This is an optimization exercise on Yosys and OpenROAD, whose aim is small area, a short achievable clock period and few clock cycles, not a production implementation.
RTL that was checked went through simulation tests only; none was proved equivalent to the original.
Some runs may be left out. An edit can pass the tests and still lose a function that they never use.
Only the layout flow was run in runs 2 and 3; the RTL was not checked for function there.
Power and IR drop assume default switching activity.

File: design/flow/config.mk
export PLATFORM = sky130hd
export DESIGN_NAME = alu
export DESIGN_NICKNAME = alu
export VERILOG_FILES = /design/flow/design.v
export SDC_FILE = /design/flow/constraint.sdc
export NUM_CORES = 4
export LEC_CHECK = 0
export CAP_MARGIN = 20
export CORE_MARGIN = 2
export CORE_UTILIZATION = 40
export SLEW_MARGIN = 20
File: design/flow/constraint.sdc
create_clock -name core_clock -period 11.0 [get_ports {clk}]
set_input_delay 2.2000 -clock core_clock [delete_from_list [all_inputs] [get_ports {clk}]]
set_output_delay 2.2000 -clock core_clock [all_outputs]
set_load 0.01 [all_outputs]
File: design/flow/design.v
module alu(
    output[16 - 1:0] data_out,
	 output 							  valid_out,
	 output 							  cmd_out,
	 input [16 - 1:0] data_in,
	 input 							  valid_in,
	 input 							  cmd_in,
	 output 									 amm_read,
	 output[8 - 1:0] amm_address,
	 input [8 - 1:0] amm_readdata,
	 input 									 amm_waitrequest,
	 input[1:0] 							 amm_response,
	 input clk,
	 input rst_n
    );
	reg amm_read_reg;
	reg[8 - 1:0] amm_address_reg;
	reg[3:0] opcode;
	reg[1:0] mod[0:62];       
	reg error;
	reg[11:0] result;
	reg[16 - 1:0] data_out_reg;
	reg[7:0] operands[0:62];  
	reg[5:0] nr_Operands;
	reg[5:0] operand_in;
	reg[5:0] operand_proc;
	reg[5:0] operand_cal;
	reg valid_out_reg;
	reg cmd_out_reg;
	reg[3:0] state;
	wire[3:0] hdr_opcode = data_in[11:8];
	wire[5:0] hdr_nr     = data_in[5:0];
	wire hdr_error = (hdr_nr == 0) ||
	                 (hdr_opcode >= 4 && hdr_opcode <= 7 && hdr_nr != 1) ||
	                 (hdr_opcode >= 8 && hdr_opcode <= 9 && hdr_nr != 2) ||
	                 (hdr_opcode > 9);
	wire[7:0] op_a = operands[operand_cal];
	wire[7:0] op_b = operands[operand_cal + 6'd1];
	always @(posedge clk) begin
		if (rst_n == 0) begin
			state        <= 2;
			error        <= 0;
			opcode       <= 0;
			nr_Operands  <= 0;
			result       <= 0;
			operand_in   <= 0;
			operand_proc <= 0;
			operand_cal  <= 0;
		end
		else begin
			case (state)
			2: begin
				result       <= 0;
				error        <= 0;
				operand_in   <= 0;
				operand_proc <= 0;
				operand_cal  <= 0;
				if (valid_in == 1 && cmd_in == 1) begin
					opcode      <= hdr_opcode;
					nr_Operands <= hdr_nr;
					if (hdr_error) begin
						error <= 1;
						state <= 10;
					end
					else
						state <= 4;
				end
			end
			4: begin
				if (valid_in == 1) begin
					mod[operand_in]      <= data_in[9:8];
					operands[operand_in] <= data_in[7:0];
					operand_in           <= operand_in + 1;
				end
				else if (operand_in == nr_Operands)
					state <= 6;
			end
			6: begin
				if (operand_proc == nr_Operands)
					state <= 8;
				else if (mod[operand_proc] == 2'b01)
					state <= 6 + 1;
				else
					operand_proc <= operand_proc + 1;
			end
			6 + 1: begin
				if (amm_waitrequest == 0) begin
					if (amm_response == 2'b00) begin
						operands[operand_proc] <= amm_readdata;
						operand_proc           <= operand_proc + 1;
						state                  <= 6;
					end
					else begin
						error <= 1;
						state <= 10;
					end
				end
			end
			8: begin
				if (operand_cal == nr_Operands)
					state <= 10;
				else begin
					case (opcode)
					'h0: begin
						result      <= result + op_a;
						operand_cal <= operand_cal + 1;
					end
					'h1: begin
						if (operand_cal == 0)
							result[7:0] <= op_a;
						else
							result[7:0] <= result[7:0] & op_a;
						operand_cal <= operand_cal + 1;
					end
					'h2: begin
						result[7:0] <= result[7:0] | op_a;
						operand_cal <= operand_cal + 1;
					end
					'h3: begin
						result[7:0] <= result[7:0] ^ op_a;
						operand_cal <= operand_cal + 1;
					end
					'h4: begin
						result[7:0] <= ~op_a;
						operand_cal <= operand_cal + 1;
					end
					'h5: begin
						result[7:0] <= op_a + 8'd1;
						operand_cal <= operand_cal + 1;
					end
					'h6: begin
						result[7:0] <= op_a - 8'd1;
						operand_cal <= operand_cal + 1;
					end
					'h7: begin
						result[7:0] <= -op_a;
						operand_cal <= operand_cal + 1;
					end
					'h8: begin
						result[7:0] <= op_a >> op_b;
						operand_cal <= operand_cal + 2;
					end
					'h9: begin
						result[7:0] <= op_a << op_b;
						operand_cal <= operand_cal + 2;
					end
					default: ;
					endcase
				end
			end
			10:
				state <= 10 + 1;
			10 + 1:
				state <= 2;
			default:
				state <= 2;
			endcase
		end
	end
	always @(*) begin
		amm_read_reg    = 0;
		amm_address_reg = 0;
		data_out_reg    = 0;
		cmd_out_reg     = 0;
		valid_out_reg   = 0;
		case (state)
		6: begin
			if (operand_proc != nr_Operands && mod[operand_proc] == 2'b01) begin
				amm_read_reg    = 1;
				amm_address_reg = operands[operand_proc];
			end
		end
		6 + 1: begin
			amm_read_reg    = 1;
			amm_address_reg = operands[operand_proc];
		end
		10: begin
			valid_out_reg = 1;
			cmd_out_reg   = 1;
			data_out_reg  = {11'b0, error, opcode};
		end
		10 + 1: begin
			valid_out_reg = 1;
			if (error)
				data_out_reg = {4'b0, 12'hBAD};
			else
				data_out_reg = {4'b0, result};
		end
		default: ;
		endcase
	end
	assign amm_read    = amm_read_reg;
	assign amm_address = amm_address_reg;
	assign data_out  = data_out_reg;
	assign valid_out = valid_out_reg;
	assign cmd_out   = cmd_out_reg;
endmodule
File: design/flow/run.sh
#!/bin/bash
# synth_recipe.tcl (not shown) runs the flow's synth.tcl, then flattens the netlist and writes it again
# the make line also repeats each setting of config.mk as NAME=value (left out here)
make -C /OpenROAD-flow-scripts/flow DESIGN_CONFIG=/design/flow/config.mk WORK_HOME=/design/flow/orfs CLKGATE_MAP_FILE= SYNTH_SCRIPT=/design/flow/synth_recipe.tcl finish
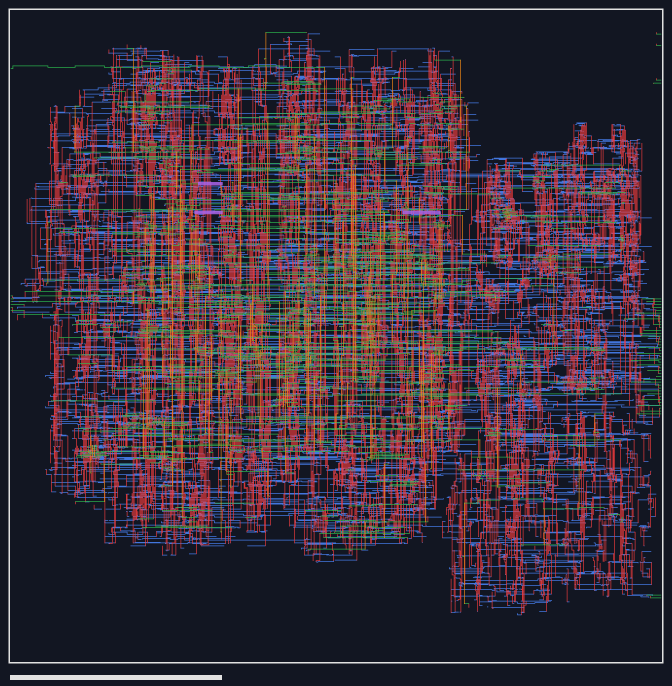
run_1/metal_stack.png
The bar under the picture is 100 um long.
colour	layer	wire length
blue	met1	43.4 mm
green	met3	13700 um
purple	met5	38.6 um
red	met2	53.2 mm
orange	met4	4880 um
via count: 24810
Tot GR Track Use: 0.2424
wire per inst: 30.93 um
final WL: 115200 um

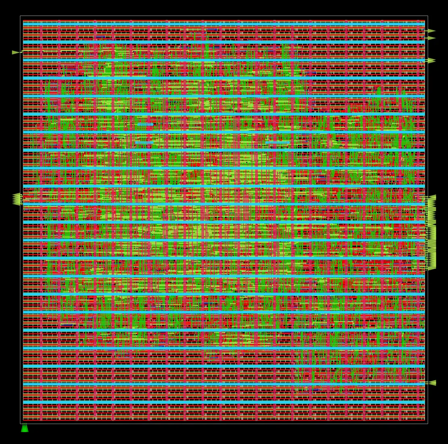
run_1/layout.png
Die Width: 308.3 um
IO Count: 58
fin util: 0.4489

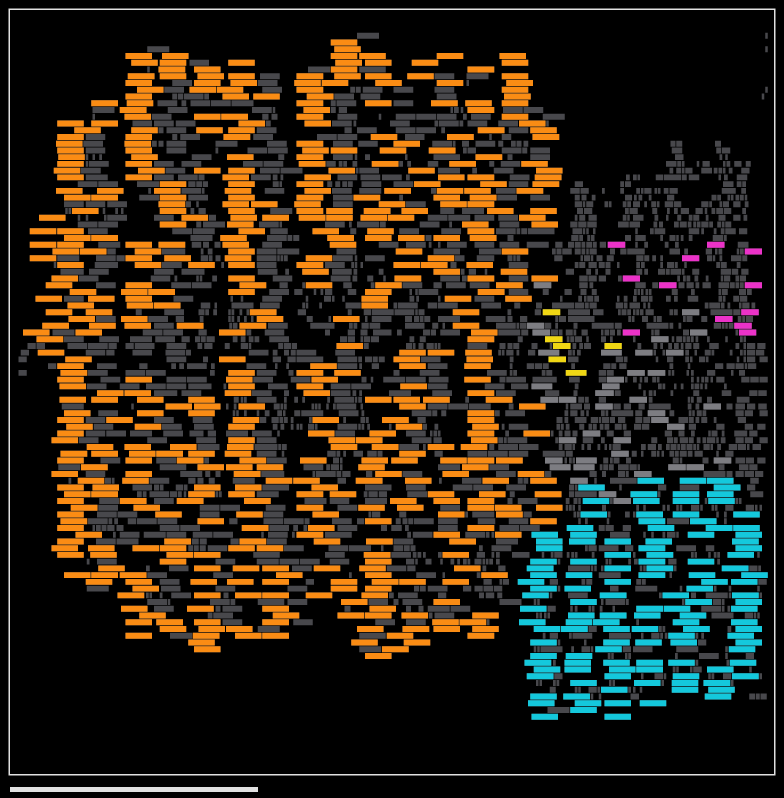
run_1/registers.png
The bar under the picture is 100 um long.
colour	name in the netlist	sequential cells
magenta	`result`	12
cyan	`mod`	126
orange	`operands`	504
yellow	`operand_cal`	6
not coloured	39
fraction of area in registers: 0.4882
Register Area: 20090 um2
sequential cell power: 0.00295 W

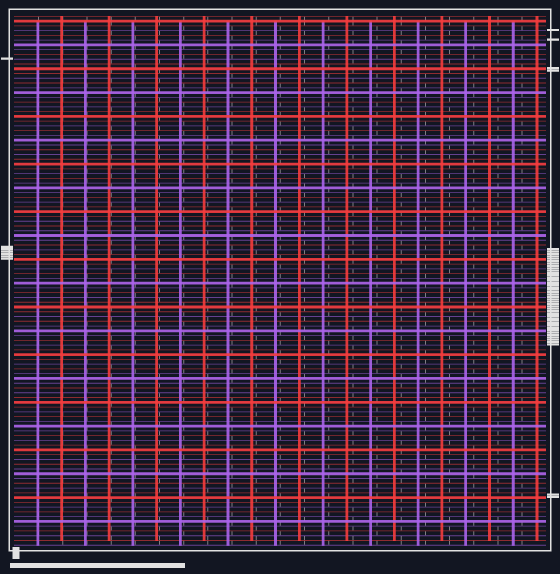
run_1/pdn.png
The bar under the picture is 100 um long. Pins as bars on the die edge. Tap cells in grey.
colour	net
purple	VSS
red	VDD
met1 rails	112
rows	111
Core ar.: 91660 um2
chip height: 308.3 um
worst vdd ir: 0.1097 mV

==> qor.csv, run 1 <==
stage,metric,value,unit
placed_design,post_dp_cell_area,38500,um2
final_layout,comb.multi_input.count,1550,
setup_path,critPathLaunchType,flip-flop,
setup_path,path_buf_inv,3,
synthesis,synth_most_common_cell,edfxtp_1,
synthesis,synth_seq_cells,687,
synthesis,synthCells,2481,
global_route,gr-usage-met2,0.3790,
power_and_ir_drop,p_leak,12.40,nW
timing,relSlewSlack,0.1794,
synthesis,yosys.cell_types.count,92,
drt,top_layer,met5,
final_layout,syn2layout_area_growth,11.12,%
global_route,use_met3,0.06507,
floorplanning,rows,111,
power_and_ir_drop,switchingPower,0.001847,W
setup_path,crit_family,buffers and inverters,
clock_network,cts_buffers,76,
drt,drt-vias-per-instance,6.661,
final_layout,buf_share,0.02019,
power_and_ir_drop,p_clk_frac,0.392,
global_route,met1_usage,0.3251,
synthesis,synth_fa_ha_area_frac,0.01054,
synthesis,yosys.area.top_type,edfxtp_1,
synthesis,synth-edff-count,630,
power_and_ir_drop,combinationalPowerShare,0.175,
synthesis,synth_top_area_share,0.5109,
clock_network,cts_tree,done,
synthesis,netlist_area,37030,um2
floorplanning,tapcell.inserted,1186,
hold_path,hold_class,flip-flop to flip-flop,
synthesis,avgSynthCellArea,14.92,um2
clock_network,cts.clk_slew.worst_paths,0.07,ns
final_layout,num-nonclk-inverters,74,
global_route,gr-total-overflow,0,
drt,dr.first_iter.drc_count,3426,
global_route,grt_antenna_before_repair,2,
setup_path,cpMaxStageDelayCell,dfxtp_4,
drt,postRouteAntennaNets,0,
final_layout,clockBufferCount,89,
clock_network,h-tree-depth,3,
synthesis,synthTopCellsByCount,"edfxtp_1 (630), mux4_2 (369), nor2_1 (237), nand2_1 (173), a21oi_1 (83)",
synthesis,synth_top_family_by_area,multiplexers,
synthesis,async_flop_share,0,
timing,tightest_slew,1.230,ns
drt,wl_met2,53170,um
floorplanning,start_util,0.4039,
timing,fin_crit,7.768,ns
timing,final.period_utilization,0.7061,
synthesis,synth.area.top_cells,"edfxtp_1 (51%), mux4_2 (22%), dfxtp_1 (3.1%), nor2_1 (2.4%), nand2_1 (1.8%)",
placed_design,gp_congestion,0.9514,
setup_path,worst_ep_arrival_time,5.57,ns
final_layout,layout-drive-gt1-share,0.2343,
synthesis,synth_compound_area_frac,0.06654,
final_layout,largest_class,flip-flops and latches,
setup_path,end_kind,primary output,
drt,dr.pass1.iters,6,
power_and_ir_drop,pwr-share-seq,0.433,
clock_network,cts_sinks,687,
final_layout,multi_input_area_share,0.3855,
final_layout,final_cell_area,41140,um2
final_layout,fillCellCount,7997,
synthesis,yosys.area_share.xor_xnor,0.01315,
timing,hold_viol,0,
final_layout,clk_share,0.06313,
power_and_ir_drop,internal-power,0.004970,W
timing,timing.hold.ws,0.5516,ns
power_and_ir_drop,power,0.006817,W
timing,finalSetupViolations,0,
final_layout,finalNonFillerCells,3725,
power_and_ir_drop,p_per_area,165.7,nW/um2
timing,tns,0,ns
timing,fin_skew,0.06700,ns
global_route,grt_max_degree,102,
drt,wl_met1,43420,um
final_layout,reg.largest.list,"operands: 504 flops, mod: 126 flops, result: 12 flops",
setup_path,r2r_slack,5.15,ns
setup_path,critPathCapture,amm_address[3],
placed_design,numPlacedInstances,3588,
setup_path,critPathMaxStageDelay,1.01,ns
setup_path,cp_max_fo,72,
status,status,"complete, no violations",
final_layout,n_antenna_cell,0,
power_and_ir_drop,swShare,0.2709,
final_layout,multi_input_area,15860,um2
setup_path,r2r_cells,16,
synthesis,yosysSeqAreaShare,0.5417,
final_layout,final_cell_mix,"edfxtp_1 (630), mux4_2 (369), nor2_1 (229)",
setup_path,path_cells,buf_4 > buf_4 > mux4_2 > mux4_2 > mux4_2 > nor2b_1 > clkdlybuf4s50_1,
final_layout,largest_register_ffs,504,
placed_design,place_ws,3.631,ns
drt,drc,0,
clock_network,cts_resized,0,
clock_network,cts_root_buf,clkbuf_16,
setup_path,critPathKind,flip-flop to primary output,
final_layout,layout.nets,2542,
global_route,grt.busiest_layer,met2,
placed_design,dpl.hpwl,75380,um
synthesis,synth_warnings,1,
synthesis,synth-simple-area-share,0.08130,
clock_network,clkLatencyLatePin,0.67,ns
synthesis,synthMuxAreaShare,0.2547,
global_route,grt_pass1_vias,24230,
floorplanning,die_area,95020,um2
Testbench counts for the RTL of run 1, summed over its fixed seeds: cycles 21,528.
==> run 1: worst min-delay path by stage <==
stage	startpoint	to	slack (ns)	cells past startpoint
2_1_floorplan	result[11]$_SDFFE_PN0P_	result[11]$_SDFFE_PN0P_	0.48	2
3_3_place_gp	result[11]$_SDFFE_PN0P_	result[11]$_SDFFE_PN0P_	0.50	2
3_5_place_dp	result[11]$_SDFFE_PN0P_	result[11]$_SDFFE_PN0P_	0.54	2
4_1_cts	result[8]$_SDFFE_PN0P_	result[8]$_SDFFE_PN0P_	0.55	2
5_1_grt	result[8]$_SDFFE_PN0P_	result[8]$_SDFFE_PN0P_	0.57	2
6_report	result[11]$_SDFFE_PN0P_	result[11]$_SDFFE_PN0P_	0.55	2
==> run 1: power by group through the flow <==
stage / clock network (W) / registers, W / logic (W)
3_3_place_gp: 0 / 0.00301 / 0.00116
6_report: 0.00267 / 0.00295 / 0.00119
3_5_place_dp: 0 / 0.00301 / 0.00118
5_1_grt: 0.00280 / 0.00296 / 0.00127
4_1_cts: 0.00269 / 0.00295 / 0.00118
2_1_floorplan: 0 / 0.00293 / 0.000919
## Run 2: files that changed since run 1, shown whole
==> design/flow/design.v <==
module alu(
    output [15:0] data_out,
    output        valid_out,
    output        cmd_out,
    input  [15:0] data_in,
    input         valid_in,
    input         cmd_in,
    output        amm_read,
    output [7:0]  amm_address,
    input  [7:0]  amm_readdata,
    input         amm_waitrequest,
    input  [1:0]  amm_response,
    input clk,
    input rst_n
    );
	localparam QD = 61;               
	localparam ST_IDLE = 2'd0;
	localparam ST_PAY  = 2'd1;
	localparam ST_RES  = 2'd2;
	reg [1:0]  st;
	reg [3:0]  opcode;
	reg [5:0]  cnt;                   
	reg        err;
	reg [11:0] acc;
	reg [7:0]  opd_r;                 
	reg [7:0]  rd_r;                  
	reg [3:0]  shamt;                 
	reg        pend_v0;               
	reg        rd_q;                  
	reg [7:0]  addr_q;                
	reg [7:0]  stg;                   
	reg        stg_v;
	reg [8*QD-1:0] qv;                
	reg [5:0]  qidx;                  
	reg        qempty;
	reg        vo_q, co_q;
	reg [11:0] do_q;
	wire op_and   = (opcode == 4'd1);
	wire op_or    = (opcode == 4'd2);
	wire op_xor   = (opcode == 4'd3);
	wire op_shr   = (opcode == 4'd8);
	wire op_shl   = (opcode == 4'd9);
	wire op_shift = op_shr | op_shl;
	wire op_inv   = op_and | (opcode == 4'd4) | (opcode == 4'd7);
	wire [3:0] h_op = data_in[11:8];
	wire [5:0] h_n  = data_in[5:0];
	wire h_err = (h_n == 6'd0) ||
	             (h_op >= 4'd4 && h_op <= 4'd7 && h_n != 6'd1) ||
	             (h_op >= 4'd8 && h_op <= 4'd9 && h_n != 6'd2) ||
	             (h_op > 4'd9);
	reg [11:0] h_init;
	always @(*) begin
		case (h_op)
		4'd5, 4'd7: h_init = 12'd1;       
		4'd6:       h_init = 12'd255;     
		default:    h_init = 12'd0;
		endcase
	end
	wire idle = (st == ST_IDLE);
	wire pay  = (st == ST_PAY);
	wire res  = (st == ST_RES);
	wire hdr  = idle & valid_in & cmd_in;
	wire beat = pay & valid_in;
	wire ind  = (data_in[9:8] == 2'b01);
	wire beat_ind = beat & ind;
	wire beat_dir = beat & ~ind;
	wire rd_free = ~rd_q | ~amm_waitrequest;
	wire rd_done = rd_q & ~amm_waitrequest;
	wire memerr  = rd_done & (amm_response != 2'b00);
	wire take_q   = rd_free & ~qempty;
	wire take_stg = rd_free & qempty & stg_v;
	wire take_in  = rd_free & qempty & ~stg_v & beat_ind;
	wire push     = stg_v & ~take_stg;
	wire pop      = take_q;
	wire [7:0] q_head = qv[qidx*8 +: 8];
	wire dir_sh = op_shift & (cnt == 6'd1);
	wire rd_sh  = op_shift & ~pend_v0;
	wire beats_done = (cnt == 6'd0) | ((cnt == 6'd1) & valid_in);
	wire reads_done = rd_free & qempty & ~stg_v & ~beat_ind;
	wire fin_go     = pay & (memerr | (beats_done & reads_done));
	wire hdr_go     = (hdr & h_err) | fin_go;
	wire [11:0] f_sum = acc + {4'd0, opd_r} + {4'd0, rd_r};
	wire [7:0]  f_or  = acc[7:0] | opd_r | rd_r;
	wire [7:0]  f_xor = acc[7:0] ^ opd_r ^ rd_r;
	wire [11:0] fold  = (op_and | op_or) ? {4'd0, f_or} :
	                    op_xor           ? {4'd0, f_xor} : f_sum;
	wire [7:0] b8  = op_and ? ~fold[7:0] : fold[7:0];
	wire [7:0] shr = shamt[3] ? 8'd0 : (fold[7:0] >> shamt[2:0]);
	wire [7:0] shl = shamt[3] ? 8'd0 : (fold[7:0] << shamt[2:0]);
	wire [11:0] R  = (opcode == 4'd0) ? fold :
	                 op_shr ? {4'd0, shr} :
	                 op_shl ? {4'd0, shl} : {4'd0, b8};
	always @(posedge clk) begin
		opd_r <= (beat_dir & ~dir_sh) ? (op_inv ? ~data_in[7:0] : data_in[7:0]) : 8'd0;
		rd_r  <= (rd_done & ~rd_sh) ? (op_inv ? ~amm_readdata : amm_readdata) : 8'd0;
		stg   <= data_in[7:0];
		do_q  <= res ? (err ? 12'hBAD : R) :
		         {7'd0, hdr ? h_err : memerr, hdr ? h_op : opcode};
		if (beat_dir & dir_sh)
			shamt <= {|data_in[7:3], data_in[2:0]};
		else if (rd_done & rd_sh)
			shamt <= {|amm_readdata[7:3], amm_readdata[2:0]};
		if (rd_free)
			addr_q <= ~qempty ? q_head : stg_v ? stg : data_in[7:0];
		if (stg_v)
			qv <= {qv[8*QD-9:0], stg};
		if (!rst_n) begin
			st      <= ST_IDLE;
			opcode  <= 4'd0;
			cnt     <= 6'd0;
			err     <= 1'b0;
			acc     <= 12'd0;
			pend_v0 <= 1'b0;
			rd_q    <= 1'b0;
			stg_v   <= 1'b0;
			qidx    <= 6'd0;
			qempty  <= 1'b1;
			vo_q    <= 1'b0;
			co_q    <= 1'b0;
		end
		else begin
			vo_q <= hdr_go | res;
			co_q <= hdr_go;
			acc  <= hdr ? h_init : fold;
			if (hdr) begin
				opcode <= h_op;
				cnt    <= h_n;
				err    <= h_err;
			end
			else if (beat)
				cnt <= cnt - 6'd1;
			if (fin_go)
				err <= memerr;
			if (hdr)
				pend_v0 <= 1'b0;
			else if (beat_ind & (cnt == 6'd2))
				pend_v0 <= 1'b1;
			else if (rd_done)
				pend_v0 <= 1'b0;
			case (st)
			ST_IDLE: if (hdr) st <= h_err ? ST_RES : ST_PAY;
			ST_PAY:  if (fin_go) st <= ST_RES;
			default: st <= ST_IDLE;
			endcase
			if (memerr) begin
				rd_q   <= 1'b0;
				stg_v  <= 1'b0;
				qidx   <= 6'd0;
				qempty <= 1'b1;
			end
			else begin
				if (rd_free)
					rd_q <= take_q | take_stg | take_in;
				stg_v <= beat_ind & ~take_in;
				if (push & ~pop) begin
					if (!qempty)
						qidx <= qidx + 6'd1;
					qempty <= 1'b0;
				end
				else if (pop & ~push) begin
					if (qidx == 6'd0)
						qempty <= 1'b1;
					else
						qidx <= qidx - 6'd1;
				end
			end
		end
	end
	assign data_out    = {4'd0, do_q};
	assign valid_out   = vo_q;
	assign cmd_out     = co_q;
	assign amm_read    = rd_q;
	assign amm_address = addr_q;
endmodule
==> design/flow/config.mk <==
export PLATFORM = sky130hd
export DESIGN_NAME = alu
export DESIGN_NICKNAME = alu
export VERILOG_FILES = /design/flow/design.v
export SDC_FILE = /design/flow/constraint.sdc
export NUM_CORES = 4
export LEC_CHECK = 0
export ABC_CLOCK_PERIOD_IN_PS = 3000
export CAP_MARGIN = 20
export CORE_MARGIN = 2
export CORE_UTILIZATION = 40
export SETUP_SLACK_MARGIN = 5
export SLEW_MARGIN = 20
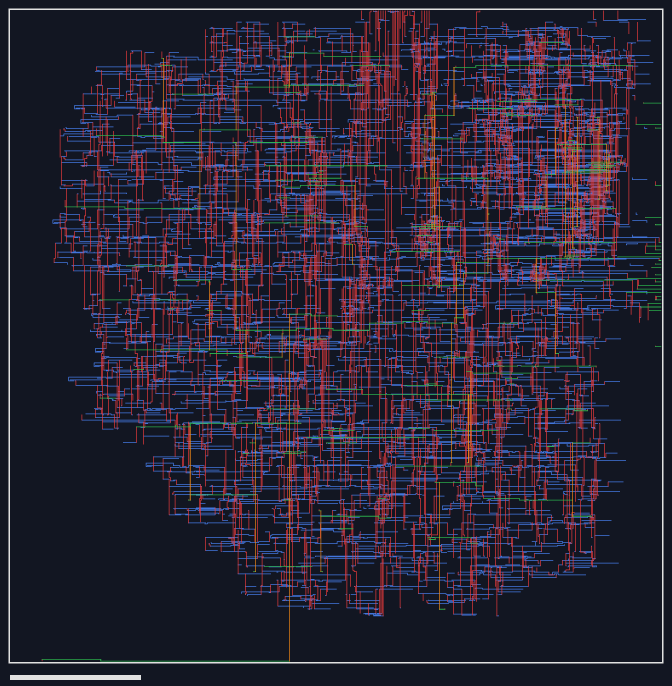
run_2/metal_stack.png
The bar under the picture is 50 um long.
colour	layer	wire length
green	met3	2220 um
blue	met1	21.9 mm
orange	met4	1180 um
red	met2	21.2 mm
wire per inst: 20.96 um
Tot GR Track Use: 0.1520
via count: 12310
final WL: 46520 um

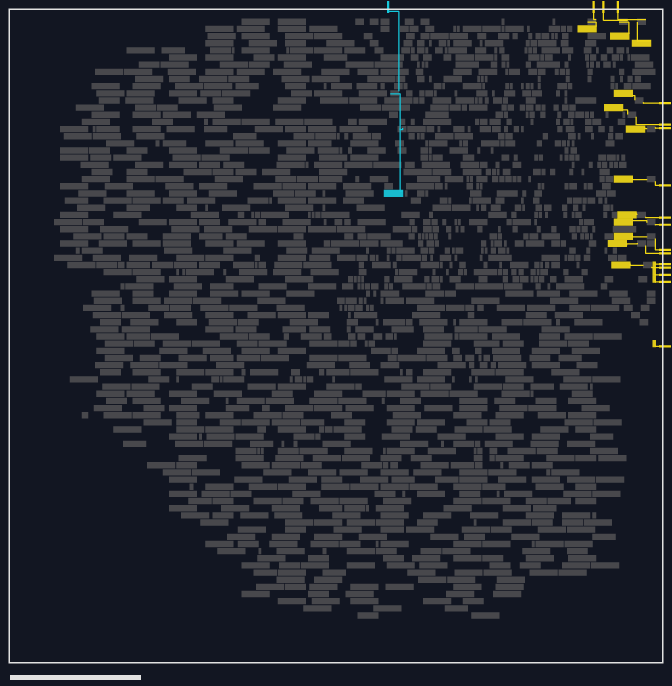
run_2/port_nets.png
The bar under the picture is 50 um long.
colour	port	bits	direction	end cells	buffers	wire
yellow	`data_out`	16	output	16	12	156 um
cyan	`amm_read`	1	output	1	1	78.0 um
port buffer count: 49

==> qor.csv, run 2 <==
stage,metric,value,unit
global_route,gr-usage-met2,0.2290,
synthesis,synth_top_area_share,0.6309,
final_layout,layout.nets,1462,
power_and_ir_drop,power,0.004361,W
final_layout,num-nonclk-inverters,38,
final_layout,comb.multi_input.count,661,
setup_path,cp_max_fo,10,
synthesis,synthTopCellsByCount,"edfxtp_1 (500), mux4_2 (150), dfxtp_1 (73), nor2_1 (69), nand2_1 (63)",
synthesis,synthCells,1343,
final_layout,reg.largest.list,"qv: 488 flops, acc: 12 flops, do_q: 12 flops",
synthesis,synth_warnings,1,
global_route,met1_usage,0.2258,
synthesis,avgSynthCellArea,17.72,um2
clock_network,cts_tree,done,
clock_network,cts_root_buf,clkbuf_16,
setup_path,r2r_slack,6.93,ns
drt,drt-vias-per-instance,5.546,
drt,wl_met2,21230,um
drt,postRouteAntennaNets,0,
drt,wl_met1,21890,um
power_and_ir_drop,swShare,0.2048,
clock_network,cts_sinks,573,
global_route,grt_pass1_vias,12300,
synthesis,synth-edff-count,500,
setup_path,path_buf_inv,2,
setup_path,r2r_cells,7,
power_and_ir_drop,combinationalPowerShare,0.028,
floorplanning,tapcell.inserted,773,
timing,fin_crit,4.706,ns
setup_path,cpMaxStageDelayCell,clkdlybuf4s50_1,
power_and_ir_drop,clk-power,0.00189,W
timing,final.period_utilization,0.4278,
power_and_ir_drop,top_power_group,registers,
final_layout,final_cell_mix,"edfxtp_1 (500), mux4_2 (150), dfxtp_1 (69)",
timing,tightest_slew,1.001,ns
global_route,use_met3,0.02336,
clock_network,cts.clk_slew.worst_paths,0.06,ns
synthesis,synth_fa_ha_area_frac,0.02103,
drt,dr.first_iter.drc_count,1150,
synthesis,async_flop_share,0,
final_layout,multi_input_area_share,0.2541,
status,status,"complete, no violations",
final_layout,layout-drive-gt1-share,0.1833,
setup_path,critPathKind,primary input to flip-flop,
hold_path,min_to,qv[335]$_DFFE_PP_,
synthesis,synth_compound_area_frac,0.05210,
timing,hold_viol,0,
global_route,gr-total-overflow,0,
timing,relSlewSlack,0.3308,
power_and_ir_drop,internal-power,0.003468,W
placed_design,gp_congestion,0.8894,
synthesis,synth.area.top_cells,"edfxtp_1 (63%), mux4_2 (14%), dfxtp_1 (6.1%), ha_1 (1.3%), nor2_1 (1.1%)",
placed_design,place_ws,5.708,ns
placed_design,dpl.hpwl,27460,um
drt,top_layer,met4,
synthesis,yosys.area_share.xor_xnor,0.009937,
power_and_ir_drop,comb-power,0.000122,W
setup_path,crit_family,simple AND/OR/NAND/NOR gates,
hold_path,hold_start,qv[327]$_DFFE_PP_,
final_layout,buf_share,0.02377,
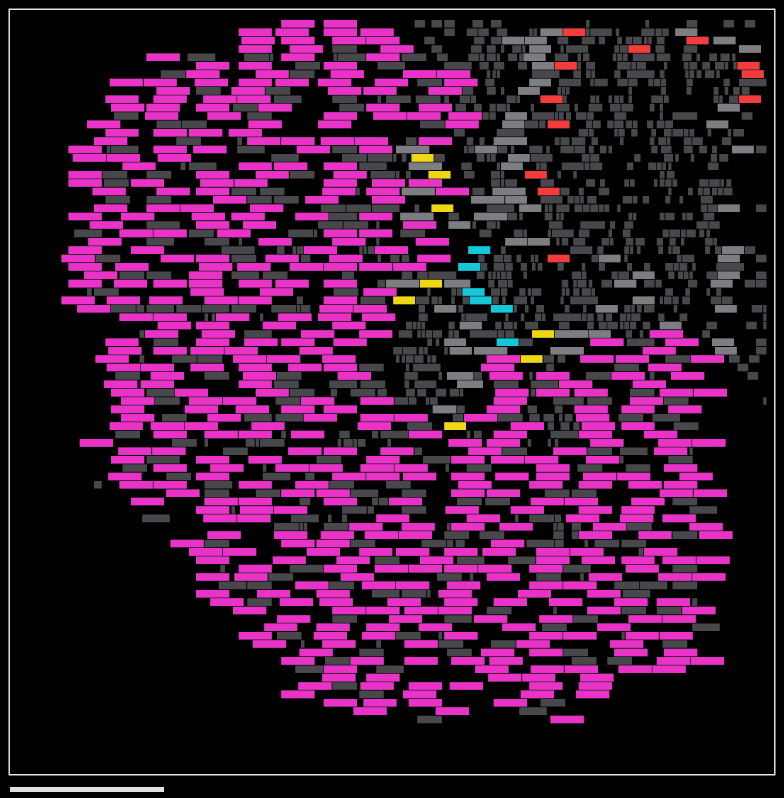
run_2/registers.png
The bar under the picture is 50 um long.
colour	name in the netlist	sequential cells
yellow	`stg`	8
cyan	`cnt`	6
red	`acc`	12
magenta	`qv`	488
not coloured	59
fin util: 0.4565
sequential cell power: 0.00235 W
Register Area: 16490 um2

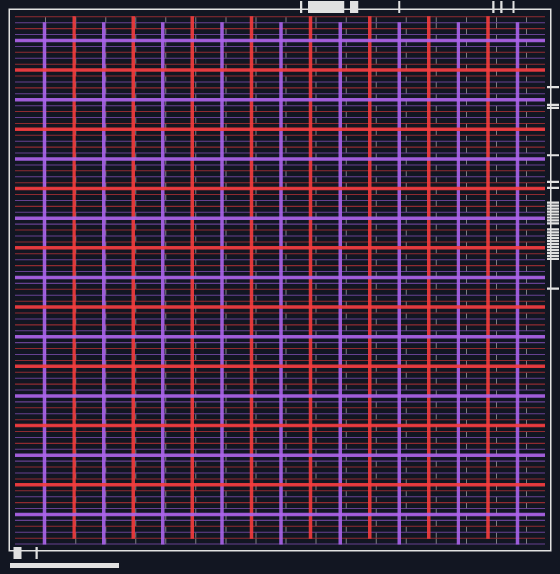
run_2/pdn.png
The bar under the picture is 50 um long. Pins as bars on the die edge. Tap cells in grey.
colour	net
purple	VSS
red	VDD
met4 straps	17
met1 rails	90
signal pins	58
tap cells	773
rows	89
Die Width: 247.9 um
worst vdd ir: 0.1096 mV
chip height: 247.9 um
Core ar.: 58910 um2

[run 2: changes by cell type after synthesis, sizes merged, moves of 24 or more]
| cell | before | now |
|---|---|---|
| xor2 | 29 | 5 |
| nand2 | 175 | 63 |
| mux4 | 377 | 150 |
| mux2i | 64 | 19 |
| nor4 | 48 | 5 |
| nand3 | 37 | 12 |
| o21ai | 64 | 30 |
| nor2 | 237 | 69 |
| a21oi | 85 | 33 |
| clkbuf | 74 | 40 |
| o32a | 31 | 1 |
| inv | 71 | 36 |
| buf | 99 | 34 |
| edfxtp | 630 | 500 |
[run 2: metrics by stage]
| stage | cells | cell area (um2) | hold WS (ns) | utilization |
|---|---|---|---|---|
| 3_3_place_gp | 2108 | 25040 | 0.4143 | 0.4251 |
| 3_5_place_dp | 2108 | 25040 | 0.4187 | 0.4251 |
| 2_1_floorplan | 1346 | 23820 | 0.4080 | - |
| 5_1_grt | 2219 | 26890 | 0.4459 | 0.4565 |
| 6_report | 2219 | 26890 | 0.4325 | 0.4565 |
| 4_1_cts | 2218 | 26860 | 0.4278 | 0.4560 |
==> run 3: changes to the inputs <==
--- a/design/flow/config.mk
+++ b/design/flow/config.mk
@@ -5,7 +5,6 @@
 export SDC_FILE = /design/flow/constraint.sdc
 export NUM_CORES = 4
 export LEC_CHECK = 0
-export ABC_CLOCK_PERIOD_IN_PS = 3000
 export CAP_MARGIN = 20
 export CORE_MARGIN = 2
 export CORE_UTILIZATION = 40
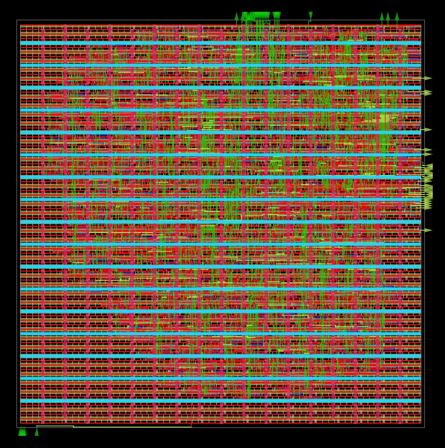
run_3/layout.png
std cell rows: 89
Die Footprint: 61460 um2
post-route cell area: 26890 um2
non-filler cells, final: 2219

==> qor.csv, run 3 <==
stage,metric,value,unit
clock_network,cts.clk_slew.worst_paths,0.06,ns
clock_network,cts_buffers,59,
setup_path,worst_ep_arrival_time,5.24,ns
power_and_ir_drop,swShare,0.2048,
placed_design,port_buffers,49,
placed_design,numPlacedInstances,2108,
synthesis,synth_top_family_by_area,multiplexers,
setup_path,path_cells,clkdlybuf4s50_1 > nand2_1 > nand2_1 > and2_1 > ha_1 > inv_1 > ha_1 > a21o_1 > a21oi_2 > o21bai_1 > a21oi_1 > xnor2_1 > or3_1 > a21oi_1,
final_layout,reg.largest.list,"qv: 488 flops, acc: 12 flops, do_q: 12 flops",
power_and_ir_drop,p_per_area,162.2,nW/um2
global_route,grt_pass1_vias,12300,
setup_path,critPathMaxStageDelay,0.43,ns
placed_design,post_dp_cell_area,25040,um2
timing,fin_skew,0.01785,ns
floorplanning,die-height,247.9,um
placed_design,place_ws,5.708,ns
synthesis,synth_compound_area_frac,0.05210,
timing,relSlewSlack,0.3308,
power_and_ir_drop,pwr-share-seq,0.539,
timing,timing.hold.ws,0.4325,ns
global_route,grt_antenna_before_repair,1,
clock_network,cts_root_buf,clkbuf_16,
synthesis,synth-edff-count,500,
final_layout,finalCoreUtilization,0.4565,
synthesis,yosys.area_share.xor_xnor,0.009937,
synthesis,yosysSeqAreaShare,0.6923,
drt,dr.pass1.iters,5,
power_and_ir_drop,combinationalPowerShare,0.028,
synthesis,synthCells,1343,
global_route,gr-usage-all-layers,0.1520,
timing,hold_viol,0,
power_and_ir_drop,clk-power,0.00189,W
synthesis,synth_seq_cells,573,
power_and_ir_drop,p_clk_frac,0.433,
final_layout,final_cell_mix,"edfxtp_1 (500), mux4_2 (150), dfxtp_1 (69)",
final_layout,layout-drive-gt1-share,0.1833,
timing,finalSetupViolations,0,
power_and_ir_drop,switchingPower,0.0008931,W
global_route,gr-total-overflow,0,
status,status,"complete, no violations",
synthesis,yosys_most_used_dff,edfxtp_1,
floorplanning,ios,58,
timing,final.period_utilization,0.4278,
floorplanning,start_util,0.4040,
clock_network,cts_resized,0,
clock_network,cts_tree,done,
setup_path,critPathKind,primary input to flip-flop,
power_and_ir_drop,p_seq,0.00235,W
synthesis,yosys.cell_types.count,76,
timing,fin_crit,4.706,ns
final_layout,fillCellCount,4926,
setup_path,end_kind,flip-flop,
power_and_ir_drop,comb-power,0.000122,W
drt,drt-vias-per-instance,5.546,
setup_path,critPathCapture,qidx[5]$_SDFFE_PP0P_,
final_layout,layout.nets,1462,
synthesis,synth_warnings,1,
setup_path,r2r_cells,7,
placed_design,gp_congestion,0.8894,
drt,num_vias,12310,
power_and_ir_drop,power,0.004361,W
setup_path,cp_max_fo,10,
synthesis,synth.area.top_cells,"edfxtp_1 (63%), mux4_2 (14%), dfxtp_1 (6.1%), ha_1 (1.3%), nor2_1 (1.1%)",
setup_path,r2r_slack,6.93,ns
synthesis,synthMuxAreaShare,0.1533,
setup_path,path_buf_inv,2,
synthesis,avgSynthCellArea,17.72,um2
floorplanning,core_area,58910,um2
synthesis,async_flop_share,0,
synthesis,synth_fa_ha_area_frac,0.02103,
placed_design,dpl.hpwl,27460,um
power_and_ir_drop,p_leak,8.109,nW
synthesis,synthTopCellsByCount,"edfxtp_1 (500), mux4_2 (150), dfxtp_1 (73), nor2_1 (69), nand2_1 (63)",
timing,tightest_slew,1.001,ns
final_layout,n_antenna_cell,0,
clock_network,clkLatencyLatePin,0.61,ns
floorplanning,die_w,247.9,um
clock_network,cts_sinks,573,
synthesis,synth-simple-area-share,0.04989,
hold_path,hold_class,flip-flop to flip-flop,
timing,tns,0,ns
drt,dr.first_iter.drc_count,1150,
setup_path,crit_family,simple AND/OR/NAND/NOR gates,
## run 3: worst min-delay path by stage
stage	from	end	slack, ns	cells past startpoint
after CTS	qv[327]$_DFFE_PP_	qv[335]$_DFFE_PP_	0.43	0
final	qv[327]$_DFFE_PP_	qv[335]$_DFFE_PP_	0.43	0
after global routing	stg[5]$_DFF_P_	qv[5]$_DFFE_PP_	0.45	0
after detailed placement	stg[1]$_DFF_P_	qv[1]$_DFFE_PP_	0.42	0
after floorplan	stg[0]$_DFF_P_	qv[0]$_DFFE_PP_	0.41	0
after global placement	stg[6]$_DFF_P_	qv[6]$_DFFE_PP_	0.41	0
## run 3: final cells by class
class,count,area (um2),area share
Clock inverter,40,305.3,0.01135
Sequential cell,573,16490,0.6131
Clock buffer,70,1518,0.05643
Inverter,38,142.6,0.005304
Tap cell,773,967.2,0.03596
Multi-Input combinational cell,661,6833,0.2541
Timing Repair Buffer,64,639.4,0.02377
## run 3: per-layer routing
layer / share of wire / up-vias / track usage
met5: 0 / - / 0
met4: 0.025 / 0 / 0.05143
met3: 0.048 / 83 / 0.02336
met2: 0.46 / 328 / 0.2290
met1: 0.47 / 6389 / 0.2258
li1: - / 5506 / -
==> run 4: changes to the inputs <==
--- a/design/flow/design.v
+++ b/design/flow/design.v
@@ -102,7 +102,7 @@
 			shamt <= {|amm_readdata[7:3], amm_readdata[2:0]};
 		if (rd_free)
 			addr_q <= ~qempty ? q_head : stg_v ? stg : data_in[7:0];
-		if (stg_v)
+		if (push)
 			qv <= {qv[8*QD-9:0], stg};
 		if (!rst_n) begin
 			st      <= ST_IDLE;
--- a/design/flow/config.mk
+++ b/design/flow/config.mk
@@ -8,5 +8,4 @@
 export CAP_MARGIN = 20
 export CORE_MARGIN = 2
 export CORE_UTILIZATION = 40
-export SETUP_SLACK_MARGIN = 5
 export SLEW_MARGIN = 20
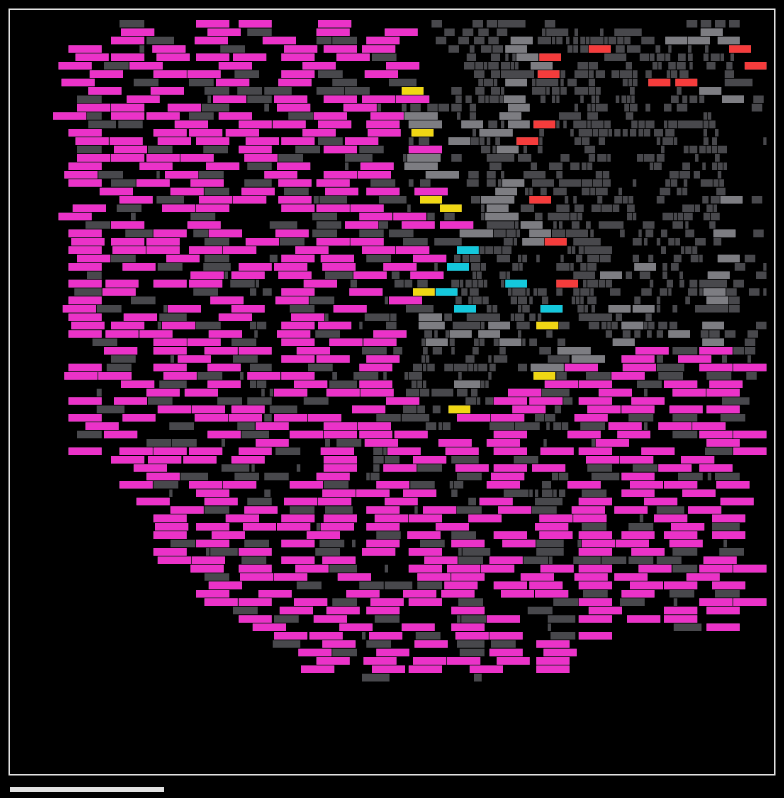
run_4/registers.png
The bar under the picture is 50 um long.
colour	name in the netlist	sequential cells
magenta	`qv`	488
cyan	`cnt`	6
yellow	`stg`	8
red	`acc`	12
not coloured	59
fin util: 0.4567
fraction of area in registers: 0.6127
Register Area: 16480 um2

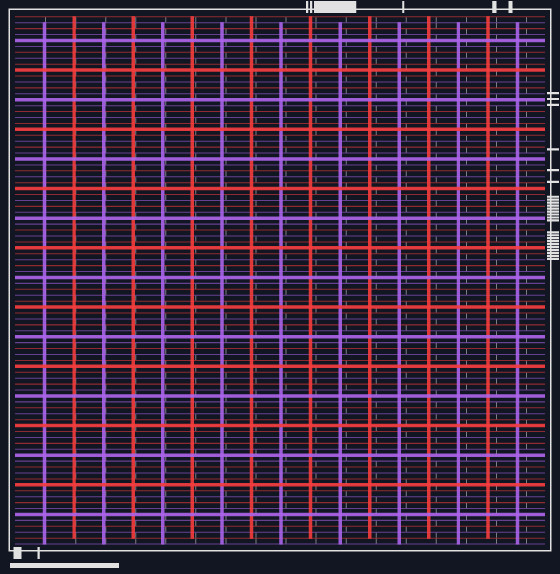
run_4/pdn.png
The bar under the picture is 50 um long. Pins as bars on the die edge. Tap cells in grey.
colour	net
red	VDD
purple	VSS
met1 rails	90
met4 straps	17
rows	89
worst vdd ir: 0.1325 mV

==> qor.csv, run 4 <==
stage,metric,value,unit
synthesis,synth-edff-count,500,
hold_path,min_to,qv[1]$_DFFE_PP_,
synthesis,yosys.cell_types.count,76,
power_and_ir_drop,p_seq,0.00235,W
final_layout,reg.largest.list,"qv: 488 flops, acc: 12 flops, do_q: 12 flops",
floorplanning,ios,58,
timing,finalSetupViolations,0,
floorplanning,core_area,58910,um2
synthesis,avgSynthCellArea,17.72,um2
placed_design,port_buffers,49,
setup_path,cpMaxStageDelayCell,buf_12,
clock_network,h-tree-depth,2,
global_route,grt_antenna_before_repair,0,
clock_network,clkLatencyLatePin,0.62,ns
power_and_ir_drop,p_per_area,163.1,nW/um2
setup_path,path_buf_inv,4,
floorplanning,die_w,247.9,um
final_layout,syn2layout_area_growth,13.05,%
final_layout,layout-drive-gt1-share,0.1809,
power_and_ir_drop,swShare,0.2041,
synthesis,synthCells,1343,
global_route,grt_max_degree,203,
setup_path,critPathLaunchType,primary input,
status,status,"complete, no violations",
synthesis,synth_seq_cells,573,
power_and_ir_drop,p_clk_frac,0.437,
timing,fin_crit,5.629,ns
synthesis,synth_warnings,1,
floorplanning,die-height,247.9,um
final_layout,final_cell_mix,"edfxtp_1 (500), mux4_2 (150), dfxtp_1 (70)",
setup_path,critPathKind,primary input to flip-flop,
final_layout,layout.nets,1459,
drt,drt-vias-per-instance,5.541,
global_route,gr-total-overflow,0,
timing,timing.hold.ws,0.4309,ns
clock_network,cts_sinks,573,
drt,dr.pass1.iters,5,
setup_path,cp_max_fo,202,
timing,hold_viol,0,
synthesis,yosysSeqAreaShare,0.6923,
final_layout,regMostFlops,qv,
power_and_ir_drop,pwr-share-seq,0.535,
floorplanning,start_util,0.4040,
setup_path,end_kind,flip-flop,
placed_design,gp_congestion,0.8819,
clock_network,cts_tree,done,
placed_design,dpl.hpwl,27460,um
synthesis,synthTopCellsByCount,"edfxtp_1 (500), mux4_2 (150), dfxtp_1 (73), nor2_1 (69), nand2_1 (63)",
setup_path,worst_ep_arrival_time,5.85,ns
synthesis,yosys_most_used_dff,edfxtp_1,
power_and_ir_drop,switchingPower,0.0008956,W
setup_path,critPathMaxStageDelay,0.79,ns
timing,tns,0,ns
timing,fin_skew,0.03040,ns
hold_path,hold_depth,0,
timing,relSlewSlack,0.2585,
power_and_ir_drop,clk-power,0.00192,W
power_and_ir_drop,internal-power,0.003492,W
setup_path,crit_family,buffers and inverters,
clock_network,cts_root_buf,clkbuf_16,
setup_path,r2r_cells,8,
power_and_ir_drop,combinationalPowerShare,0.028,
clock_network,cts.clk_slew.worst_paths,0.06,ns
synthesis,synth_top_area_share,0.6309,
synthesis,yosys.area.top_type,edfxtp_1,
hold_path,hold_class,flip-flop to flip-flop,
timing,final.period_utilization,0.5117,
synthesis,netlist_area,23800,um2
hold_path,hold_start,stg[1]$_DFF_P_,
placed_design,post_dp_cell_area,25050,um2
drt,drc,0,
clock_network,cts_resized,0,
power_and_ir_drop,p_leak,8.096,nW
power_and_ir_drop,power,0.004388,W
setup_path,path_cells,clkdlybuf4s50_1 > nand2_1 > nand2_1 > and2_4 > buf_6 > buf_12 > buf_12,
power_and_ir_drop,top_power_group,registers,
floorplanning,die_area,61460,um2
power_and_ir_drop,comb-power,0.000124,W
floorplanning,rows,89,
placed_design,numPlacedInstances,2108,
placed_design,place_ws,4.412,ns
synthesis,synth_most_common_cell,edfxtp_1,
synthesis,async_flop_share,0,
timing,tightest_slew,1.112,ns
drt,postRouteAntennaNets,0,
synthesis,synth.area.top_cells,"edfxtp_1 (63%), mux4_2 (14%), dfxtp_1 (6.1%), ha_1 (1.3%), nor2_1 (1.1%)",
setup_path,r2r_slack,6.65,ns
Testbench counts for the RTL of run 4, summed over its fixed seeds: cycles 7,084.
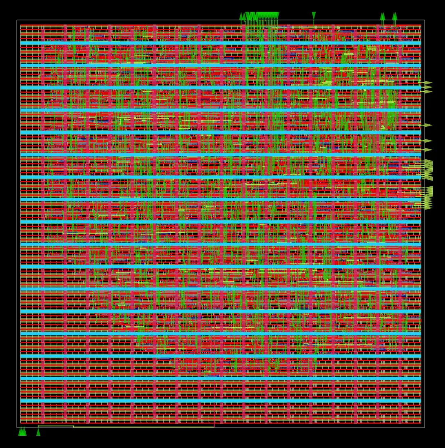
run_4/layout.png
post-route cell area: 26900 um2
non-filler cells, final: 2217
final WL: 46420 um

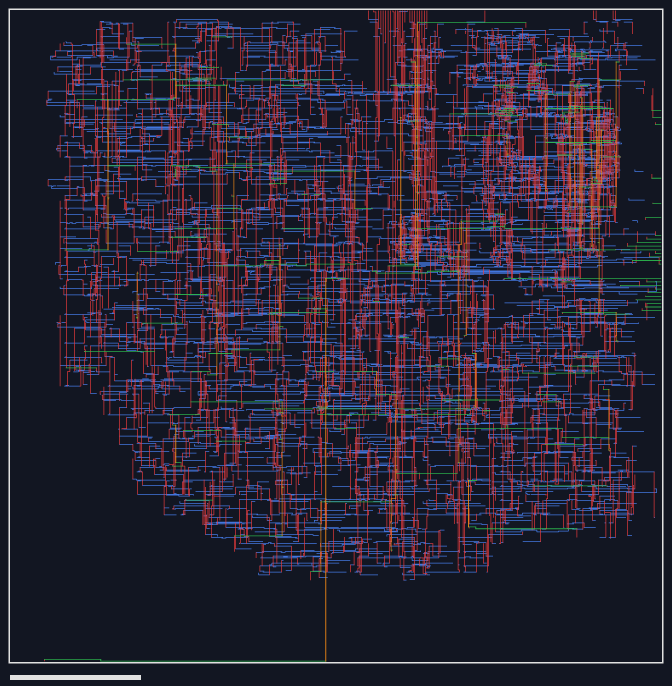
run_4/metal_stack.png
The bar under the picture is 50 um long.
colour	layer	wire length
red	met2	21.0 mm
green	met3	2070 um
blue	met1	21.9 mm
orange	met4	1470 um
wire per inst: 20.94 um
via count: 12280
Tot GR Track Use: 0.1518

==> run 4: changes by cell type in the layout (fill, tap and decap cells not counted), moves of 5 or more <==
cell and delta:
clkbuf_1 +7, clkbuf_8 +5, clkinv_1 -7, clkinv_2 -8
==> run 4: kinds of logic (layout without fill, tap and decap cells) <==
kind of cell,count (synthesis),in the layout,synth area share
xor+xnor,27,27,0.009937
flops,573,573,0.6923
buf+inv,112,209,0.02129
mux,176,176,0.1533
simple gates,243,243,0.04990
compound gates,177,177,0.05210
fa+ha+maj,34,34,0.02103
other cells,1,5,0.0001576
==> run 4: cell type report <==
class | instances | area (um2)
Antenna cell | 1 | 2.502
Clock buffer | 81 | 1588
Clock inverter | 27 | 262.8
Fill cell | 4995 | 32000
Inverter | 38 | 142.6
Multi-Input combinational cell | 661 | 6832
Sequential cell | 573 | 16480
Tap cell | 773 | 967.2
Timing Repair Buffer | 63 | 624.3
==> run 4: routing by layer <==
metal / vias up / global-route usage / routed length [um]
met1: 6355 / 0.2254 / 21860
li1: 5515 / - / -
met5: - / 0 / 0
met3: 87 / 0.02411 / 2072
met2: 327 / 0.2254 / 21020
met4: 0 / 0.05812 / 1470
--- run 5 (changed files replaced; the others as in run 4) ---
removed: design/flow/run.sh
==> design/flow/design.v <==
module alu(
    output [15:0] data_out,
    output        valid_out,
    output        cmd_out,
    input  [15:0] data_in,
    input         valid_in,
    input         cmd_in,
    output        amm_read,
    output [7:0]  amm_address,
    input  [7:0]  amm_readdata,
    input         amm_waitrequest,
    input  [1:0]  amm_response,
    input clk,
    input rst_n
    );
	localparam QD = 62;               
	localparam ST_IDLE = 2'd0;
	localparam ST_PAY  = 2'd1;
	localparam ST_RES  = 2'd2;
	localparam [5:0] Q0 = 6'b000001;
	function [5:0] lfsr_fwd(input [5:0] s);
		lfsr_fwd = {s[4:0], s[5] ^ s[4]};
	endfunction
	function [5:0] lfsr_bwd(input [5:0] s);
		lfsr_bwd = {s[0] ^ s[5], s[5:1]};
	endfunction
	function [5:0] lfsr_at(input integer p);
		integer k;
		begin
			lfsr_at = Q0;
			for (k = 0; k < p; k = k + 1)
				lfsr_at = lfsr_fwd(lfsr_at);
		end
	endfunction
	reg [1:0]  st;
	reg [3:0]  opcode;
	reg [5:0]  cnt;                   
	reg        err;
	reg [11:0] acc;
	reg [7:0]  opd_r;                 
	reg [7:0]  rd_r;                  
	reg [3:0]  shamt;                 
	reg        pend_v0;               
	reg        first;                 
	reg        rd_q;                  
	reg [7:0]  addr_q;                
	reg [7:0]  addr_h;                
	reg [7:0]  stg;                   
	reg        stg_v;
	reg [8*QD-1:0] qv;                
	reg [5:0]  qidx;                  
	reg        qempty;
	reg        vo_q, co_q;
	reg [11:0] do_q;
	wire op_add   = (opcode == 4'd0);
	wire op_and   = (opcode == 4'd1);
	wire op_or    = (opcode == 4'd2);
	wire op_xor   = (opcode == 4'd3);
	wire op_shr   = (opcode == 4'd8);
	wire op_shl   = (opcode == 4'd9);
	wire op_shift = op_shr | op_shl;
	wire op_inv   = op_and | (opcode == 4'd4) | (opcode == 4'd7);
	wire [3:0] h_op = data_in[11:8];
	wire [5:0] h_n  = data_in[5:0];
	wire h_err = (cnt == 6'd0) ||
	             (opcode >= 4'd4 && opcode <= 4'd7 && cnt != 6'd1) ||
	             (opcode >= 4'd8 && opcode <= 4'd9 && cnt != 6'd2) ||
	             (opcode > 4'd9);
	wire bad_hdr = first & h_err;
	reg [11:0] h_init;
	always @(*) begin
		case (h_op)
		4'd5, 4'd7: h_init = 12'd1;       
		4'd6:       h_init = 12'd255;     
		default:    h_init = 12'd0;
		endcase
	end
	wire idle = (st == ST_IDLE);
	wire pay  = (st == ST_PAY);
	wire res  = (st == ST_RES);
	wire hdr  = idle & valid_in & cmd_in;
	wire beat = pay & valid_in & ~bad_hdr;
	wire ind  = (data_in[9:8] == 2'b01);
	wire beat_ind = beat & ind;
	wire beat_dir = beat & ~ind;
	wire rd_free = ~rd_q | ~amm_waitrequest;
	wire rd_done = rd_q & ~amm_waitrequest;
	wire memerr  = rd_done & (amm_response != 2'b00);
	wire push     = stg_v & ~(rd_free & qempty);
	wire pop      = rd_free & ~qempty;
	reg [8*64-1:0] qperm;
	integer p;
	always @(*) begin
		qperm = {8*64{1'b0}};
		for (p = 0; p < QD; p = p + 1)
			qperm[lfsr_at(p)*8 +: 8] = qv[p*8 +: 8];
	end
	wire [7:0] q_head = qperm[qidx*8 +: 8];
	wire       qidx_0   = (qidx == Q0);
	wire [5:0] qidx_f   = (qempty | stg_v | qidx_0) ? qidx : lfsr_bwd(qidx);
	wire       qempty_f = qempty | (~stg_v & qidx_0);
	wire [5:0] qidx_b   = (stg_v & ~qempty) ? lfsr_fwd(qidx) : qidx;
	wire       qempty_b = qempty & ~stg_v;
	wire dir_sh = op_shift & (cnt == 6'd1);
	wire rd_sh  = op_shift & ~pend_v0;
	wire q_idle  = pay & qempty & ~stg_v & ~bad_hdr;
	wire fin_a   = q_idle & (cnt == 6'd0);
	wire fin_b   = q_idle & (cnt == 6'd1);
	wire fin_go  = (pay & (memerr | bad_hdr)) |
	               (rd_free & (fin_a | (fin_b & valid_in & ~ind)));
	wire hdr_go  = fin_go;
	wire [11:0] f_sum = acc + {4'd0, opd_r} + {4'd0, rd_r};
	wire [7:0]  f_or  = acc[7:0] | opd_r | rd_r;
	wire [7:0]  f_xor = acc[7:0] ^ opd_r ^ rd_r;
	wire        or_fold = op_and | op_or | op_shift;
	wire [11:0] fold  = or_fold ? {4'd0, f_or} :
	                    op_xor  ? {4'd0, f_xor} : f_sum;
	wire [7:0] shr = shamt[3] ? 8'd0 : (f_or >> shamt[2:0]);
	wire [7:0] shl = shamt[3] ? 8'd0 : (f_or << shamt[2:0]);
	wire [11:0] R  = op_add ? f_sum :
	                 op_shr ? {4'd0, shr} :
	                 op_shl ? {4'd0, shl} :
	                 op_and ? {4'd0, ~f_or} :
	                 op_or  ? {4'd0, f_or} :
	                 op_xor ? {4'd0, f_xor} : {4'd0, f_sum[7:0]};
	wire [7:0] addr_n   = ~qempty ? q_head : stg_v ? stg : data_in[7:0];
	wire       rd_start = ~qempty | stg_v | beat_ind;
	always @(posedge clk) begin
		opd_r <= (beat_dir & ~dir_sh) ? (op_inv ? ~data_in[7:0] : data_in[7:0]) : 8'd0;
		rd_r  <= (rd_done & ~rd_sh) ? (op_inv ? ~amm_readdata : amm_readdata) : 8'd0;
		stg   <= data_in[7:0];
		do_q  <= res ? (err ? 12'hBAD : R) :
		         {7'd0, memerr | bad_hdr, opcode};
		addr_q <= rd_free ? addr_n : addr_h;
		if (rd_free & rd_start)
			addr_h <= addr_n;
		if (beat_dir & dir_sh)
			shamt <= {|data_in[7:3], data_in[2:0]};
		else if (rd_done & rd_sh)
			shamt <= {|amm_readdata[7:3], amm_readdata[2:0]};
		if (stg_v)
			qv <= {qv[8*QD-9:0], stg};
		if (!rst_n) begin
			st      <= ST_IDLE;
			opcode  <= 4'd0;
			cnt     <= 6'd0;
			err     <= 1'b0;
			acc     <= 12'd0;
			pend_v0 <= 1'b0;
			first   <= 1'b0;
			rd_q    <= 1'b0;
			stg_v   <= 1'b0;
			qidx    <= Q0;
			qempty  <= 1'b1;
			vo_q    <= 1'b0;
			co_q    <= 1'b0;
		end
		else begin
			vo_q <= hdr_go | res;
			co_q <= hdr_go;
			acc  <= hdr ? h_init : fold;
			first <= hdr;
			if (hdr) begin
				opcode <= h_op;
				cnt    <= h_n;
			end
			else if (beat)
				cnt <= cnt - 6'd1;
			if (fin_go)
				err <= memerr | bad_hdr;
			if (hdr)
				pend_v0 <= 1'b0;
			else if (beat_ind & (cnt == 6'd2))
				pend_v0 <= 1'b1;
			else if (rd_done)
				pend_v0 <= 1'b0;
			case (st)
			ST_IDLE: if (hdr) st <= ST_PAY;
			ST_PAY:  if (fin_go) st <= ST_RES;
			default: st <= ST_IDLE;
			endcase
			if (memerr) begin
				rd_q   <= 1'b0;
				stg_v  <= 1'b0;
				qidx   <= Q0;
				qempty <= 1'b1;
			end
			else begin
				rd_q   <= rd_free ? rd_start : 1'b1;
				stg_v  <= beat_ind & ~(rd_free & qempty & ~stg_v);
				qidx   <= rd_free ? qidx_f : qidx_b;
				qempty <= rd_free ? qempty_f : qempty_b;
			end
		end
	end
	assign data_out    = {4'd0, do_q};
	assign valid_out   = vo_q;
	assign cmd_out     = co_q;
	assign amm_read    = rd_q;
	assign amm_address = addr_q;
endmodule
==> design/flow/flow/run.sh <==
#!/bin/bash
set -euo pipefail
bash standard.sh finish SETUP_SLACK_MARGIN=8 > standard_flow.log 2>&1
==> design/flow/standard.sh <==
#!/bin/bash
# synth_recipe.tcl (not shown) runs the flow's synth.tcl, then flattens the netlist and writes it again
# the make line also repeats each setting of config.mk as NAME=value (left out here)
make -C /OpenROAD-flow-scripts/flow DESIGN_CONFIG=/design/flow/config.mk WORK_HOME=/design/flow/orfs CLKGATE_MAP_FILE= SYNTH_SCRIPT=/design/flow/synth_recipe.tcl "${@:-finish}"
==> design/flow/config.mk <==
export PLATFORM = sky130hd
export DESIGN_NAME = alu
export DESIGN_NICKNAME = alu
export VERILOG_FILES = /design/flow/design.v
export SDC_FILE = /design/flow/constraint.sdc
export NUM_CORES = 4
export LEC_CHECK = 0
export CAP_MARGIN = 20
export CORE_MARGIN = 2
export CORE_UTILIZATION = 40
export CTS_CLUSTER_DIAMETER = 100
export CTS_CLUSTER_SIZE = 25
export SLEW_MARGIN = 20
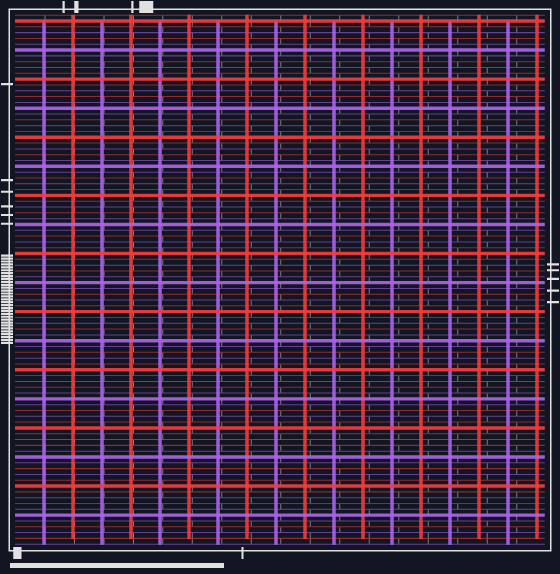
run_5/pdn.png
The bar under the picture is 100 um long. Pins as bars on the die edge. Tap cells in grey.
colour	net
purple	VSS
red	VDD
met1 rails	92
rows	91
tap cells	790
Die Width: 252.7 um
worst vdd ir: 0.1257 mV

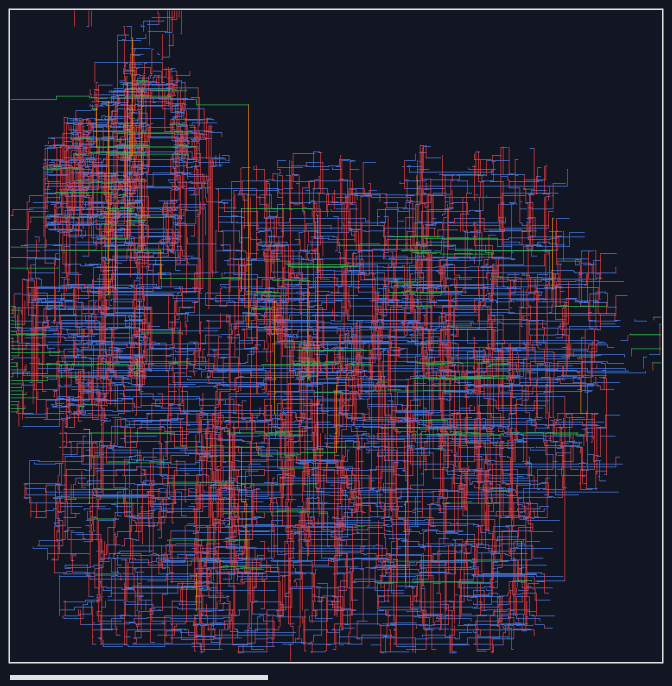
run_5/metal_stack.png
The bar under the picture is 100 um long.
colour	layer	wire length
orange	met4	1010 um
green	met3	3010 um
red	met2	26.3 mm
blue	met1	25.9 mm
via count: 13840
wire per inst: 23.44 um
final WL: 56220 um
Tot GR Track Use: 0.1749

==> qor.csv, run 5 <==
stage,metric,value,unit
power_and_ir_drop,switchingPower,0.0008014,W
timing,finalSetupViolations,0,
setup_path,cp_num_cells,1,
synthesis,avgSynthCellArea,15.88,um2
clock_network,postCtsHoldBufs,0,
hold_path,hold_start,stg[4]$_DFF_P_,
clock_network,post_cts_buffers,16,
power_and_ir_drop,power,0.003759,W
placed_design,gp_congestion,0.9137,
timing,setup_ws,7.678,ns
clock_network,clkLatencyLatePin,0.62,ns
setup_path,worst_ep_arrival_time,1.12,ns
hold_path,hold_depth,0,
synthesis,synth_seq_cells,590,
drt,drt-vias-per-instance,5.768,
setup_path,end_kind,primary output,
timing,fin_crit,3.322,ns
timing,tightest_slew,1.131,ns
hold_path,min_to,qv[4]$_DFFE_PP_,
synthesis,synthTopCellsByCount,"edfxtp_1 (508), mux2i_1 (111), nor2_1 (88), dfxtp_1 (82), mux4_2 (81)",
drt,dr.first_iter.drc_count,1672,
global_route,gr-total-overflow,0,
final_layout,layout.nets,1647,
final_layout,layout-drive-gt1-share,0.1641,
timing,relSlewSlack,0.2461,
timing,tns,0,ns
clock_network,cts_sinks,590,
setup_path,critPathLaunchType,flip-flop,
setup_path,crit_family,flip-flops,
synthesis,synth-simple-area-share,0.06121,
placed_design,place_ws,6.158,ns
clock_network,cts_root_buf,clkbuf_16,
setup_path,path_buf_inv,1,
timing,hold_viol,0,
global_route,grt_pass1_wl,85430,um
power_and_ir_drop,p_per_area,137.7,nW/um2
timing,timing.fmax,301.0,MHz
synthesis,yosys.cell_types.count,75,
setup_path,r2r_end,addr_q[0]$_DFF_P_,
power_and_ir_drop,combinationalPowerShare,0.040,
drt,dr.pass1.iters,6,
final_layout,syn2layout_area_growth,10.36,%
timing,slew_violations,0,
setup_path,path_cells,buf_6,
job,maxCapViolations,0,
final_layout,reg.largest.list,"qv: 496 flops, acc: 12 flops, do_q: 12 flops",
setup_path,worstPathRequired,8.80,ns
setup_path,regToRegStartpoint,qidx[0]$_SDFFE_PP1P_,
setup_path,critPathMaxStageDelay,0.38,ns
global_route,grt_antenna_before_repair,1,
synthesis,async_flop_share,0,
clock_network,h-tree-depth,1,
synthesis,yosys_most_used_dff,edfxtp_1,
timing,final.period_utilization,0.3020,
placed_design,dpl.hpwl,35690,um
final_layout,regMostFlops,qv,
synthesis,synth_compound_area_frac,0.07183,
synthesis,synth.area.top_cells,"edfxtp_1 (62%), mux4_2 (7.4%), dfxtp_1 (6.6%), mux2i_1 (4.5%), nor2_1 (1.3%)",
final_layout,largest_register_ffs,496,
power_and_ir_drop,swShare,0.2132,
final_layout,multi_input_area,7461,um2
status,status,"complete, no violations",
floorplanning,ios,58,
drt,postRouteAntennaNets,0,
setup_path,cp_max_fo,1,
synthesis,synth_warnings,1,
synthesis,synth_top_area_share,0.6167,
synthesis,yosys.area_share.xor_xnor,0.009915,
synthesis,synth-edff-count,508,
timing,rsz0062_at_grt,true,
setup_path,crit_start,addr_q[4]$_DFF_P_,
synthesis,synthCells,1558,
synthesis,synth_fa_ha_area_frac,0.01740,
power_and_ir_drop,p_leak,8.689,nW
synthesis,netlist_area,24730,um2
floorplanning,rows,91,
clock_network,cts_tree,done,
synthesis,synthMuxAreaShare,0.1314,
final_layout,fillCellCount,5314,
synthesis,synth_most_common_cell,edfxtp_1,
setup_path,critPathKind,flip-flop to primary output,
drt,drc,0,
synthesis,yosys.area.top_type,edfxtp_1,
clock_network,cts_resized,175,
setup_path,cpMaxStageDelayCell,dfxtp_4,
placed_design,numPlacedInstances,2328,
clock_network,ctsLongestPathBuffers,3,
power_and_ir_drop,pwr-share-seq,0.642,
global_route,grt_max_degree,192,
clock_network,cts_buffers,28,
floorplanning,core_area,61370,um2
placed_design,post_dp_cell_area,25970,um2
timing,fin_skew,0.04317,ns
timing,timing.hold.ws,0.4391,ns
setup_path,r2r_cells,8,
final_layout,n_antenna_cell,0,
floorplanning,start_util,0.4030,
synthesis,yosysSeqAreaShare,0.6831,
power_and_ir_drop,internal-power,0.002957,W
placed_design,port_buffers,49,
final_layout,final_common_cell,edfxtp_1,
setup_path,r2r_slack,8.10,ns
synthesis,synth_top_family_by_area,multiplexers,
setup_path,critPathCapture,amm_address[4],
global_route,grt_pass1_vias,13760,
power_and_ir_drop,p_clk_frac,0.317,
final_layout,regArea,16940,um2
clock_network,cts.clk_slew.worst_paths,0.10,ns
final_layout,final_cell_mix,"edfxtp_1 (508), mux2i_1 (111), nor2_1 (85)",
hold_path,hold_class,flip-flop to flip-flop,
Testbench counts for the RTL of run 5, summed over its fixed seeds: cycles 7,084.
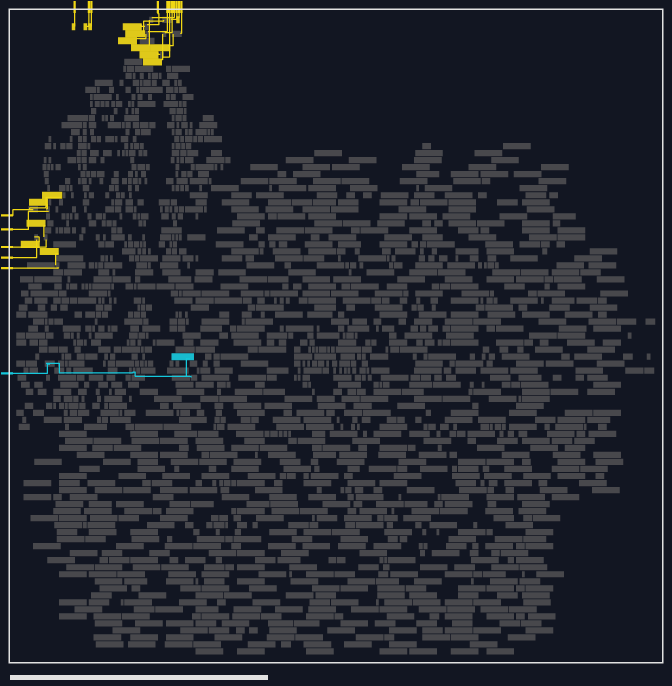
run_5/port_nets.png
The bar under the picture is 100 um long.
colour	port	bits	direction	end cells	buffers	wire
cyan	`amm_read`	1	output	1	1	88.9 um
yellow	`data_out`	16	output	16	12	270 um

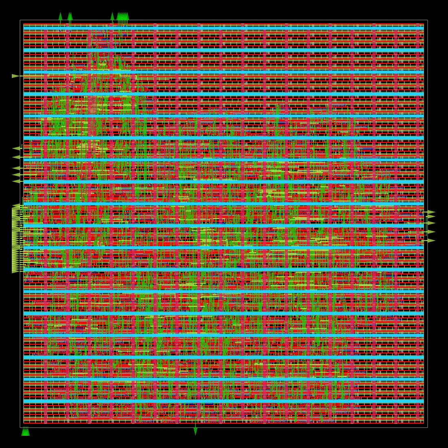
run_5/layout.png
post-route cell area: 27300 um2
chip height: 252.7 um
Die Footprint: 63840 um2
fin util: 0.4448
non-filler cells, final: 2399

-- run 5: cell types whose count changed after synthesis, moves of 19 or more --
cell / delta
mux2i_1: +92
o21ai_0: +22
mux4_2: -69
nor2_1: +19
a21oi_1: +28
a22oi_1: +31
-- run 5: layer usage --
metal,vias to the layer above,GRT usage,share of wire
li1,6132,-,-
met1,7176,0.2636,0.46
met2,466,0.2771,0.47
met3,63,0.01720,0.054
met4,0,0.03466,0.018
met5,-,0,0
-- run 5: cell type report --
class / instances / share of cell area
multi-input cells: 850 / 0.2733
clock buffers: 46 / 0.02814
flip-flops and latches: 590 / 0.6205
repair buffers: 89 / 0.03516
inverters: 28 / 0.003850
clock inverters: 6 / 0.002796
well taps: 790 / 0.03621
-- run 5: power by group through the flow --
| stage | registers, W | clock network [W] | logic (W) |
|---|---|---|---|
| floorplan | 0.00246 | 0 | 0.0000965 |
| global placement | 0.00247 | 0 | 0.000144 |
| detailed placement | 0.00247 | 0 | 0.000146 |
| CTS | 0.00241 | 0.00123 | 0.000147 |
| global route | 0.00242 | 0.00130 | 0.000167 |
| finish | 0.00241 | 0.00119 | 0.000152 |
==> run 6: changes to the inputs <==
--- a/design/flow/design.v
+++ b/design/flow/design.v
@@ -115,11 +115,16 @@
 	wire        or_fold = op_and | op_or | op_shift;
 	wire [11:0] fold  = or_fold ? {4'd0, f_or} :
 	                    op_xor  ? {4'd0, f_xor} : f_sum;
-	wire [7:0] shr = shamt[3] ? 8'd0 : (f_or >> shamt[2:0]);
-	wire [7:0] shl = shamt[3] ? 8'd0 : (f_or << shamt[2:0]);
+	function [7:0] rev8(input [7:0] x);
+		integer i;
+		for (i = 0; i < 8; i = i + 1)
+			rev8[i] = x[7-i];
+	endfunction
+	wire [7:0] sh_in  = op_shl ? rev8(f_or) : f_or;
+	wire [7:0] sh_r   = shamt[3] ? 8'd0 : (sh_in >> shamt[2:0]);
+	wire [7:0] sh_out = op_shl ? rev8(sh_r) : sh_r;
 	wire [11:0] R  = op_add ? f_sum :
-	                 op_shr ? {4'd0, shr} :
-	                 op_shl ? {4'd0, shl} :
+	                 op_shift ? {4'd0, sh_out} :
 	                 op_and ? {4'd0, ~f_or} :
 	                 op_or  ? {4'd0, f_or} :
 	                 op_xor ? {4'd0, f_xor} : {4'd0, f_sum[7:0]};
--- a/design/flow/config.mk
+++ b/design/flow/config.mk
@@ -7,7 +7,7 @@
 export LEC_CHECK = 0
 export CAP_MARGIN = 20
 export CORE_MARGIN = 2
-export CORE_UTILIZATION = 40
+export CORE_UTILIZATION = 70
 export CTS_CLUSTER_DIAMETER = 100
 export CTS_CLUSTER_SIZE = 25
 export SLEW_MARGIN = 20
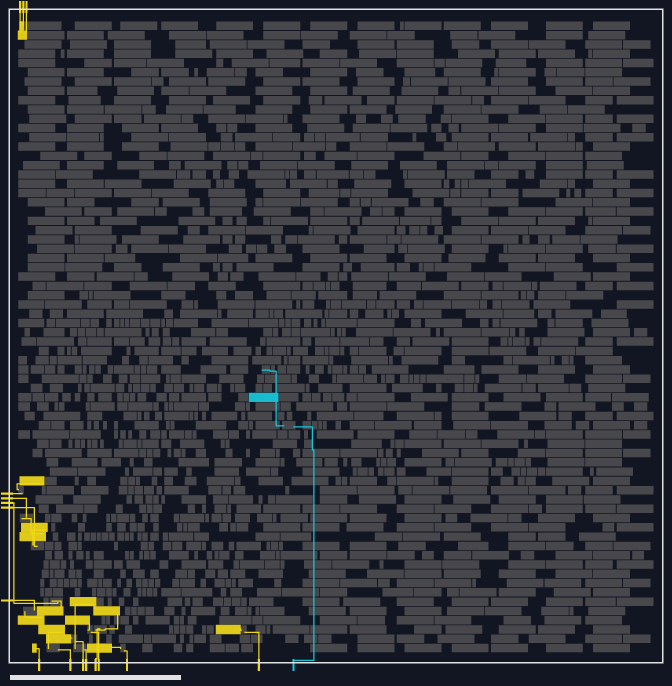
run_6/port_nets.png
The bar under the picture is 50 um long.
colour	port	bits	direction	end cells	buffers	wire
cyan	`amm_read`	1	output	1	1	103 um
yellow	`data_out`	16	output	16	12	250 um

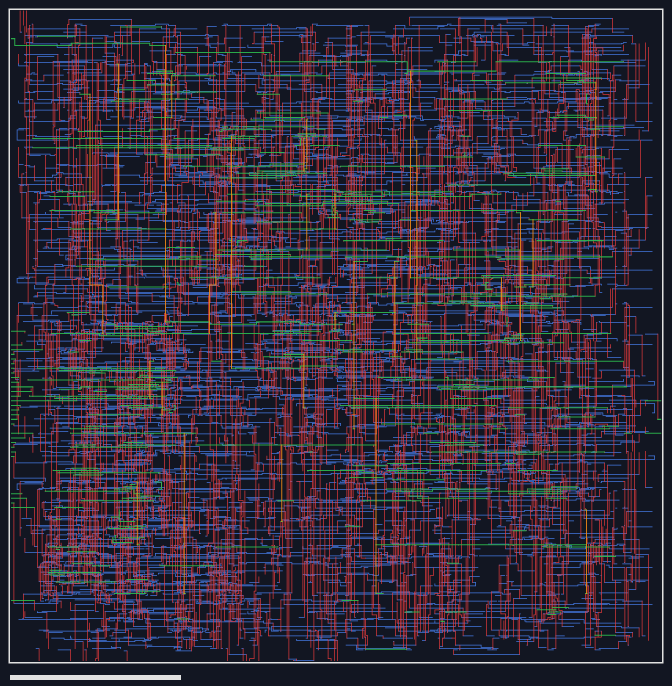
run_6/metal_stack.png
The bar under the picture is 50 um long.
colour	layer	wire length
orange	met4	878 um
blue	met1	22.5 mm
red	met2	25.8 mm
green	met3	4700 um
via count: 13610
wire per inst: 27.44 um
Tot GR Track Use: 0.2975

==> qor.csv, run 6 <==
stage,metric,value,unit
placed_design,post_dp_cell_area,25330,um2
drt,wl_met2,25770,um
final_layout,clockBufferCount,48,
drt,drt-vias-per-instance,6.930,
final_layout,num-nonclk-inverters,31,
global_route,gr-usage-met2,0.4671,
setup_path,cp_max_fo,1,
hold_path,hold_class,flip-flop to flip-flop,
drt,drc,0,
global_route,grt_pass1_vias,13180,
timing,relSlewSlack,0.3128,
clock_network,cts_tree,done,
setup_path,worstPathRequired,8.80,ns
drt,wl_met3,4695,um
clock_network,cts_root_buf,clkbuf_16,
synthesis,synth_seq_cells,590,
drt,top_layer,met4,
final_layout,regMostFlops,qv,
timing,fin_skew,0.03237,ns
final_layout,buf_share,0.03631,
timing,setup_ws,7.711,ns
synthesis,synth-edff-count,508,
setup_path,end_kind,primary output,
power_and_ir_drop,p_leak,8.265,nW
global_route,grt.busiest_layer,met2,
floorplanning,die_area,36470,um2
placed_design,dpl.hpwl,33590,um
synthesis,synth.area.top_cells,"edfxtp_1 (62%), mux4_2 (9.5%), dfxtp_1 (6.7%), mux2i_1 (2.0%), mux2_2 (1.7%)",
final_layout,syn2layout_area_growth,8.851,%
timing,fin_crit,3.289,ns
synthesis,synth-simple-area-share,0.05083,
timing,tightest_slew,1.030,ns
power_and_ir_drop,p_per_area,138.4,nW/um2
synthesis,yosys_most_used_dff,edfxtp_1,
floorplanning,ios,58,
global_route,grt_max_degree,178,
final_layout,n_antenna_cell,0,
synthesis,synth_top_family_by_area,multiplexers,
timing,hold_viol,0,
clock_network,cts_sinks,590,
global_route,gr-total-overflow,0,
final_layout,clk_share,0.02908,
status,status,"complete, no violations",
final_layout,multi_input_area_share,0.2724,
floorplanning,tapcell.inserted,455,
setup_path,path_buf_inv,1,
synthesis,yosys.area.top_type,edfxtp_1,
setup_path,regToRegStartpoint,qidx[3]$_SDFFE_PP0P_,
timing,timing.fmax,304.1,MHz
synthesis,synthCells,1444,
clock_network,clkLatencyLatePin,0.59,ns
clock_network,ctsLongestPathBuffers,3,
final_layout,comb.multi_input.count,744,
final_layout,multi_input_area,7256,um2
placed_design,numPlacedInstances,1884,
setup_path,critPathMaxStageDelay,0.37,ns
drt,routed_wl,53890,um
floorplanning,start_util,0.7101,
synthesis,yosys.area_share.xor_xnor,0.009306,
setup_path,cpMaxStageDelayCell,dfxtp_4,
final_layout,seq_cell_count,590,
synthesis,synth_top_area_share,0.6234,
global_route,grt_pass1_wl,80390,um
final_layout,largest_class,flip-flops and latches,
global_route,met1_usage,0.4649,
synthesis,synthTopCellsByCount,"edfxtp_1 (508), mux4_2 (103), dfxtp_1 (82), nand2_1 (68), nor2_1 (62)",
timing,final.period_utilization,0.2990,
floorplanning,core_area,34460,um2
synthesis,async_flop_share,0,
final_layout,layout.nets,1548,
synthesis,synth_warnings,1,
setup_path,crit_family,flip-flops,
final_layout,finalNonFillerCells,1964,
setup_path,cp_num_cells,1,
clock_network,h-tree-depth,1,
power_and_ir_drop,power,0.003686,W
placed_design,gp_congestion,0.8811,
timing,rsz0062_at_grt,true,
timing,slew_violations,0,
synthesis,netlist_area,24470,um2
global_route,use_met3,0.03562,
final_layout,fillCellCount,1894,
global_route,grt_antenna_before_repair,0,
final_layout,final_common_cell,edfxtp_1,
synthesis,yosys.cell_types.count,75,
synthesis,yosysSeqAreaShare,0.6905,
synthesis,synth_fa_ha_area_frac,0.01759,
synthesis,avgSynthCellArea,16.95,um2
hold_path,hold_depth,0,
setup_path,r2r_cells,7,
synthesis,synth_compound_area_frac,0.06555,
drt,dr.pass1.iters,5,
final_layout,buffers_excl_clock,94,
synthesis,synth_most_common_cell,edfxtp_1,
drt,wl_met1,22550,um
final_layout,final_cell_mix,"edfxtp_1 (508), mux4_2 (103), nand2_1 (63)",
drt,postRouteAntennaNets,0,
final_layout,layout-drive-gt1-share,0.2101,
setup_path,path_cells,buf_6,
final_layout,reg.largest.list,"qv: 496 flops, acc: 12 flops, do_q: 12 flops",
power_and_ir_drop,ir_worst_vdd,0.2048,mV
final_layout,largest_register_ffs,496,
clock_network,cts.clk_slew.worst_paths,0.11,ns
hold_path,hold_start,qv[58]$_DFFE_PP_,
setup_path,critPathKind,flip-flop to primary output,
setup_path,r2r_end,addr_q[4]$_DFF_P_,
setup_path,r2r_slack,8.05,ns
placed_design,port_buffers,49,
Testbench counts for the RTL of run 6, summed over its fixed seeds: cycles 7,084.
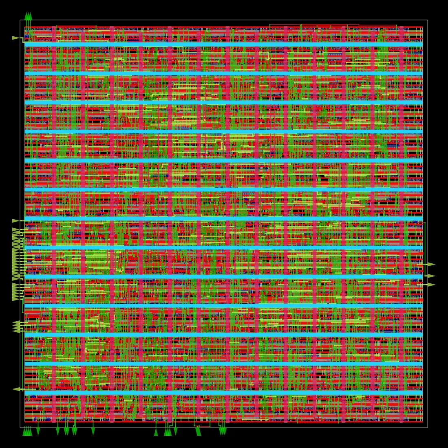
run_6/layout.png
Die Width: 191.0 um
post-route cell area: 26640 um2

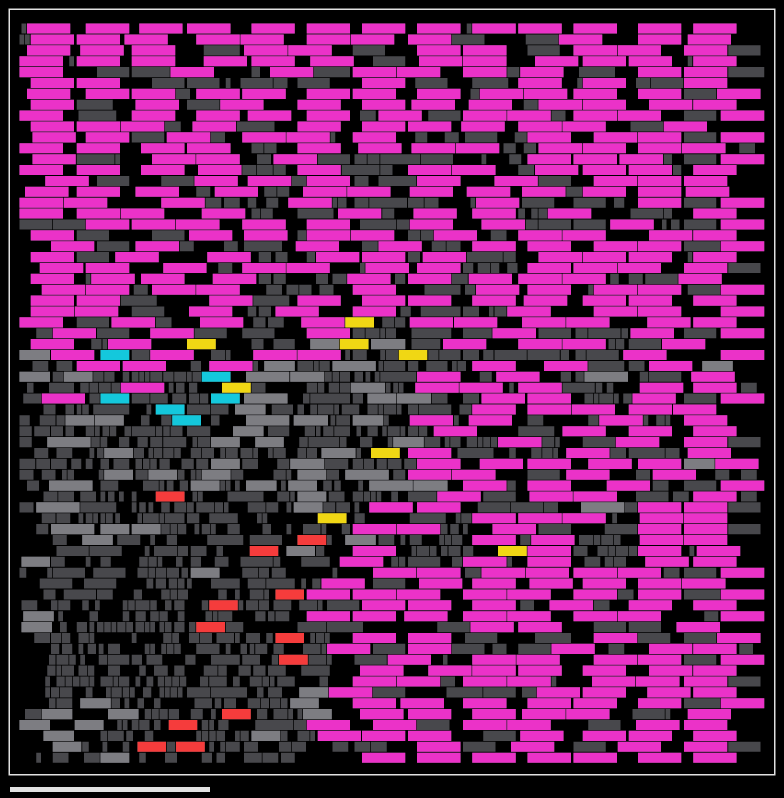
run_6/registers.png
The bar under the picture is 50 um long.
colour	name in the netlist	sequential cells
yellow	`stg`	8
red	`acc`	12
cyan	`cnt`	6
magenta	`qv`	496
not coloured	68
fraction of area in registers: 0.6364
fin util: 0.7730
sequential cell power: 0.00242 W
Register Area: 16950 um2

[run 6: cell count changes after synthesis, moves of 22 or more]
cell     previous run  this run
mux4_2             81       103
mux2i_1           111        50
a21oi_1            61        39
a22oi_1            35        11
nor2_1             88        62
nor2b_1            32        10
[run 6: worst max path at each step]
stage | startpoint | to | slack [ns]
2_1_floorplan | stg_v$_SDFF_PP0_ | qidx[2]$_SDFFE_PP0P_ | 6.03
3_3_place_gp | valid_in | addr_h[7]$_DFFE_PP_ | 6.54
3_5_place_dp | valid_in | addr_h[7]$_DFFE_PP_ | 6.47
4_1_cts | addr_q[3]$_DFF_P_ | amm_address[3] | 7.69
5_1_grt | addr_q[3]$_DFF_P_ | amm_address[3] | 7.68
6_report | addr_q[3]$_DFF_P_ | amm_address[3] | 7.71
[run 6: where the power goes]
group	internal, W	switching, W	total (W)
combinational	0.0000588	0.0000792	0.000138
clock	0.000473	0.000659	0.00113
sequential	0.00240	0.0000135	0.00242
[run 6: logic make-up (layout without fill, tap and decap cells)]
logic type | Yosys count | after routing
flops | 590 | 590
mux | 202 | 202
compound gates | 230 | 230
buf+inv | 113 | 175
simple gates | 253 | 253
fa+ha+maj | 29 | 29
other cells | 1 | 4
xor+xnor | 26 | 26
==> run 7: changes to the inputs <==
==> design/flow/flow/run.sh (replaced) <==
#!/bin/bash
set -euo pipefail
bash standard.sh finish SETUP_SLACK_MARGIN=7.7 > standard_flow.log 2>&1
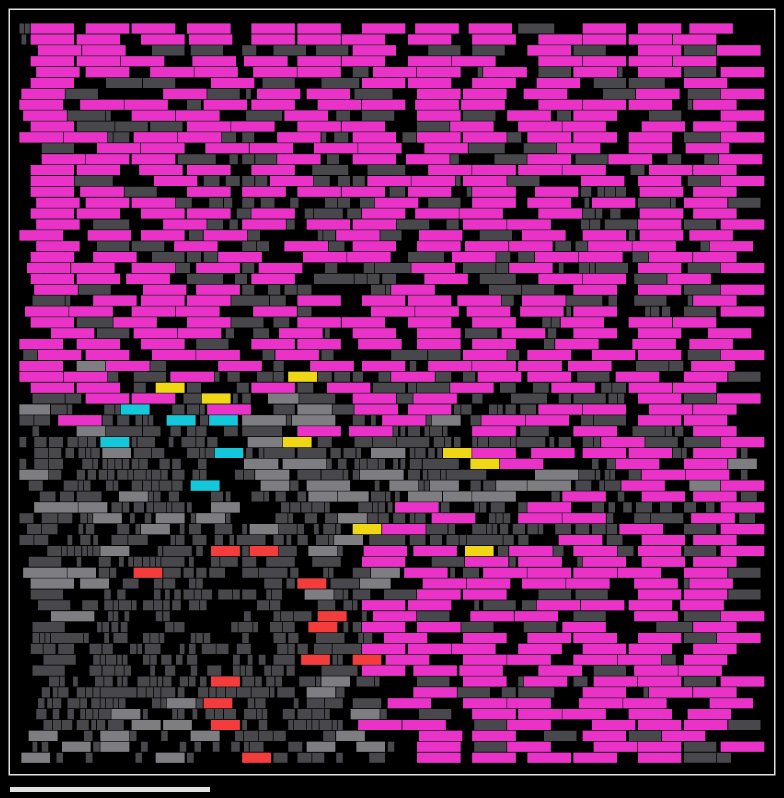
run_7/registers.png
The bar under the picture is 50 um long.
colour	name in the netlist	sequential cells
yellow	`stg`	8
cyan	`cnt`	6
red	`acc`	12
magenta	`qv`	496
not coloured	68
Register Area: 16930 um2
fraction of area in registers: 0.6428
sequential cell power: 0.00241 W
fin util: 0.7642

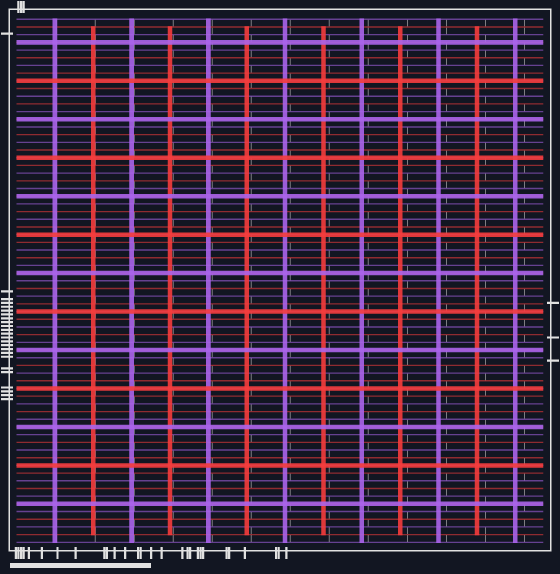
run_7/pdn.png
The bar under the picture is 50 um long. Pins as bars on the die edge. Tap cells in grey.
colour	net
purple	VSS
red	VDD
tap cells	455
met5 straps	13
met4 straps	13
chip height: 191.0 um
worst vdd ir: 0.1450 mV
Core ar.: 34460 um2

==> qor.csv, run 7 <==
stage,metric,value,unit
global_route,grt_pass1_wl,76820,um
job,maxCapViolations,0,
power_and_ir_drop,internal-power,0.002928,W
power_and_ir_drop,p_clk_frac,0.306,
synthesis,synth_most_common_cell,edfxtp_1,
power_and_ir_drop,swShare,0.2004,
synthesis,yosys.cell_types.count,75,
placed_design,gp_congestion,0.9441,
setup_path,regToRegStartpoint,qidx[1]$_SDFFE_PP0P_,
synthesis,synth-edff-count,508,
placed_design,post_dp_cell_area,25290,um2
clock_network,cts.clk_slew.worst_paths,0.10,ns
clock_network,cts_root_buf,clkbuf_16,
clock_network,post_cts_buffers,11,
final_layout,fillCellCount,1936,
synthesis,synth_top_area_share,0.6234,
drt,drc,0,
clock_network,cts_sinks,590,
drt,dr.first_iter.drc_count,1559,
setup_path,end_kind,flip-flop,
clock_network,cts_buffers,27,
global_route,gr-total-overflow,0,
timing,fin_skew,0.02504,ns
power_and_ir_drop,power,0.003662,W
synthesis,synth_seq_cells,590,
timing,rsz0062_at_grt,false,
setup_path,critPathKind,primary input to flip-flop,
global_route,gr-usage-all-layers,0.2824,
synthesis,yosys.area.top_type,edfxtp_1,
synthesis,synth_warnings,1,
final_layout,final_cell_mix,"edfxtp_1 (508), mux4_2 (103), dfxtp_1 (70)",
synthesis,yosys_most_used_dff,edfxtp_1,
synthesis,synth.area.top_cells,"edfxtp_1 (62%), mux4_2 (9.5%), dfxtp_1 (6.7%), mux2i_1 (2.0%), mux2_2 (1.7%)",
synthesis,async_flop_share,0,
timing,hold_viol,0,
timing,timing.fmax,304.7,MHz
final_layout,largest_register_ffs,496,
setup_path,cp_max_fo,5,
floorplanning,die_w,191.0,um
setup_path,crit_start,data_in[8],
power_and_ir_drop,switchingPower,0.0007338,W
timing,final.period_utilization,0.2984,
setup_path,r2r_end,addr_h[5]$_DFFE_PP_,
setup_path,r2r_cells,8,
synthesis,synthTopCellsByCount,"edfxtp_1 (508), mux4_2 (103), dfxtp_1 (82), nand2_1 (68), nor2_1 (62)",
timing,tightest_slew,1.075,ns
synthesis,netlist_area,24470,um2
hold_path,hold_start,stg[4]$_DFF_P_,
synthesis,avgSynthCellArea,16.95,um2
placed_design,place_ws,6.500,ns
setup_path,critPathLaunchType,primary input,
final_layout,layout-drive-gt1-share,0.1790,
status,status,"complete, no violations",
floorplanning,ios,58,
clock_network,h-tree-depth,1,
clock_network,cts_tree,done,
final_layout,syn2layout_area_growth,7.609,%
drt,drt-vias-per-instance,6.922,
power_and_ir_drop,comb-power,0.000129,W
synthesis,synthCells,1444,
clock_network,postCtsHoldBufs,0,
hold_path,hold_depth,0,
final_layout,final_common_cell,edfxtp_1,
drt,postRouteAntennaNets,0,
drt,num_vias,13510,
final_layout,layout.nets,1536,
power_and_ir_drop,p_leak,8.144,nW
timing,relSlewSlack,0.2836,
timing,timing.hold.ws,0.4389,ns
hold_path,min_to,qv[4]$_DFFE_PP_,
power_and_ir_drop,p_per_area,139.1,nW/um2
power_and_ir_drop,combinationalPowerShare,0.035,
clock_network,ctsLongestPathBuffers,3,
global_route,grt_max_degree,203,
power_and_ir_drop,top_power_group,registers,
power_and_ir_drop,pwr-share-seq,0.659,
timing,slew_violations,0,
clock_network,cts_resized,139,
timing,fin_crit,3.282,ns
setup_path,r2r_slack,7.85,ns
timing,setup_ws,7.718,ns
placed_design,dpl.hpwl,32340,um
final_layout,regMostFlops,qv,
synthesis,yosysSeqAreaShare,0.6905,
timing,tns,0,ns
setup_path,worst_ep_arrival_time,3.60,ns
global_route,grt_pass1_vias,12690,
final_layout,n_antenna_cell,0,
drt,dr.pass1.iters,6,
setup_path,worstPathRequired,11.32,ns
setup_path,critPathCapture,addr_h[4]$_DFFE_PP_,
timing,finalSetupViolations,0,
power_and_ir_drop,clk-power,0.00112,W
floorplanning,start_util,0.7101,
drt,wl_per_cell,26.04,um
final_layout,reg.largest.list,"qv: 496 flops, acc: 12 flops, do_q: 12 flops",
global_route,grt_antenna_before_repair,0,
clock_network,clkLatencyLatePin,0.59,ns
hold_path,hold_class,flip-flop to flip-flop,
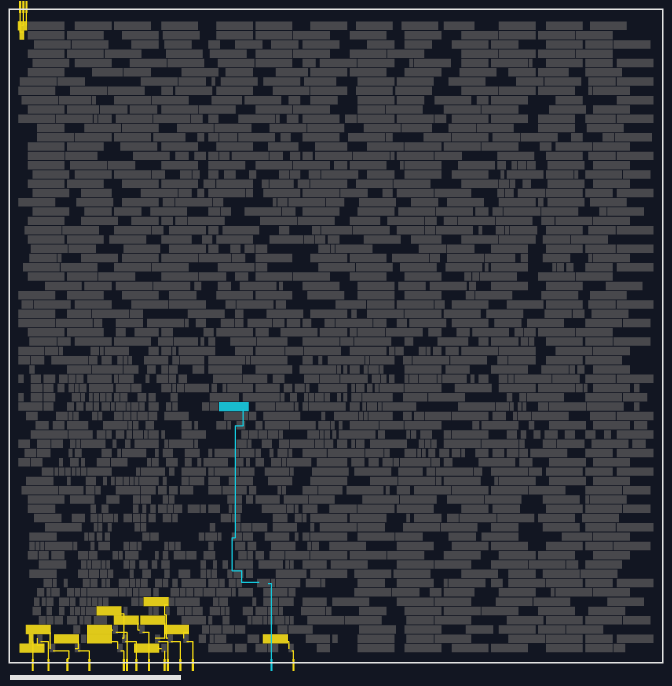
run_7/port_nets.png
The bar under the picture is 50 um long.
colour	port	bits	direction	end cells	buffers	wire
yellow	`data_out`	16	output	16	12	162 um
cyan	`amm_read`	1	output	1	1	85.2 um

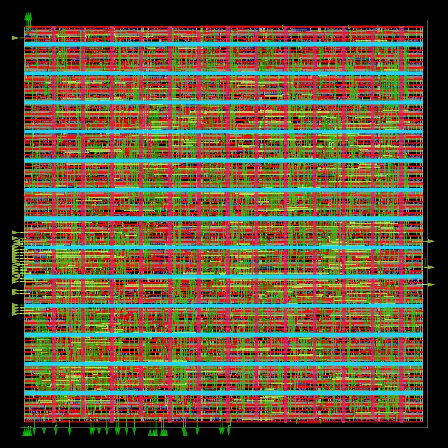
run_7/layout.png
std cell rows: 68
post-route cell area: 26330 um2
final WL: 50830 um
Die Footprint: 36470 um2
non-filler cells, final: 1952

## run 7: cell counts after synthesis
Identical to the previous run, type by type.
## run 7: cell type report
type / instances / area, um2 / share of cell area
timing repair buffer: 81 / 785.8 / 0.02984
clock buffer: 48 / 754.5 / 0.02865
clock inverter: 2 / 20.02 / 0.0007603
tap: 455 / 569.3 / 0.02162
sequential: 590 / 16930 / 0.6428
inverter: 31 / 116.4 / 0.004419
multi-input combinational: 745 / 7159 / 0.2719
## run 7: cells by family after synthesis
| kind of cell | synth area share |
|---|---|
| compound gates | 0.06555 |
| simple gates | 0.05083 |
| mux | 0.1432 |
| fa+ha+maj | 0.01759 |
| xor+xnor | 0.009306 |
| other cells | 0.0001533 |
| flops | 0.6905 |
| buf+inv | 0.02291 |
## run 7: critical path, cell delays in order
cell	delay [ns]
clkdlybuf4s50_1	0.61
nand2b_4	0.10
or2_1	0.30
a31oi_4	0.23
buf_4	0.16
## run 7: metal layers
metal,track usage,vias up,part of all wire
met5,0,-,0
met1,0.4503,6954,0.42
met2,0.4420,664,0.48
met4,0.05128,0,0.017
met3,0.02368,69,0.079
li1,-,5825,-
==> run 8: changes to the inputs <==
==> design/flow/flow/run.sh (replaced) <==
#!/bin/bash
set -euo pipefail
bash standard.sh finish \
  SETUP_SLACK_MARGIN=7.7 \
  "BUFFER_PORTS_ARGS=-buffer_cell sky130_fd_sc_hd__buf_2" \
  "CTS_ARGS=-sink_clustering_enable -repair_clock_nets -sink_clustering_size 25 -sink_clustering_max_diameter 100 -dont_use_dummy_load" \
  > standard_flow.log 2>&1
--- a/design/flow/config.mk
+++ b/design/flow/config.mk
@@ -7,7 +7,7 @@
 export LEC_CHECK = 0
 export CAP_MARGIN = 20
 export CORE_MARGIN = 2
-export CORE_UTILIZATION = 70
+export CORE_UTILIZATION = 75
 export CTS_CLUSTER_DIAMETER = 100
 export CTS_CLUSTER_SIZE = 25
 export SLEW_MARGIN = 20
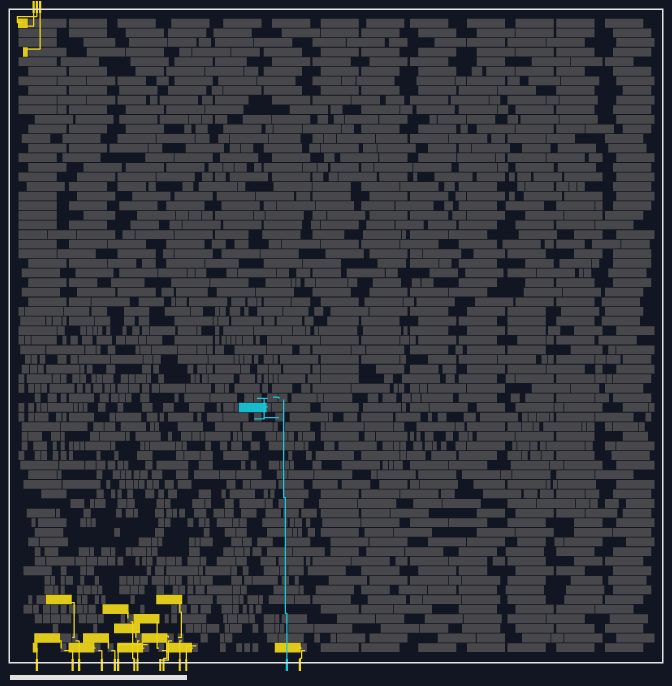
run_8/port_nets.png
The bar under the picture is 50 um long.
colour	port	bits	direction	end cells	buffers	wire
cyan	`amm_read`	1	output	1	1	93.7 um
yellow	`data_out`	16	output	16	12	162 um

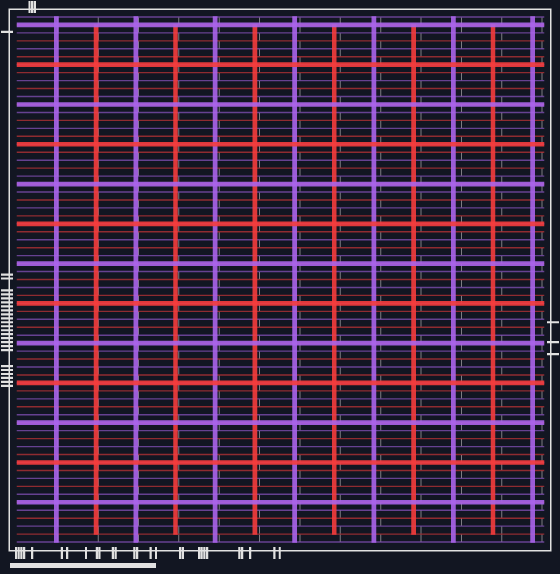
run_8/pdn.png
The bar under the picture is 50 um long. Pins as bars on the die edge. Tap cells in grey.
colour	net
red	VDD
purple	VSS
tap cells	442
met1 rails	67
met5 straps	13
Die Width: 184.6 um
worst vdd ir: 0.1468 mV

==> qor.csv, run 8 <==
stage,metric,value,unit
final_layout,regMostFlops,qv,
clock_network,h-tree-depth,1,
timing,timing.fmax,304.0,MHz
floorplanning,core_area,32370,um2
hold_path,hold_start,stg[0]$_DFF_P_,
drt,drc,0,
global_route,gr-total-overflow,0,
timing,tightest_slew,1.053,ns
setup_path,critPathLaunchType,flip-flop,
setup_path,critPathMaxStageDelay,0.38,ns
final_layout,largest_register_ffs,496,
power_and_ir_drop,swShare,0.1962,
timing,hold_viol,0,
setup_path,regToRegStartpoint,qidx[2]$_SDFFE_PP0P_,
clock_network,cts_sinks,590,
synthesis,yosys.area.top_type,edfxtp_1,
drt,dr.first_iter.drc_count,1739,
drt,dr.pass1.iters,8,
setup_path,crit_family,flip-flops,
setup_path,r2r_cells,7,
job,maxCapViolations,0,
power_and_ir_drop,switchingPower,0.0007047,W
synthesis,synth_seq_cells,590,
setup_path,r2r_slack,7.72,ns
setup_path,cpMaxStageDelayCell,dfxtp_2,
final_layout,final_cell_mix,"edfxtp_1 (508), mux4_2 (103), dfxtp_1 (73)",
drt,wl_met1,20810,um
setup_path,path_buf_inv,1,
timing,tns,0,ns
hold_path,hold_depth,0,
power_and_ir_drop,power,0.003592,W
power_and_ir_drop,top_power_group,registers,
synthesis,yosys_most_used_dff,edfxtp_1,
synthesis,synth_most_common_cell,edfxtp_1,
timing,timing.hold.ws,0.4384,ns
power_and_ir_drop,comb-power,0.000122,W
final_layout,reg.largest.list,"qv: 496 flops, acc: 12 flops, do_q: 12 flops",
power_and_ir_drop,p_clk_frac,0.294,
synthesis,synthTopCellsByCount,"edfxtp_1 (508), mux4_2 (103), dfxtp_1 (82), nand2_1 (68), nor2_1 (62)",
power_and_ir_drop,p_leak,8.021,nW
drt,drt-vias-per-instance,7.153,
global_route,grt_max_degree,91,
drt,wl_met2,26120,um
synthesis,synth.area.top_cells,"edfxtp_1 (62%), mux4_2 (9.5%), dfxtp_1 (6.7%), mux2i_1 (2.0%), mux2_2 (1.7%)",
floorplanning,start_util,0.7559,
timing,fin_skew,0.03329,ns
synthesis,synth_top_family_by_area,multiplexers,
power_and_ir_drop,clk-power,0.00106,W
placed_design,post_dp_cell_area,25000,um2
power_and_ir_drop,internal-power,0.002888,W
synthesis,synth_fa_ha_area_frac,0.01759,
hold_path,min_to,qv[0]$_DFFE_PP_,
synthesis,synthCells,1444,
final_layout,layout.nets,1528,
final_layout,layout-drive-gt1-share,0.1855,
power_and_ir_drop,pwr-share-seq,0.672,
placed_design,dpl.hpwl,32810,um
synthesis,synthMuxAreaShare,0.1432,
final_layout,syn2layout_area_growth,5.803,%
timing,fin_crit,3.290,ns
timing,slew_violations,0,
placed_design,gp_congestion,0.9361,
clock_network,cts_tree,done,
setup_path,r2r_end,addr_q[4]$_DFF_P_,
synthesis,yosysSeqAreaShare,0.6905,
global_route,grt.busiest_layer,met2,
placed_design,port_buffers,49,
power_and_ir_drop,combinationalPowerShare,0.034,
setup_path,path_cells,buf_4,
drt,postRouteAntennaNets,0,
power_and_ir_drop,p_seq,0.00241,W
synthesis,yosys.cell_types.count,75,
setup_path,cp_num_cells,1,
synthesis,synth-edff-count,508,
clock_network,clkLatencyLatePin,0.58,ns
status,status,"complete, no violations",
drt,top_layer,met4,
synthesis,yosys.area_share.xor_xnor,0.009306,
power_and_ir_drop,p_per_area,138.7,nW/um2
final_layout,final_common_cell,edfxtp_1,
setup_path,worstPathRequired,8.80,ns
synthesis,netlist_area,24470,um2
timing,relSlewSlack,0.2976,
timing,finalSetupViolations,0,
clock_network,postCtsHoldBufs,0,
setup_path,critPathKind,flip-flop to primary output,
global_route,grt_antenna_before_repair,0,
setup_path,end_kind,primary output,
drt,wl_met3,5261,um
global_route,use_met3,0.03972,
global_route,gr-usage-met2,0.5077,
floorplanning,ios,58,
clock_network,cts_root_buf,clkbuf_16,
synthesis,synth_top_area_share,0.6234,
synthesis,synth-simple-area-share,0.05083,
final_layout,n_antenna_cell,0,
clock_network,cts.clk_slew.worst_paths,0.09,ns
timing,rsz0062_at_grt,true,
clock_network,cts_buffers,27,
global_route,met1_usage,0.4782,
hold_path,hold_class,flip-flop to flip-flop,
synthesis,synth_warnings,1,
timing,final.period_utilization,0.2991,
global_route,grt_pass1_vias,12970,
clock_network,ctsLongestPathBuffers,3,
global_route,grt_pass1_wl,79380,um
setup_path,crit_start,rd_q$_SDFF_PP0_,
synthesis,synth_compound_area_frac,0.06555,
synthesis,async_flop_share,0,
setup_path,cp_max_fo,6,
synthesis,avgSynthCellArea,16.95,um2
floorplanning,die_area,34090,um2
setup_path,worst_ep_arrival_time,1.09,ns
setup_path,critPathCapture,amm_read,
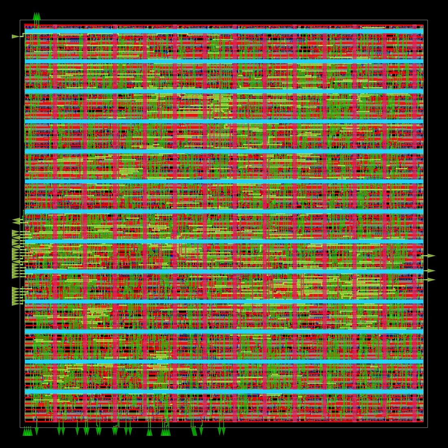
run_8/layout.png
final WL: 53230 um
chip height: 184.6 um
std cell rows: 66
post-route cell area: 25890 um2
fin util: 0.7998

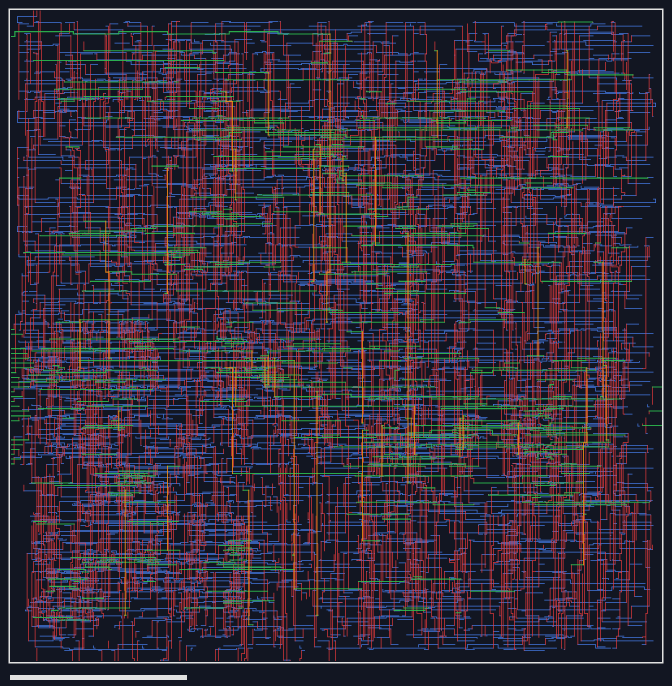
run_8/metal_stack.png
The bar under the picture is 50 um long.
colour	layer	wire length
blue	met1	20.8 mm
orange	met4	1040 um
red	met2	26.1 mm
green	met3	5260 um
via count: 13650
Tot GR Track Use: 0.3167
wire per inst: 27.90 um

run 8: cell types whose count changed in the layout (fill, tap and decap cells not counted), moves of 3 or more:
cell and change:
buf_6 -6, clkbuf_1 -21, clkdlybuf4s50_1 -20, buf_2 +30, dfxtp_1 +3, buf_16 -3, dlygate4sd2_1 -5
run 8: what timing repair did:
| action | CTS | global route |
|---|---|---|
| resized for setup | 13 | 12 |
| endpoints found under the setup margin | 36 | 26 |
| buffers inserted | 5 | 4 |
| pin swaps | 1 | 0 |
| gates cloned | 0 | 0 |
run 8: layout make-up:
cell class / count / area [um2]
clock buffers: 27 / 675.6
fillers: 1707 / 6481
inverters: 31 / 116.4
multi-input cells: 744 / 7116
flip-flops and latches: 590 / 16920
well taps: 442 / 553.0
repair buffers: 74 / 511.7
run 8: through the flow:
| step | setup slack, ns | instances | util |
|---|---|---|---|
| finish | 7.710 | 1908 | 0.7998 |
| global route | 7.667 | 1908 | 0.7998 |
| CTS | 7.627 | 1904 | 0.7971 |
| detailed placement | 6.963 | 1872 | 0.7723 |
| global placement | 7.034 | 1872 | 0.7723 |
| floorplan | 6.035 | 1447 | - |

## afterwards: timing with drivers on the ports
Ports are ideal in the flow. The routed layouts listed here were re-timed in OpenROAD. Step 1, drivers: a clkbuf_16 drives clk and a buf_2 each remaining input, both assumed. Step 2 also shifts input and output timing later by t, the mid clock arrival at the registers, as if the neighbouring blocks saw the same clock. Slacks: ideal / step 1 / step 2; pairs: ideal / step 1.
run	shift t [ns]	slack for setup (ns)	worst hold slack (ns)	clock arrival spread, ns	worst data-port slew with drivers (ns)
run 1	0.699	3.232 / 3.167 / 3.661	0.552 / 0.552 / 0.552	0.068 / 0.067	0.04
run 2	0.655	6.294 / 6.312 / 5.657	0.432 / 0.432 / 0.432	0.019 / 0.019	0.06
run 3	0.655	6.294 / 6.312 / 5.657	0.432 / 0.432 / 0.432	0.019 / 0.019	0.06
run 4	0.667	5.371 / 5.390 / 4.723	0.431 / 0.431 / 0.431	0.034 / 0.033	0.07
run 5	0.661	7.678 / 7.622 / 7.315	0.439 / 0.439 / 0.439	0.049 / 0.049	0.04
run 6	0.635	7.711 / 7.654 / 7.386	0.439 / 0.439 / 0.439	0.038 / 0.038	0.07
run 7	0.636	7.718 / 7.669 / 7.115	0.439 / 0.439 / 0.439	0.027 / 0.026	0.03
run 8	0.618	7.710 / 7.655 / 7.171	0.438 / 0.438 / 0.438	0.038 / 0.038	0.07
After both steps setup and hold are still met in every run listed. The setup slack of run 4, which loses most, moves by +0.019 ns with the drivers and by -0.648 ns with both steps.
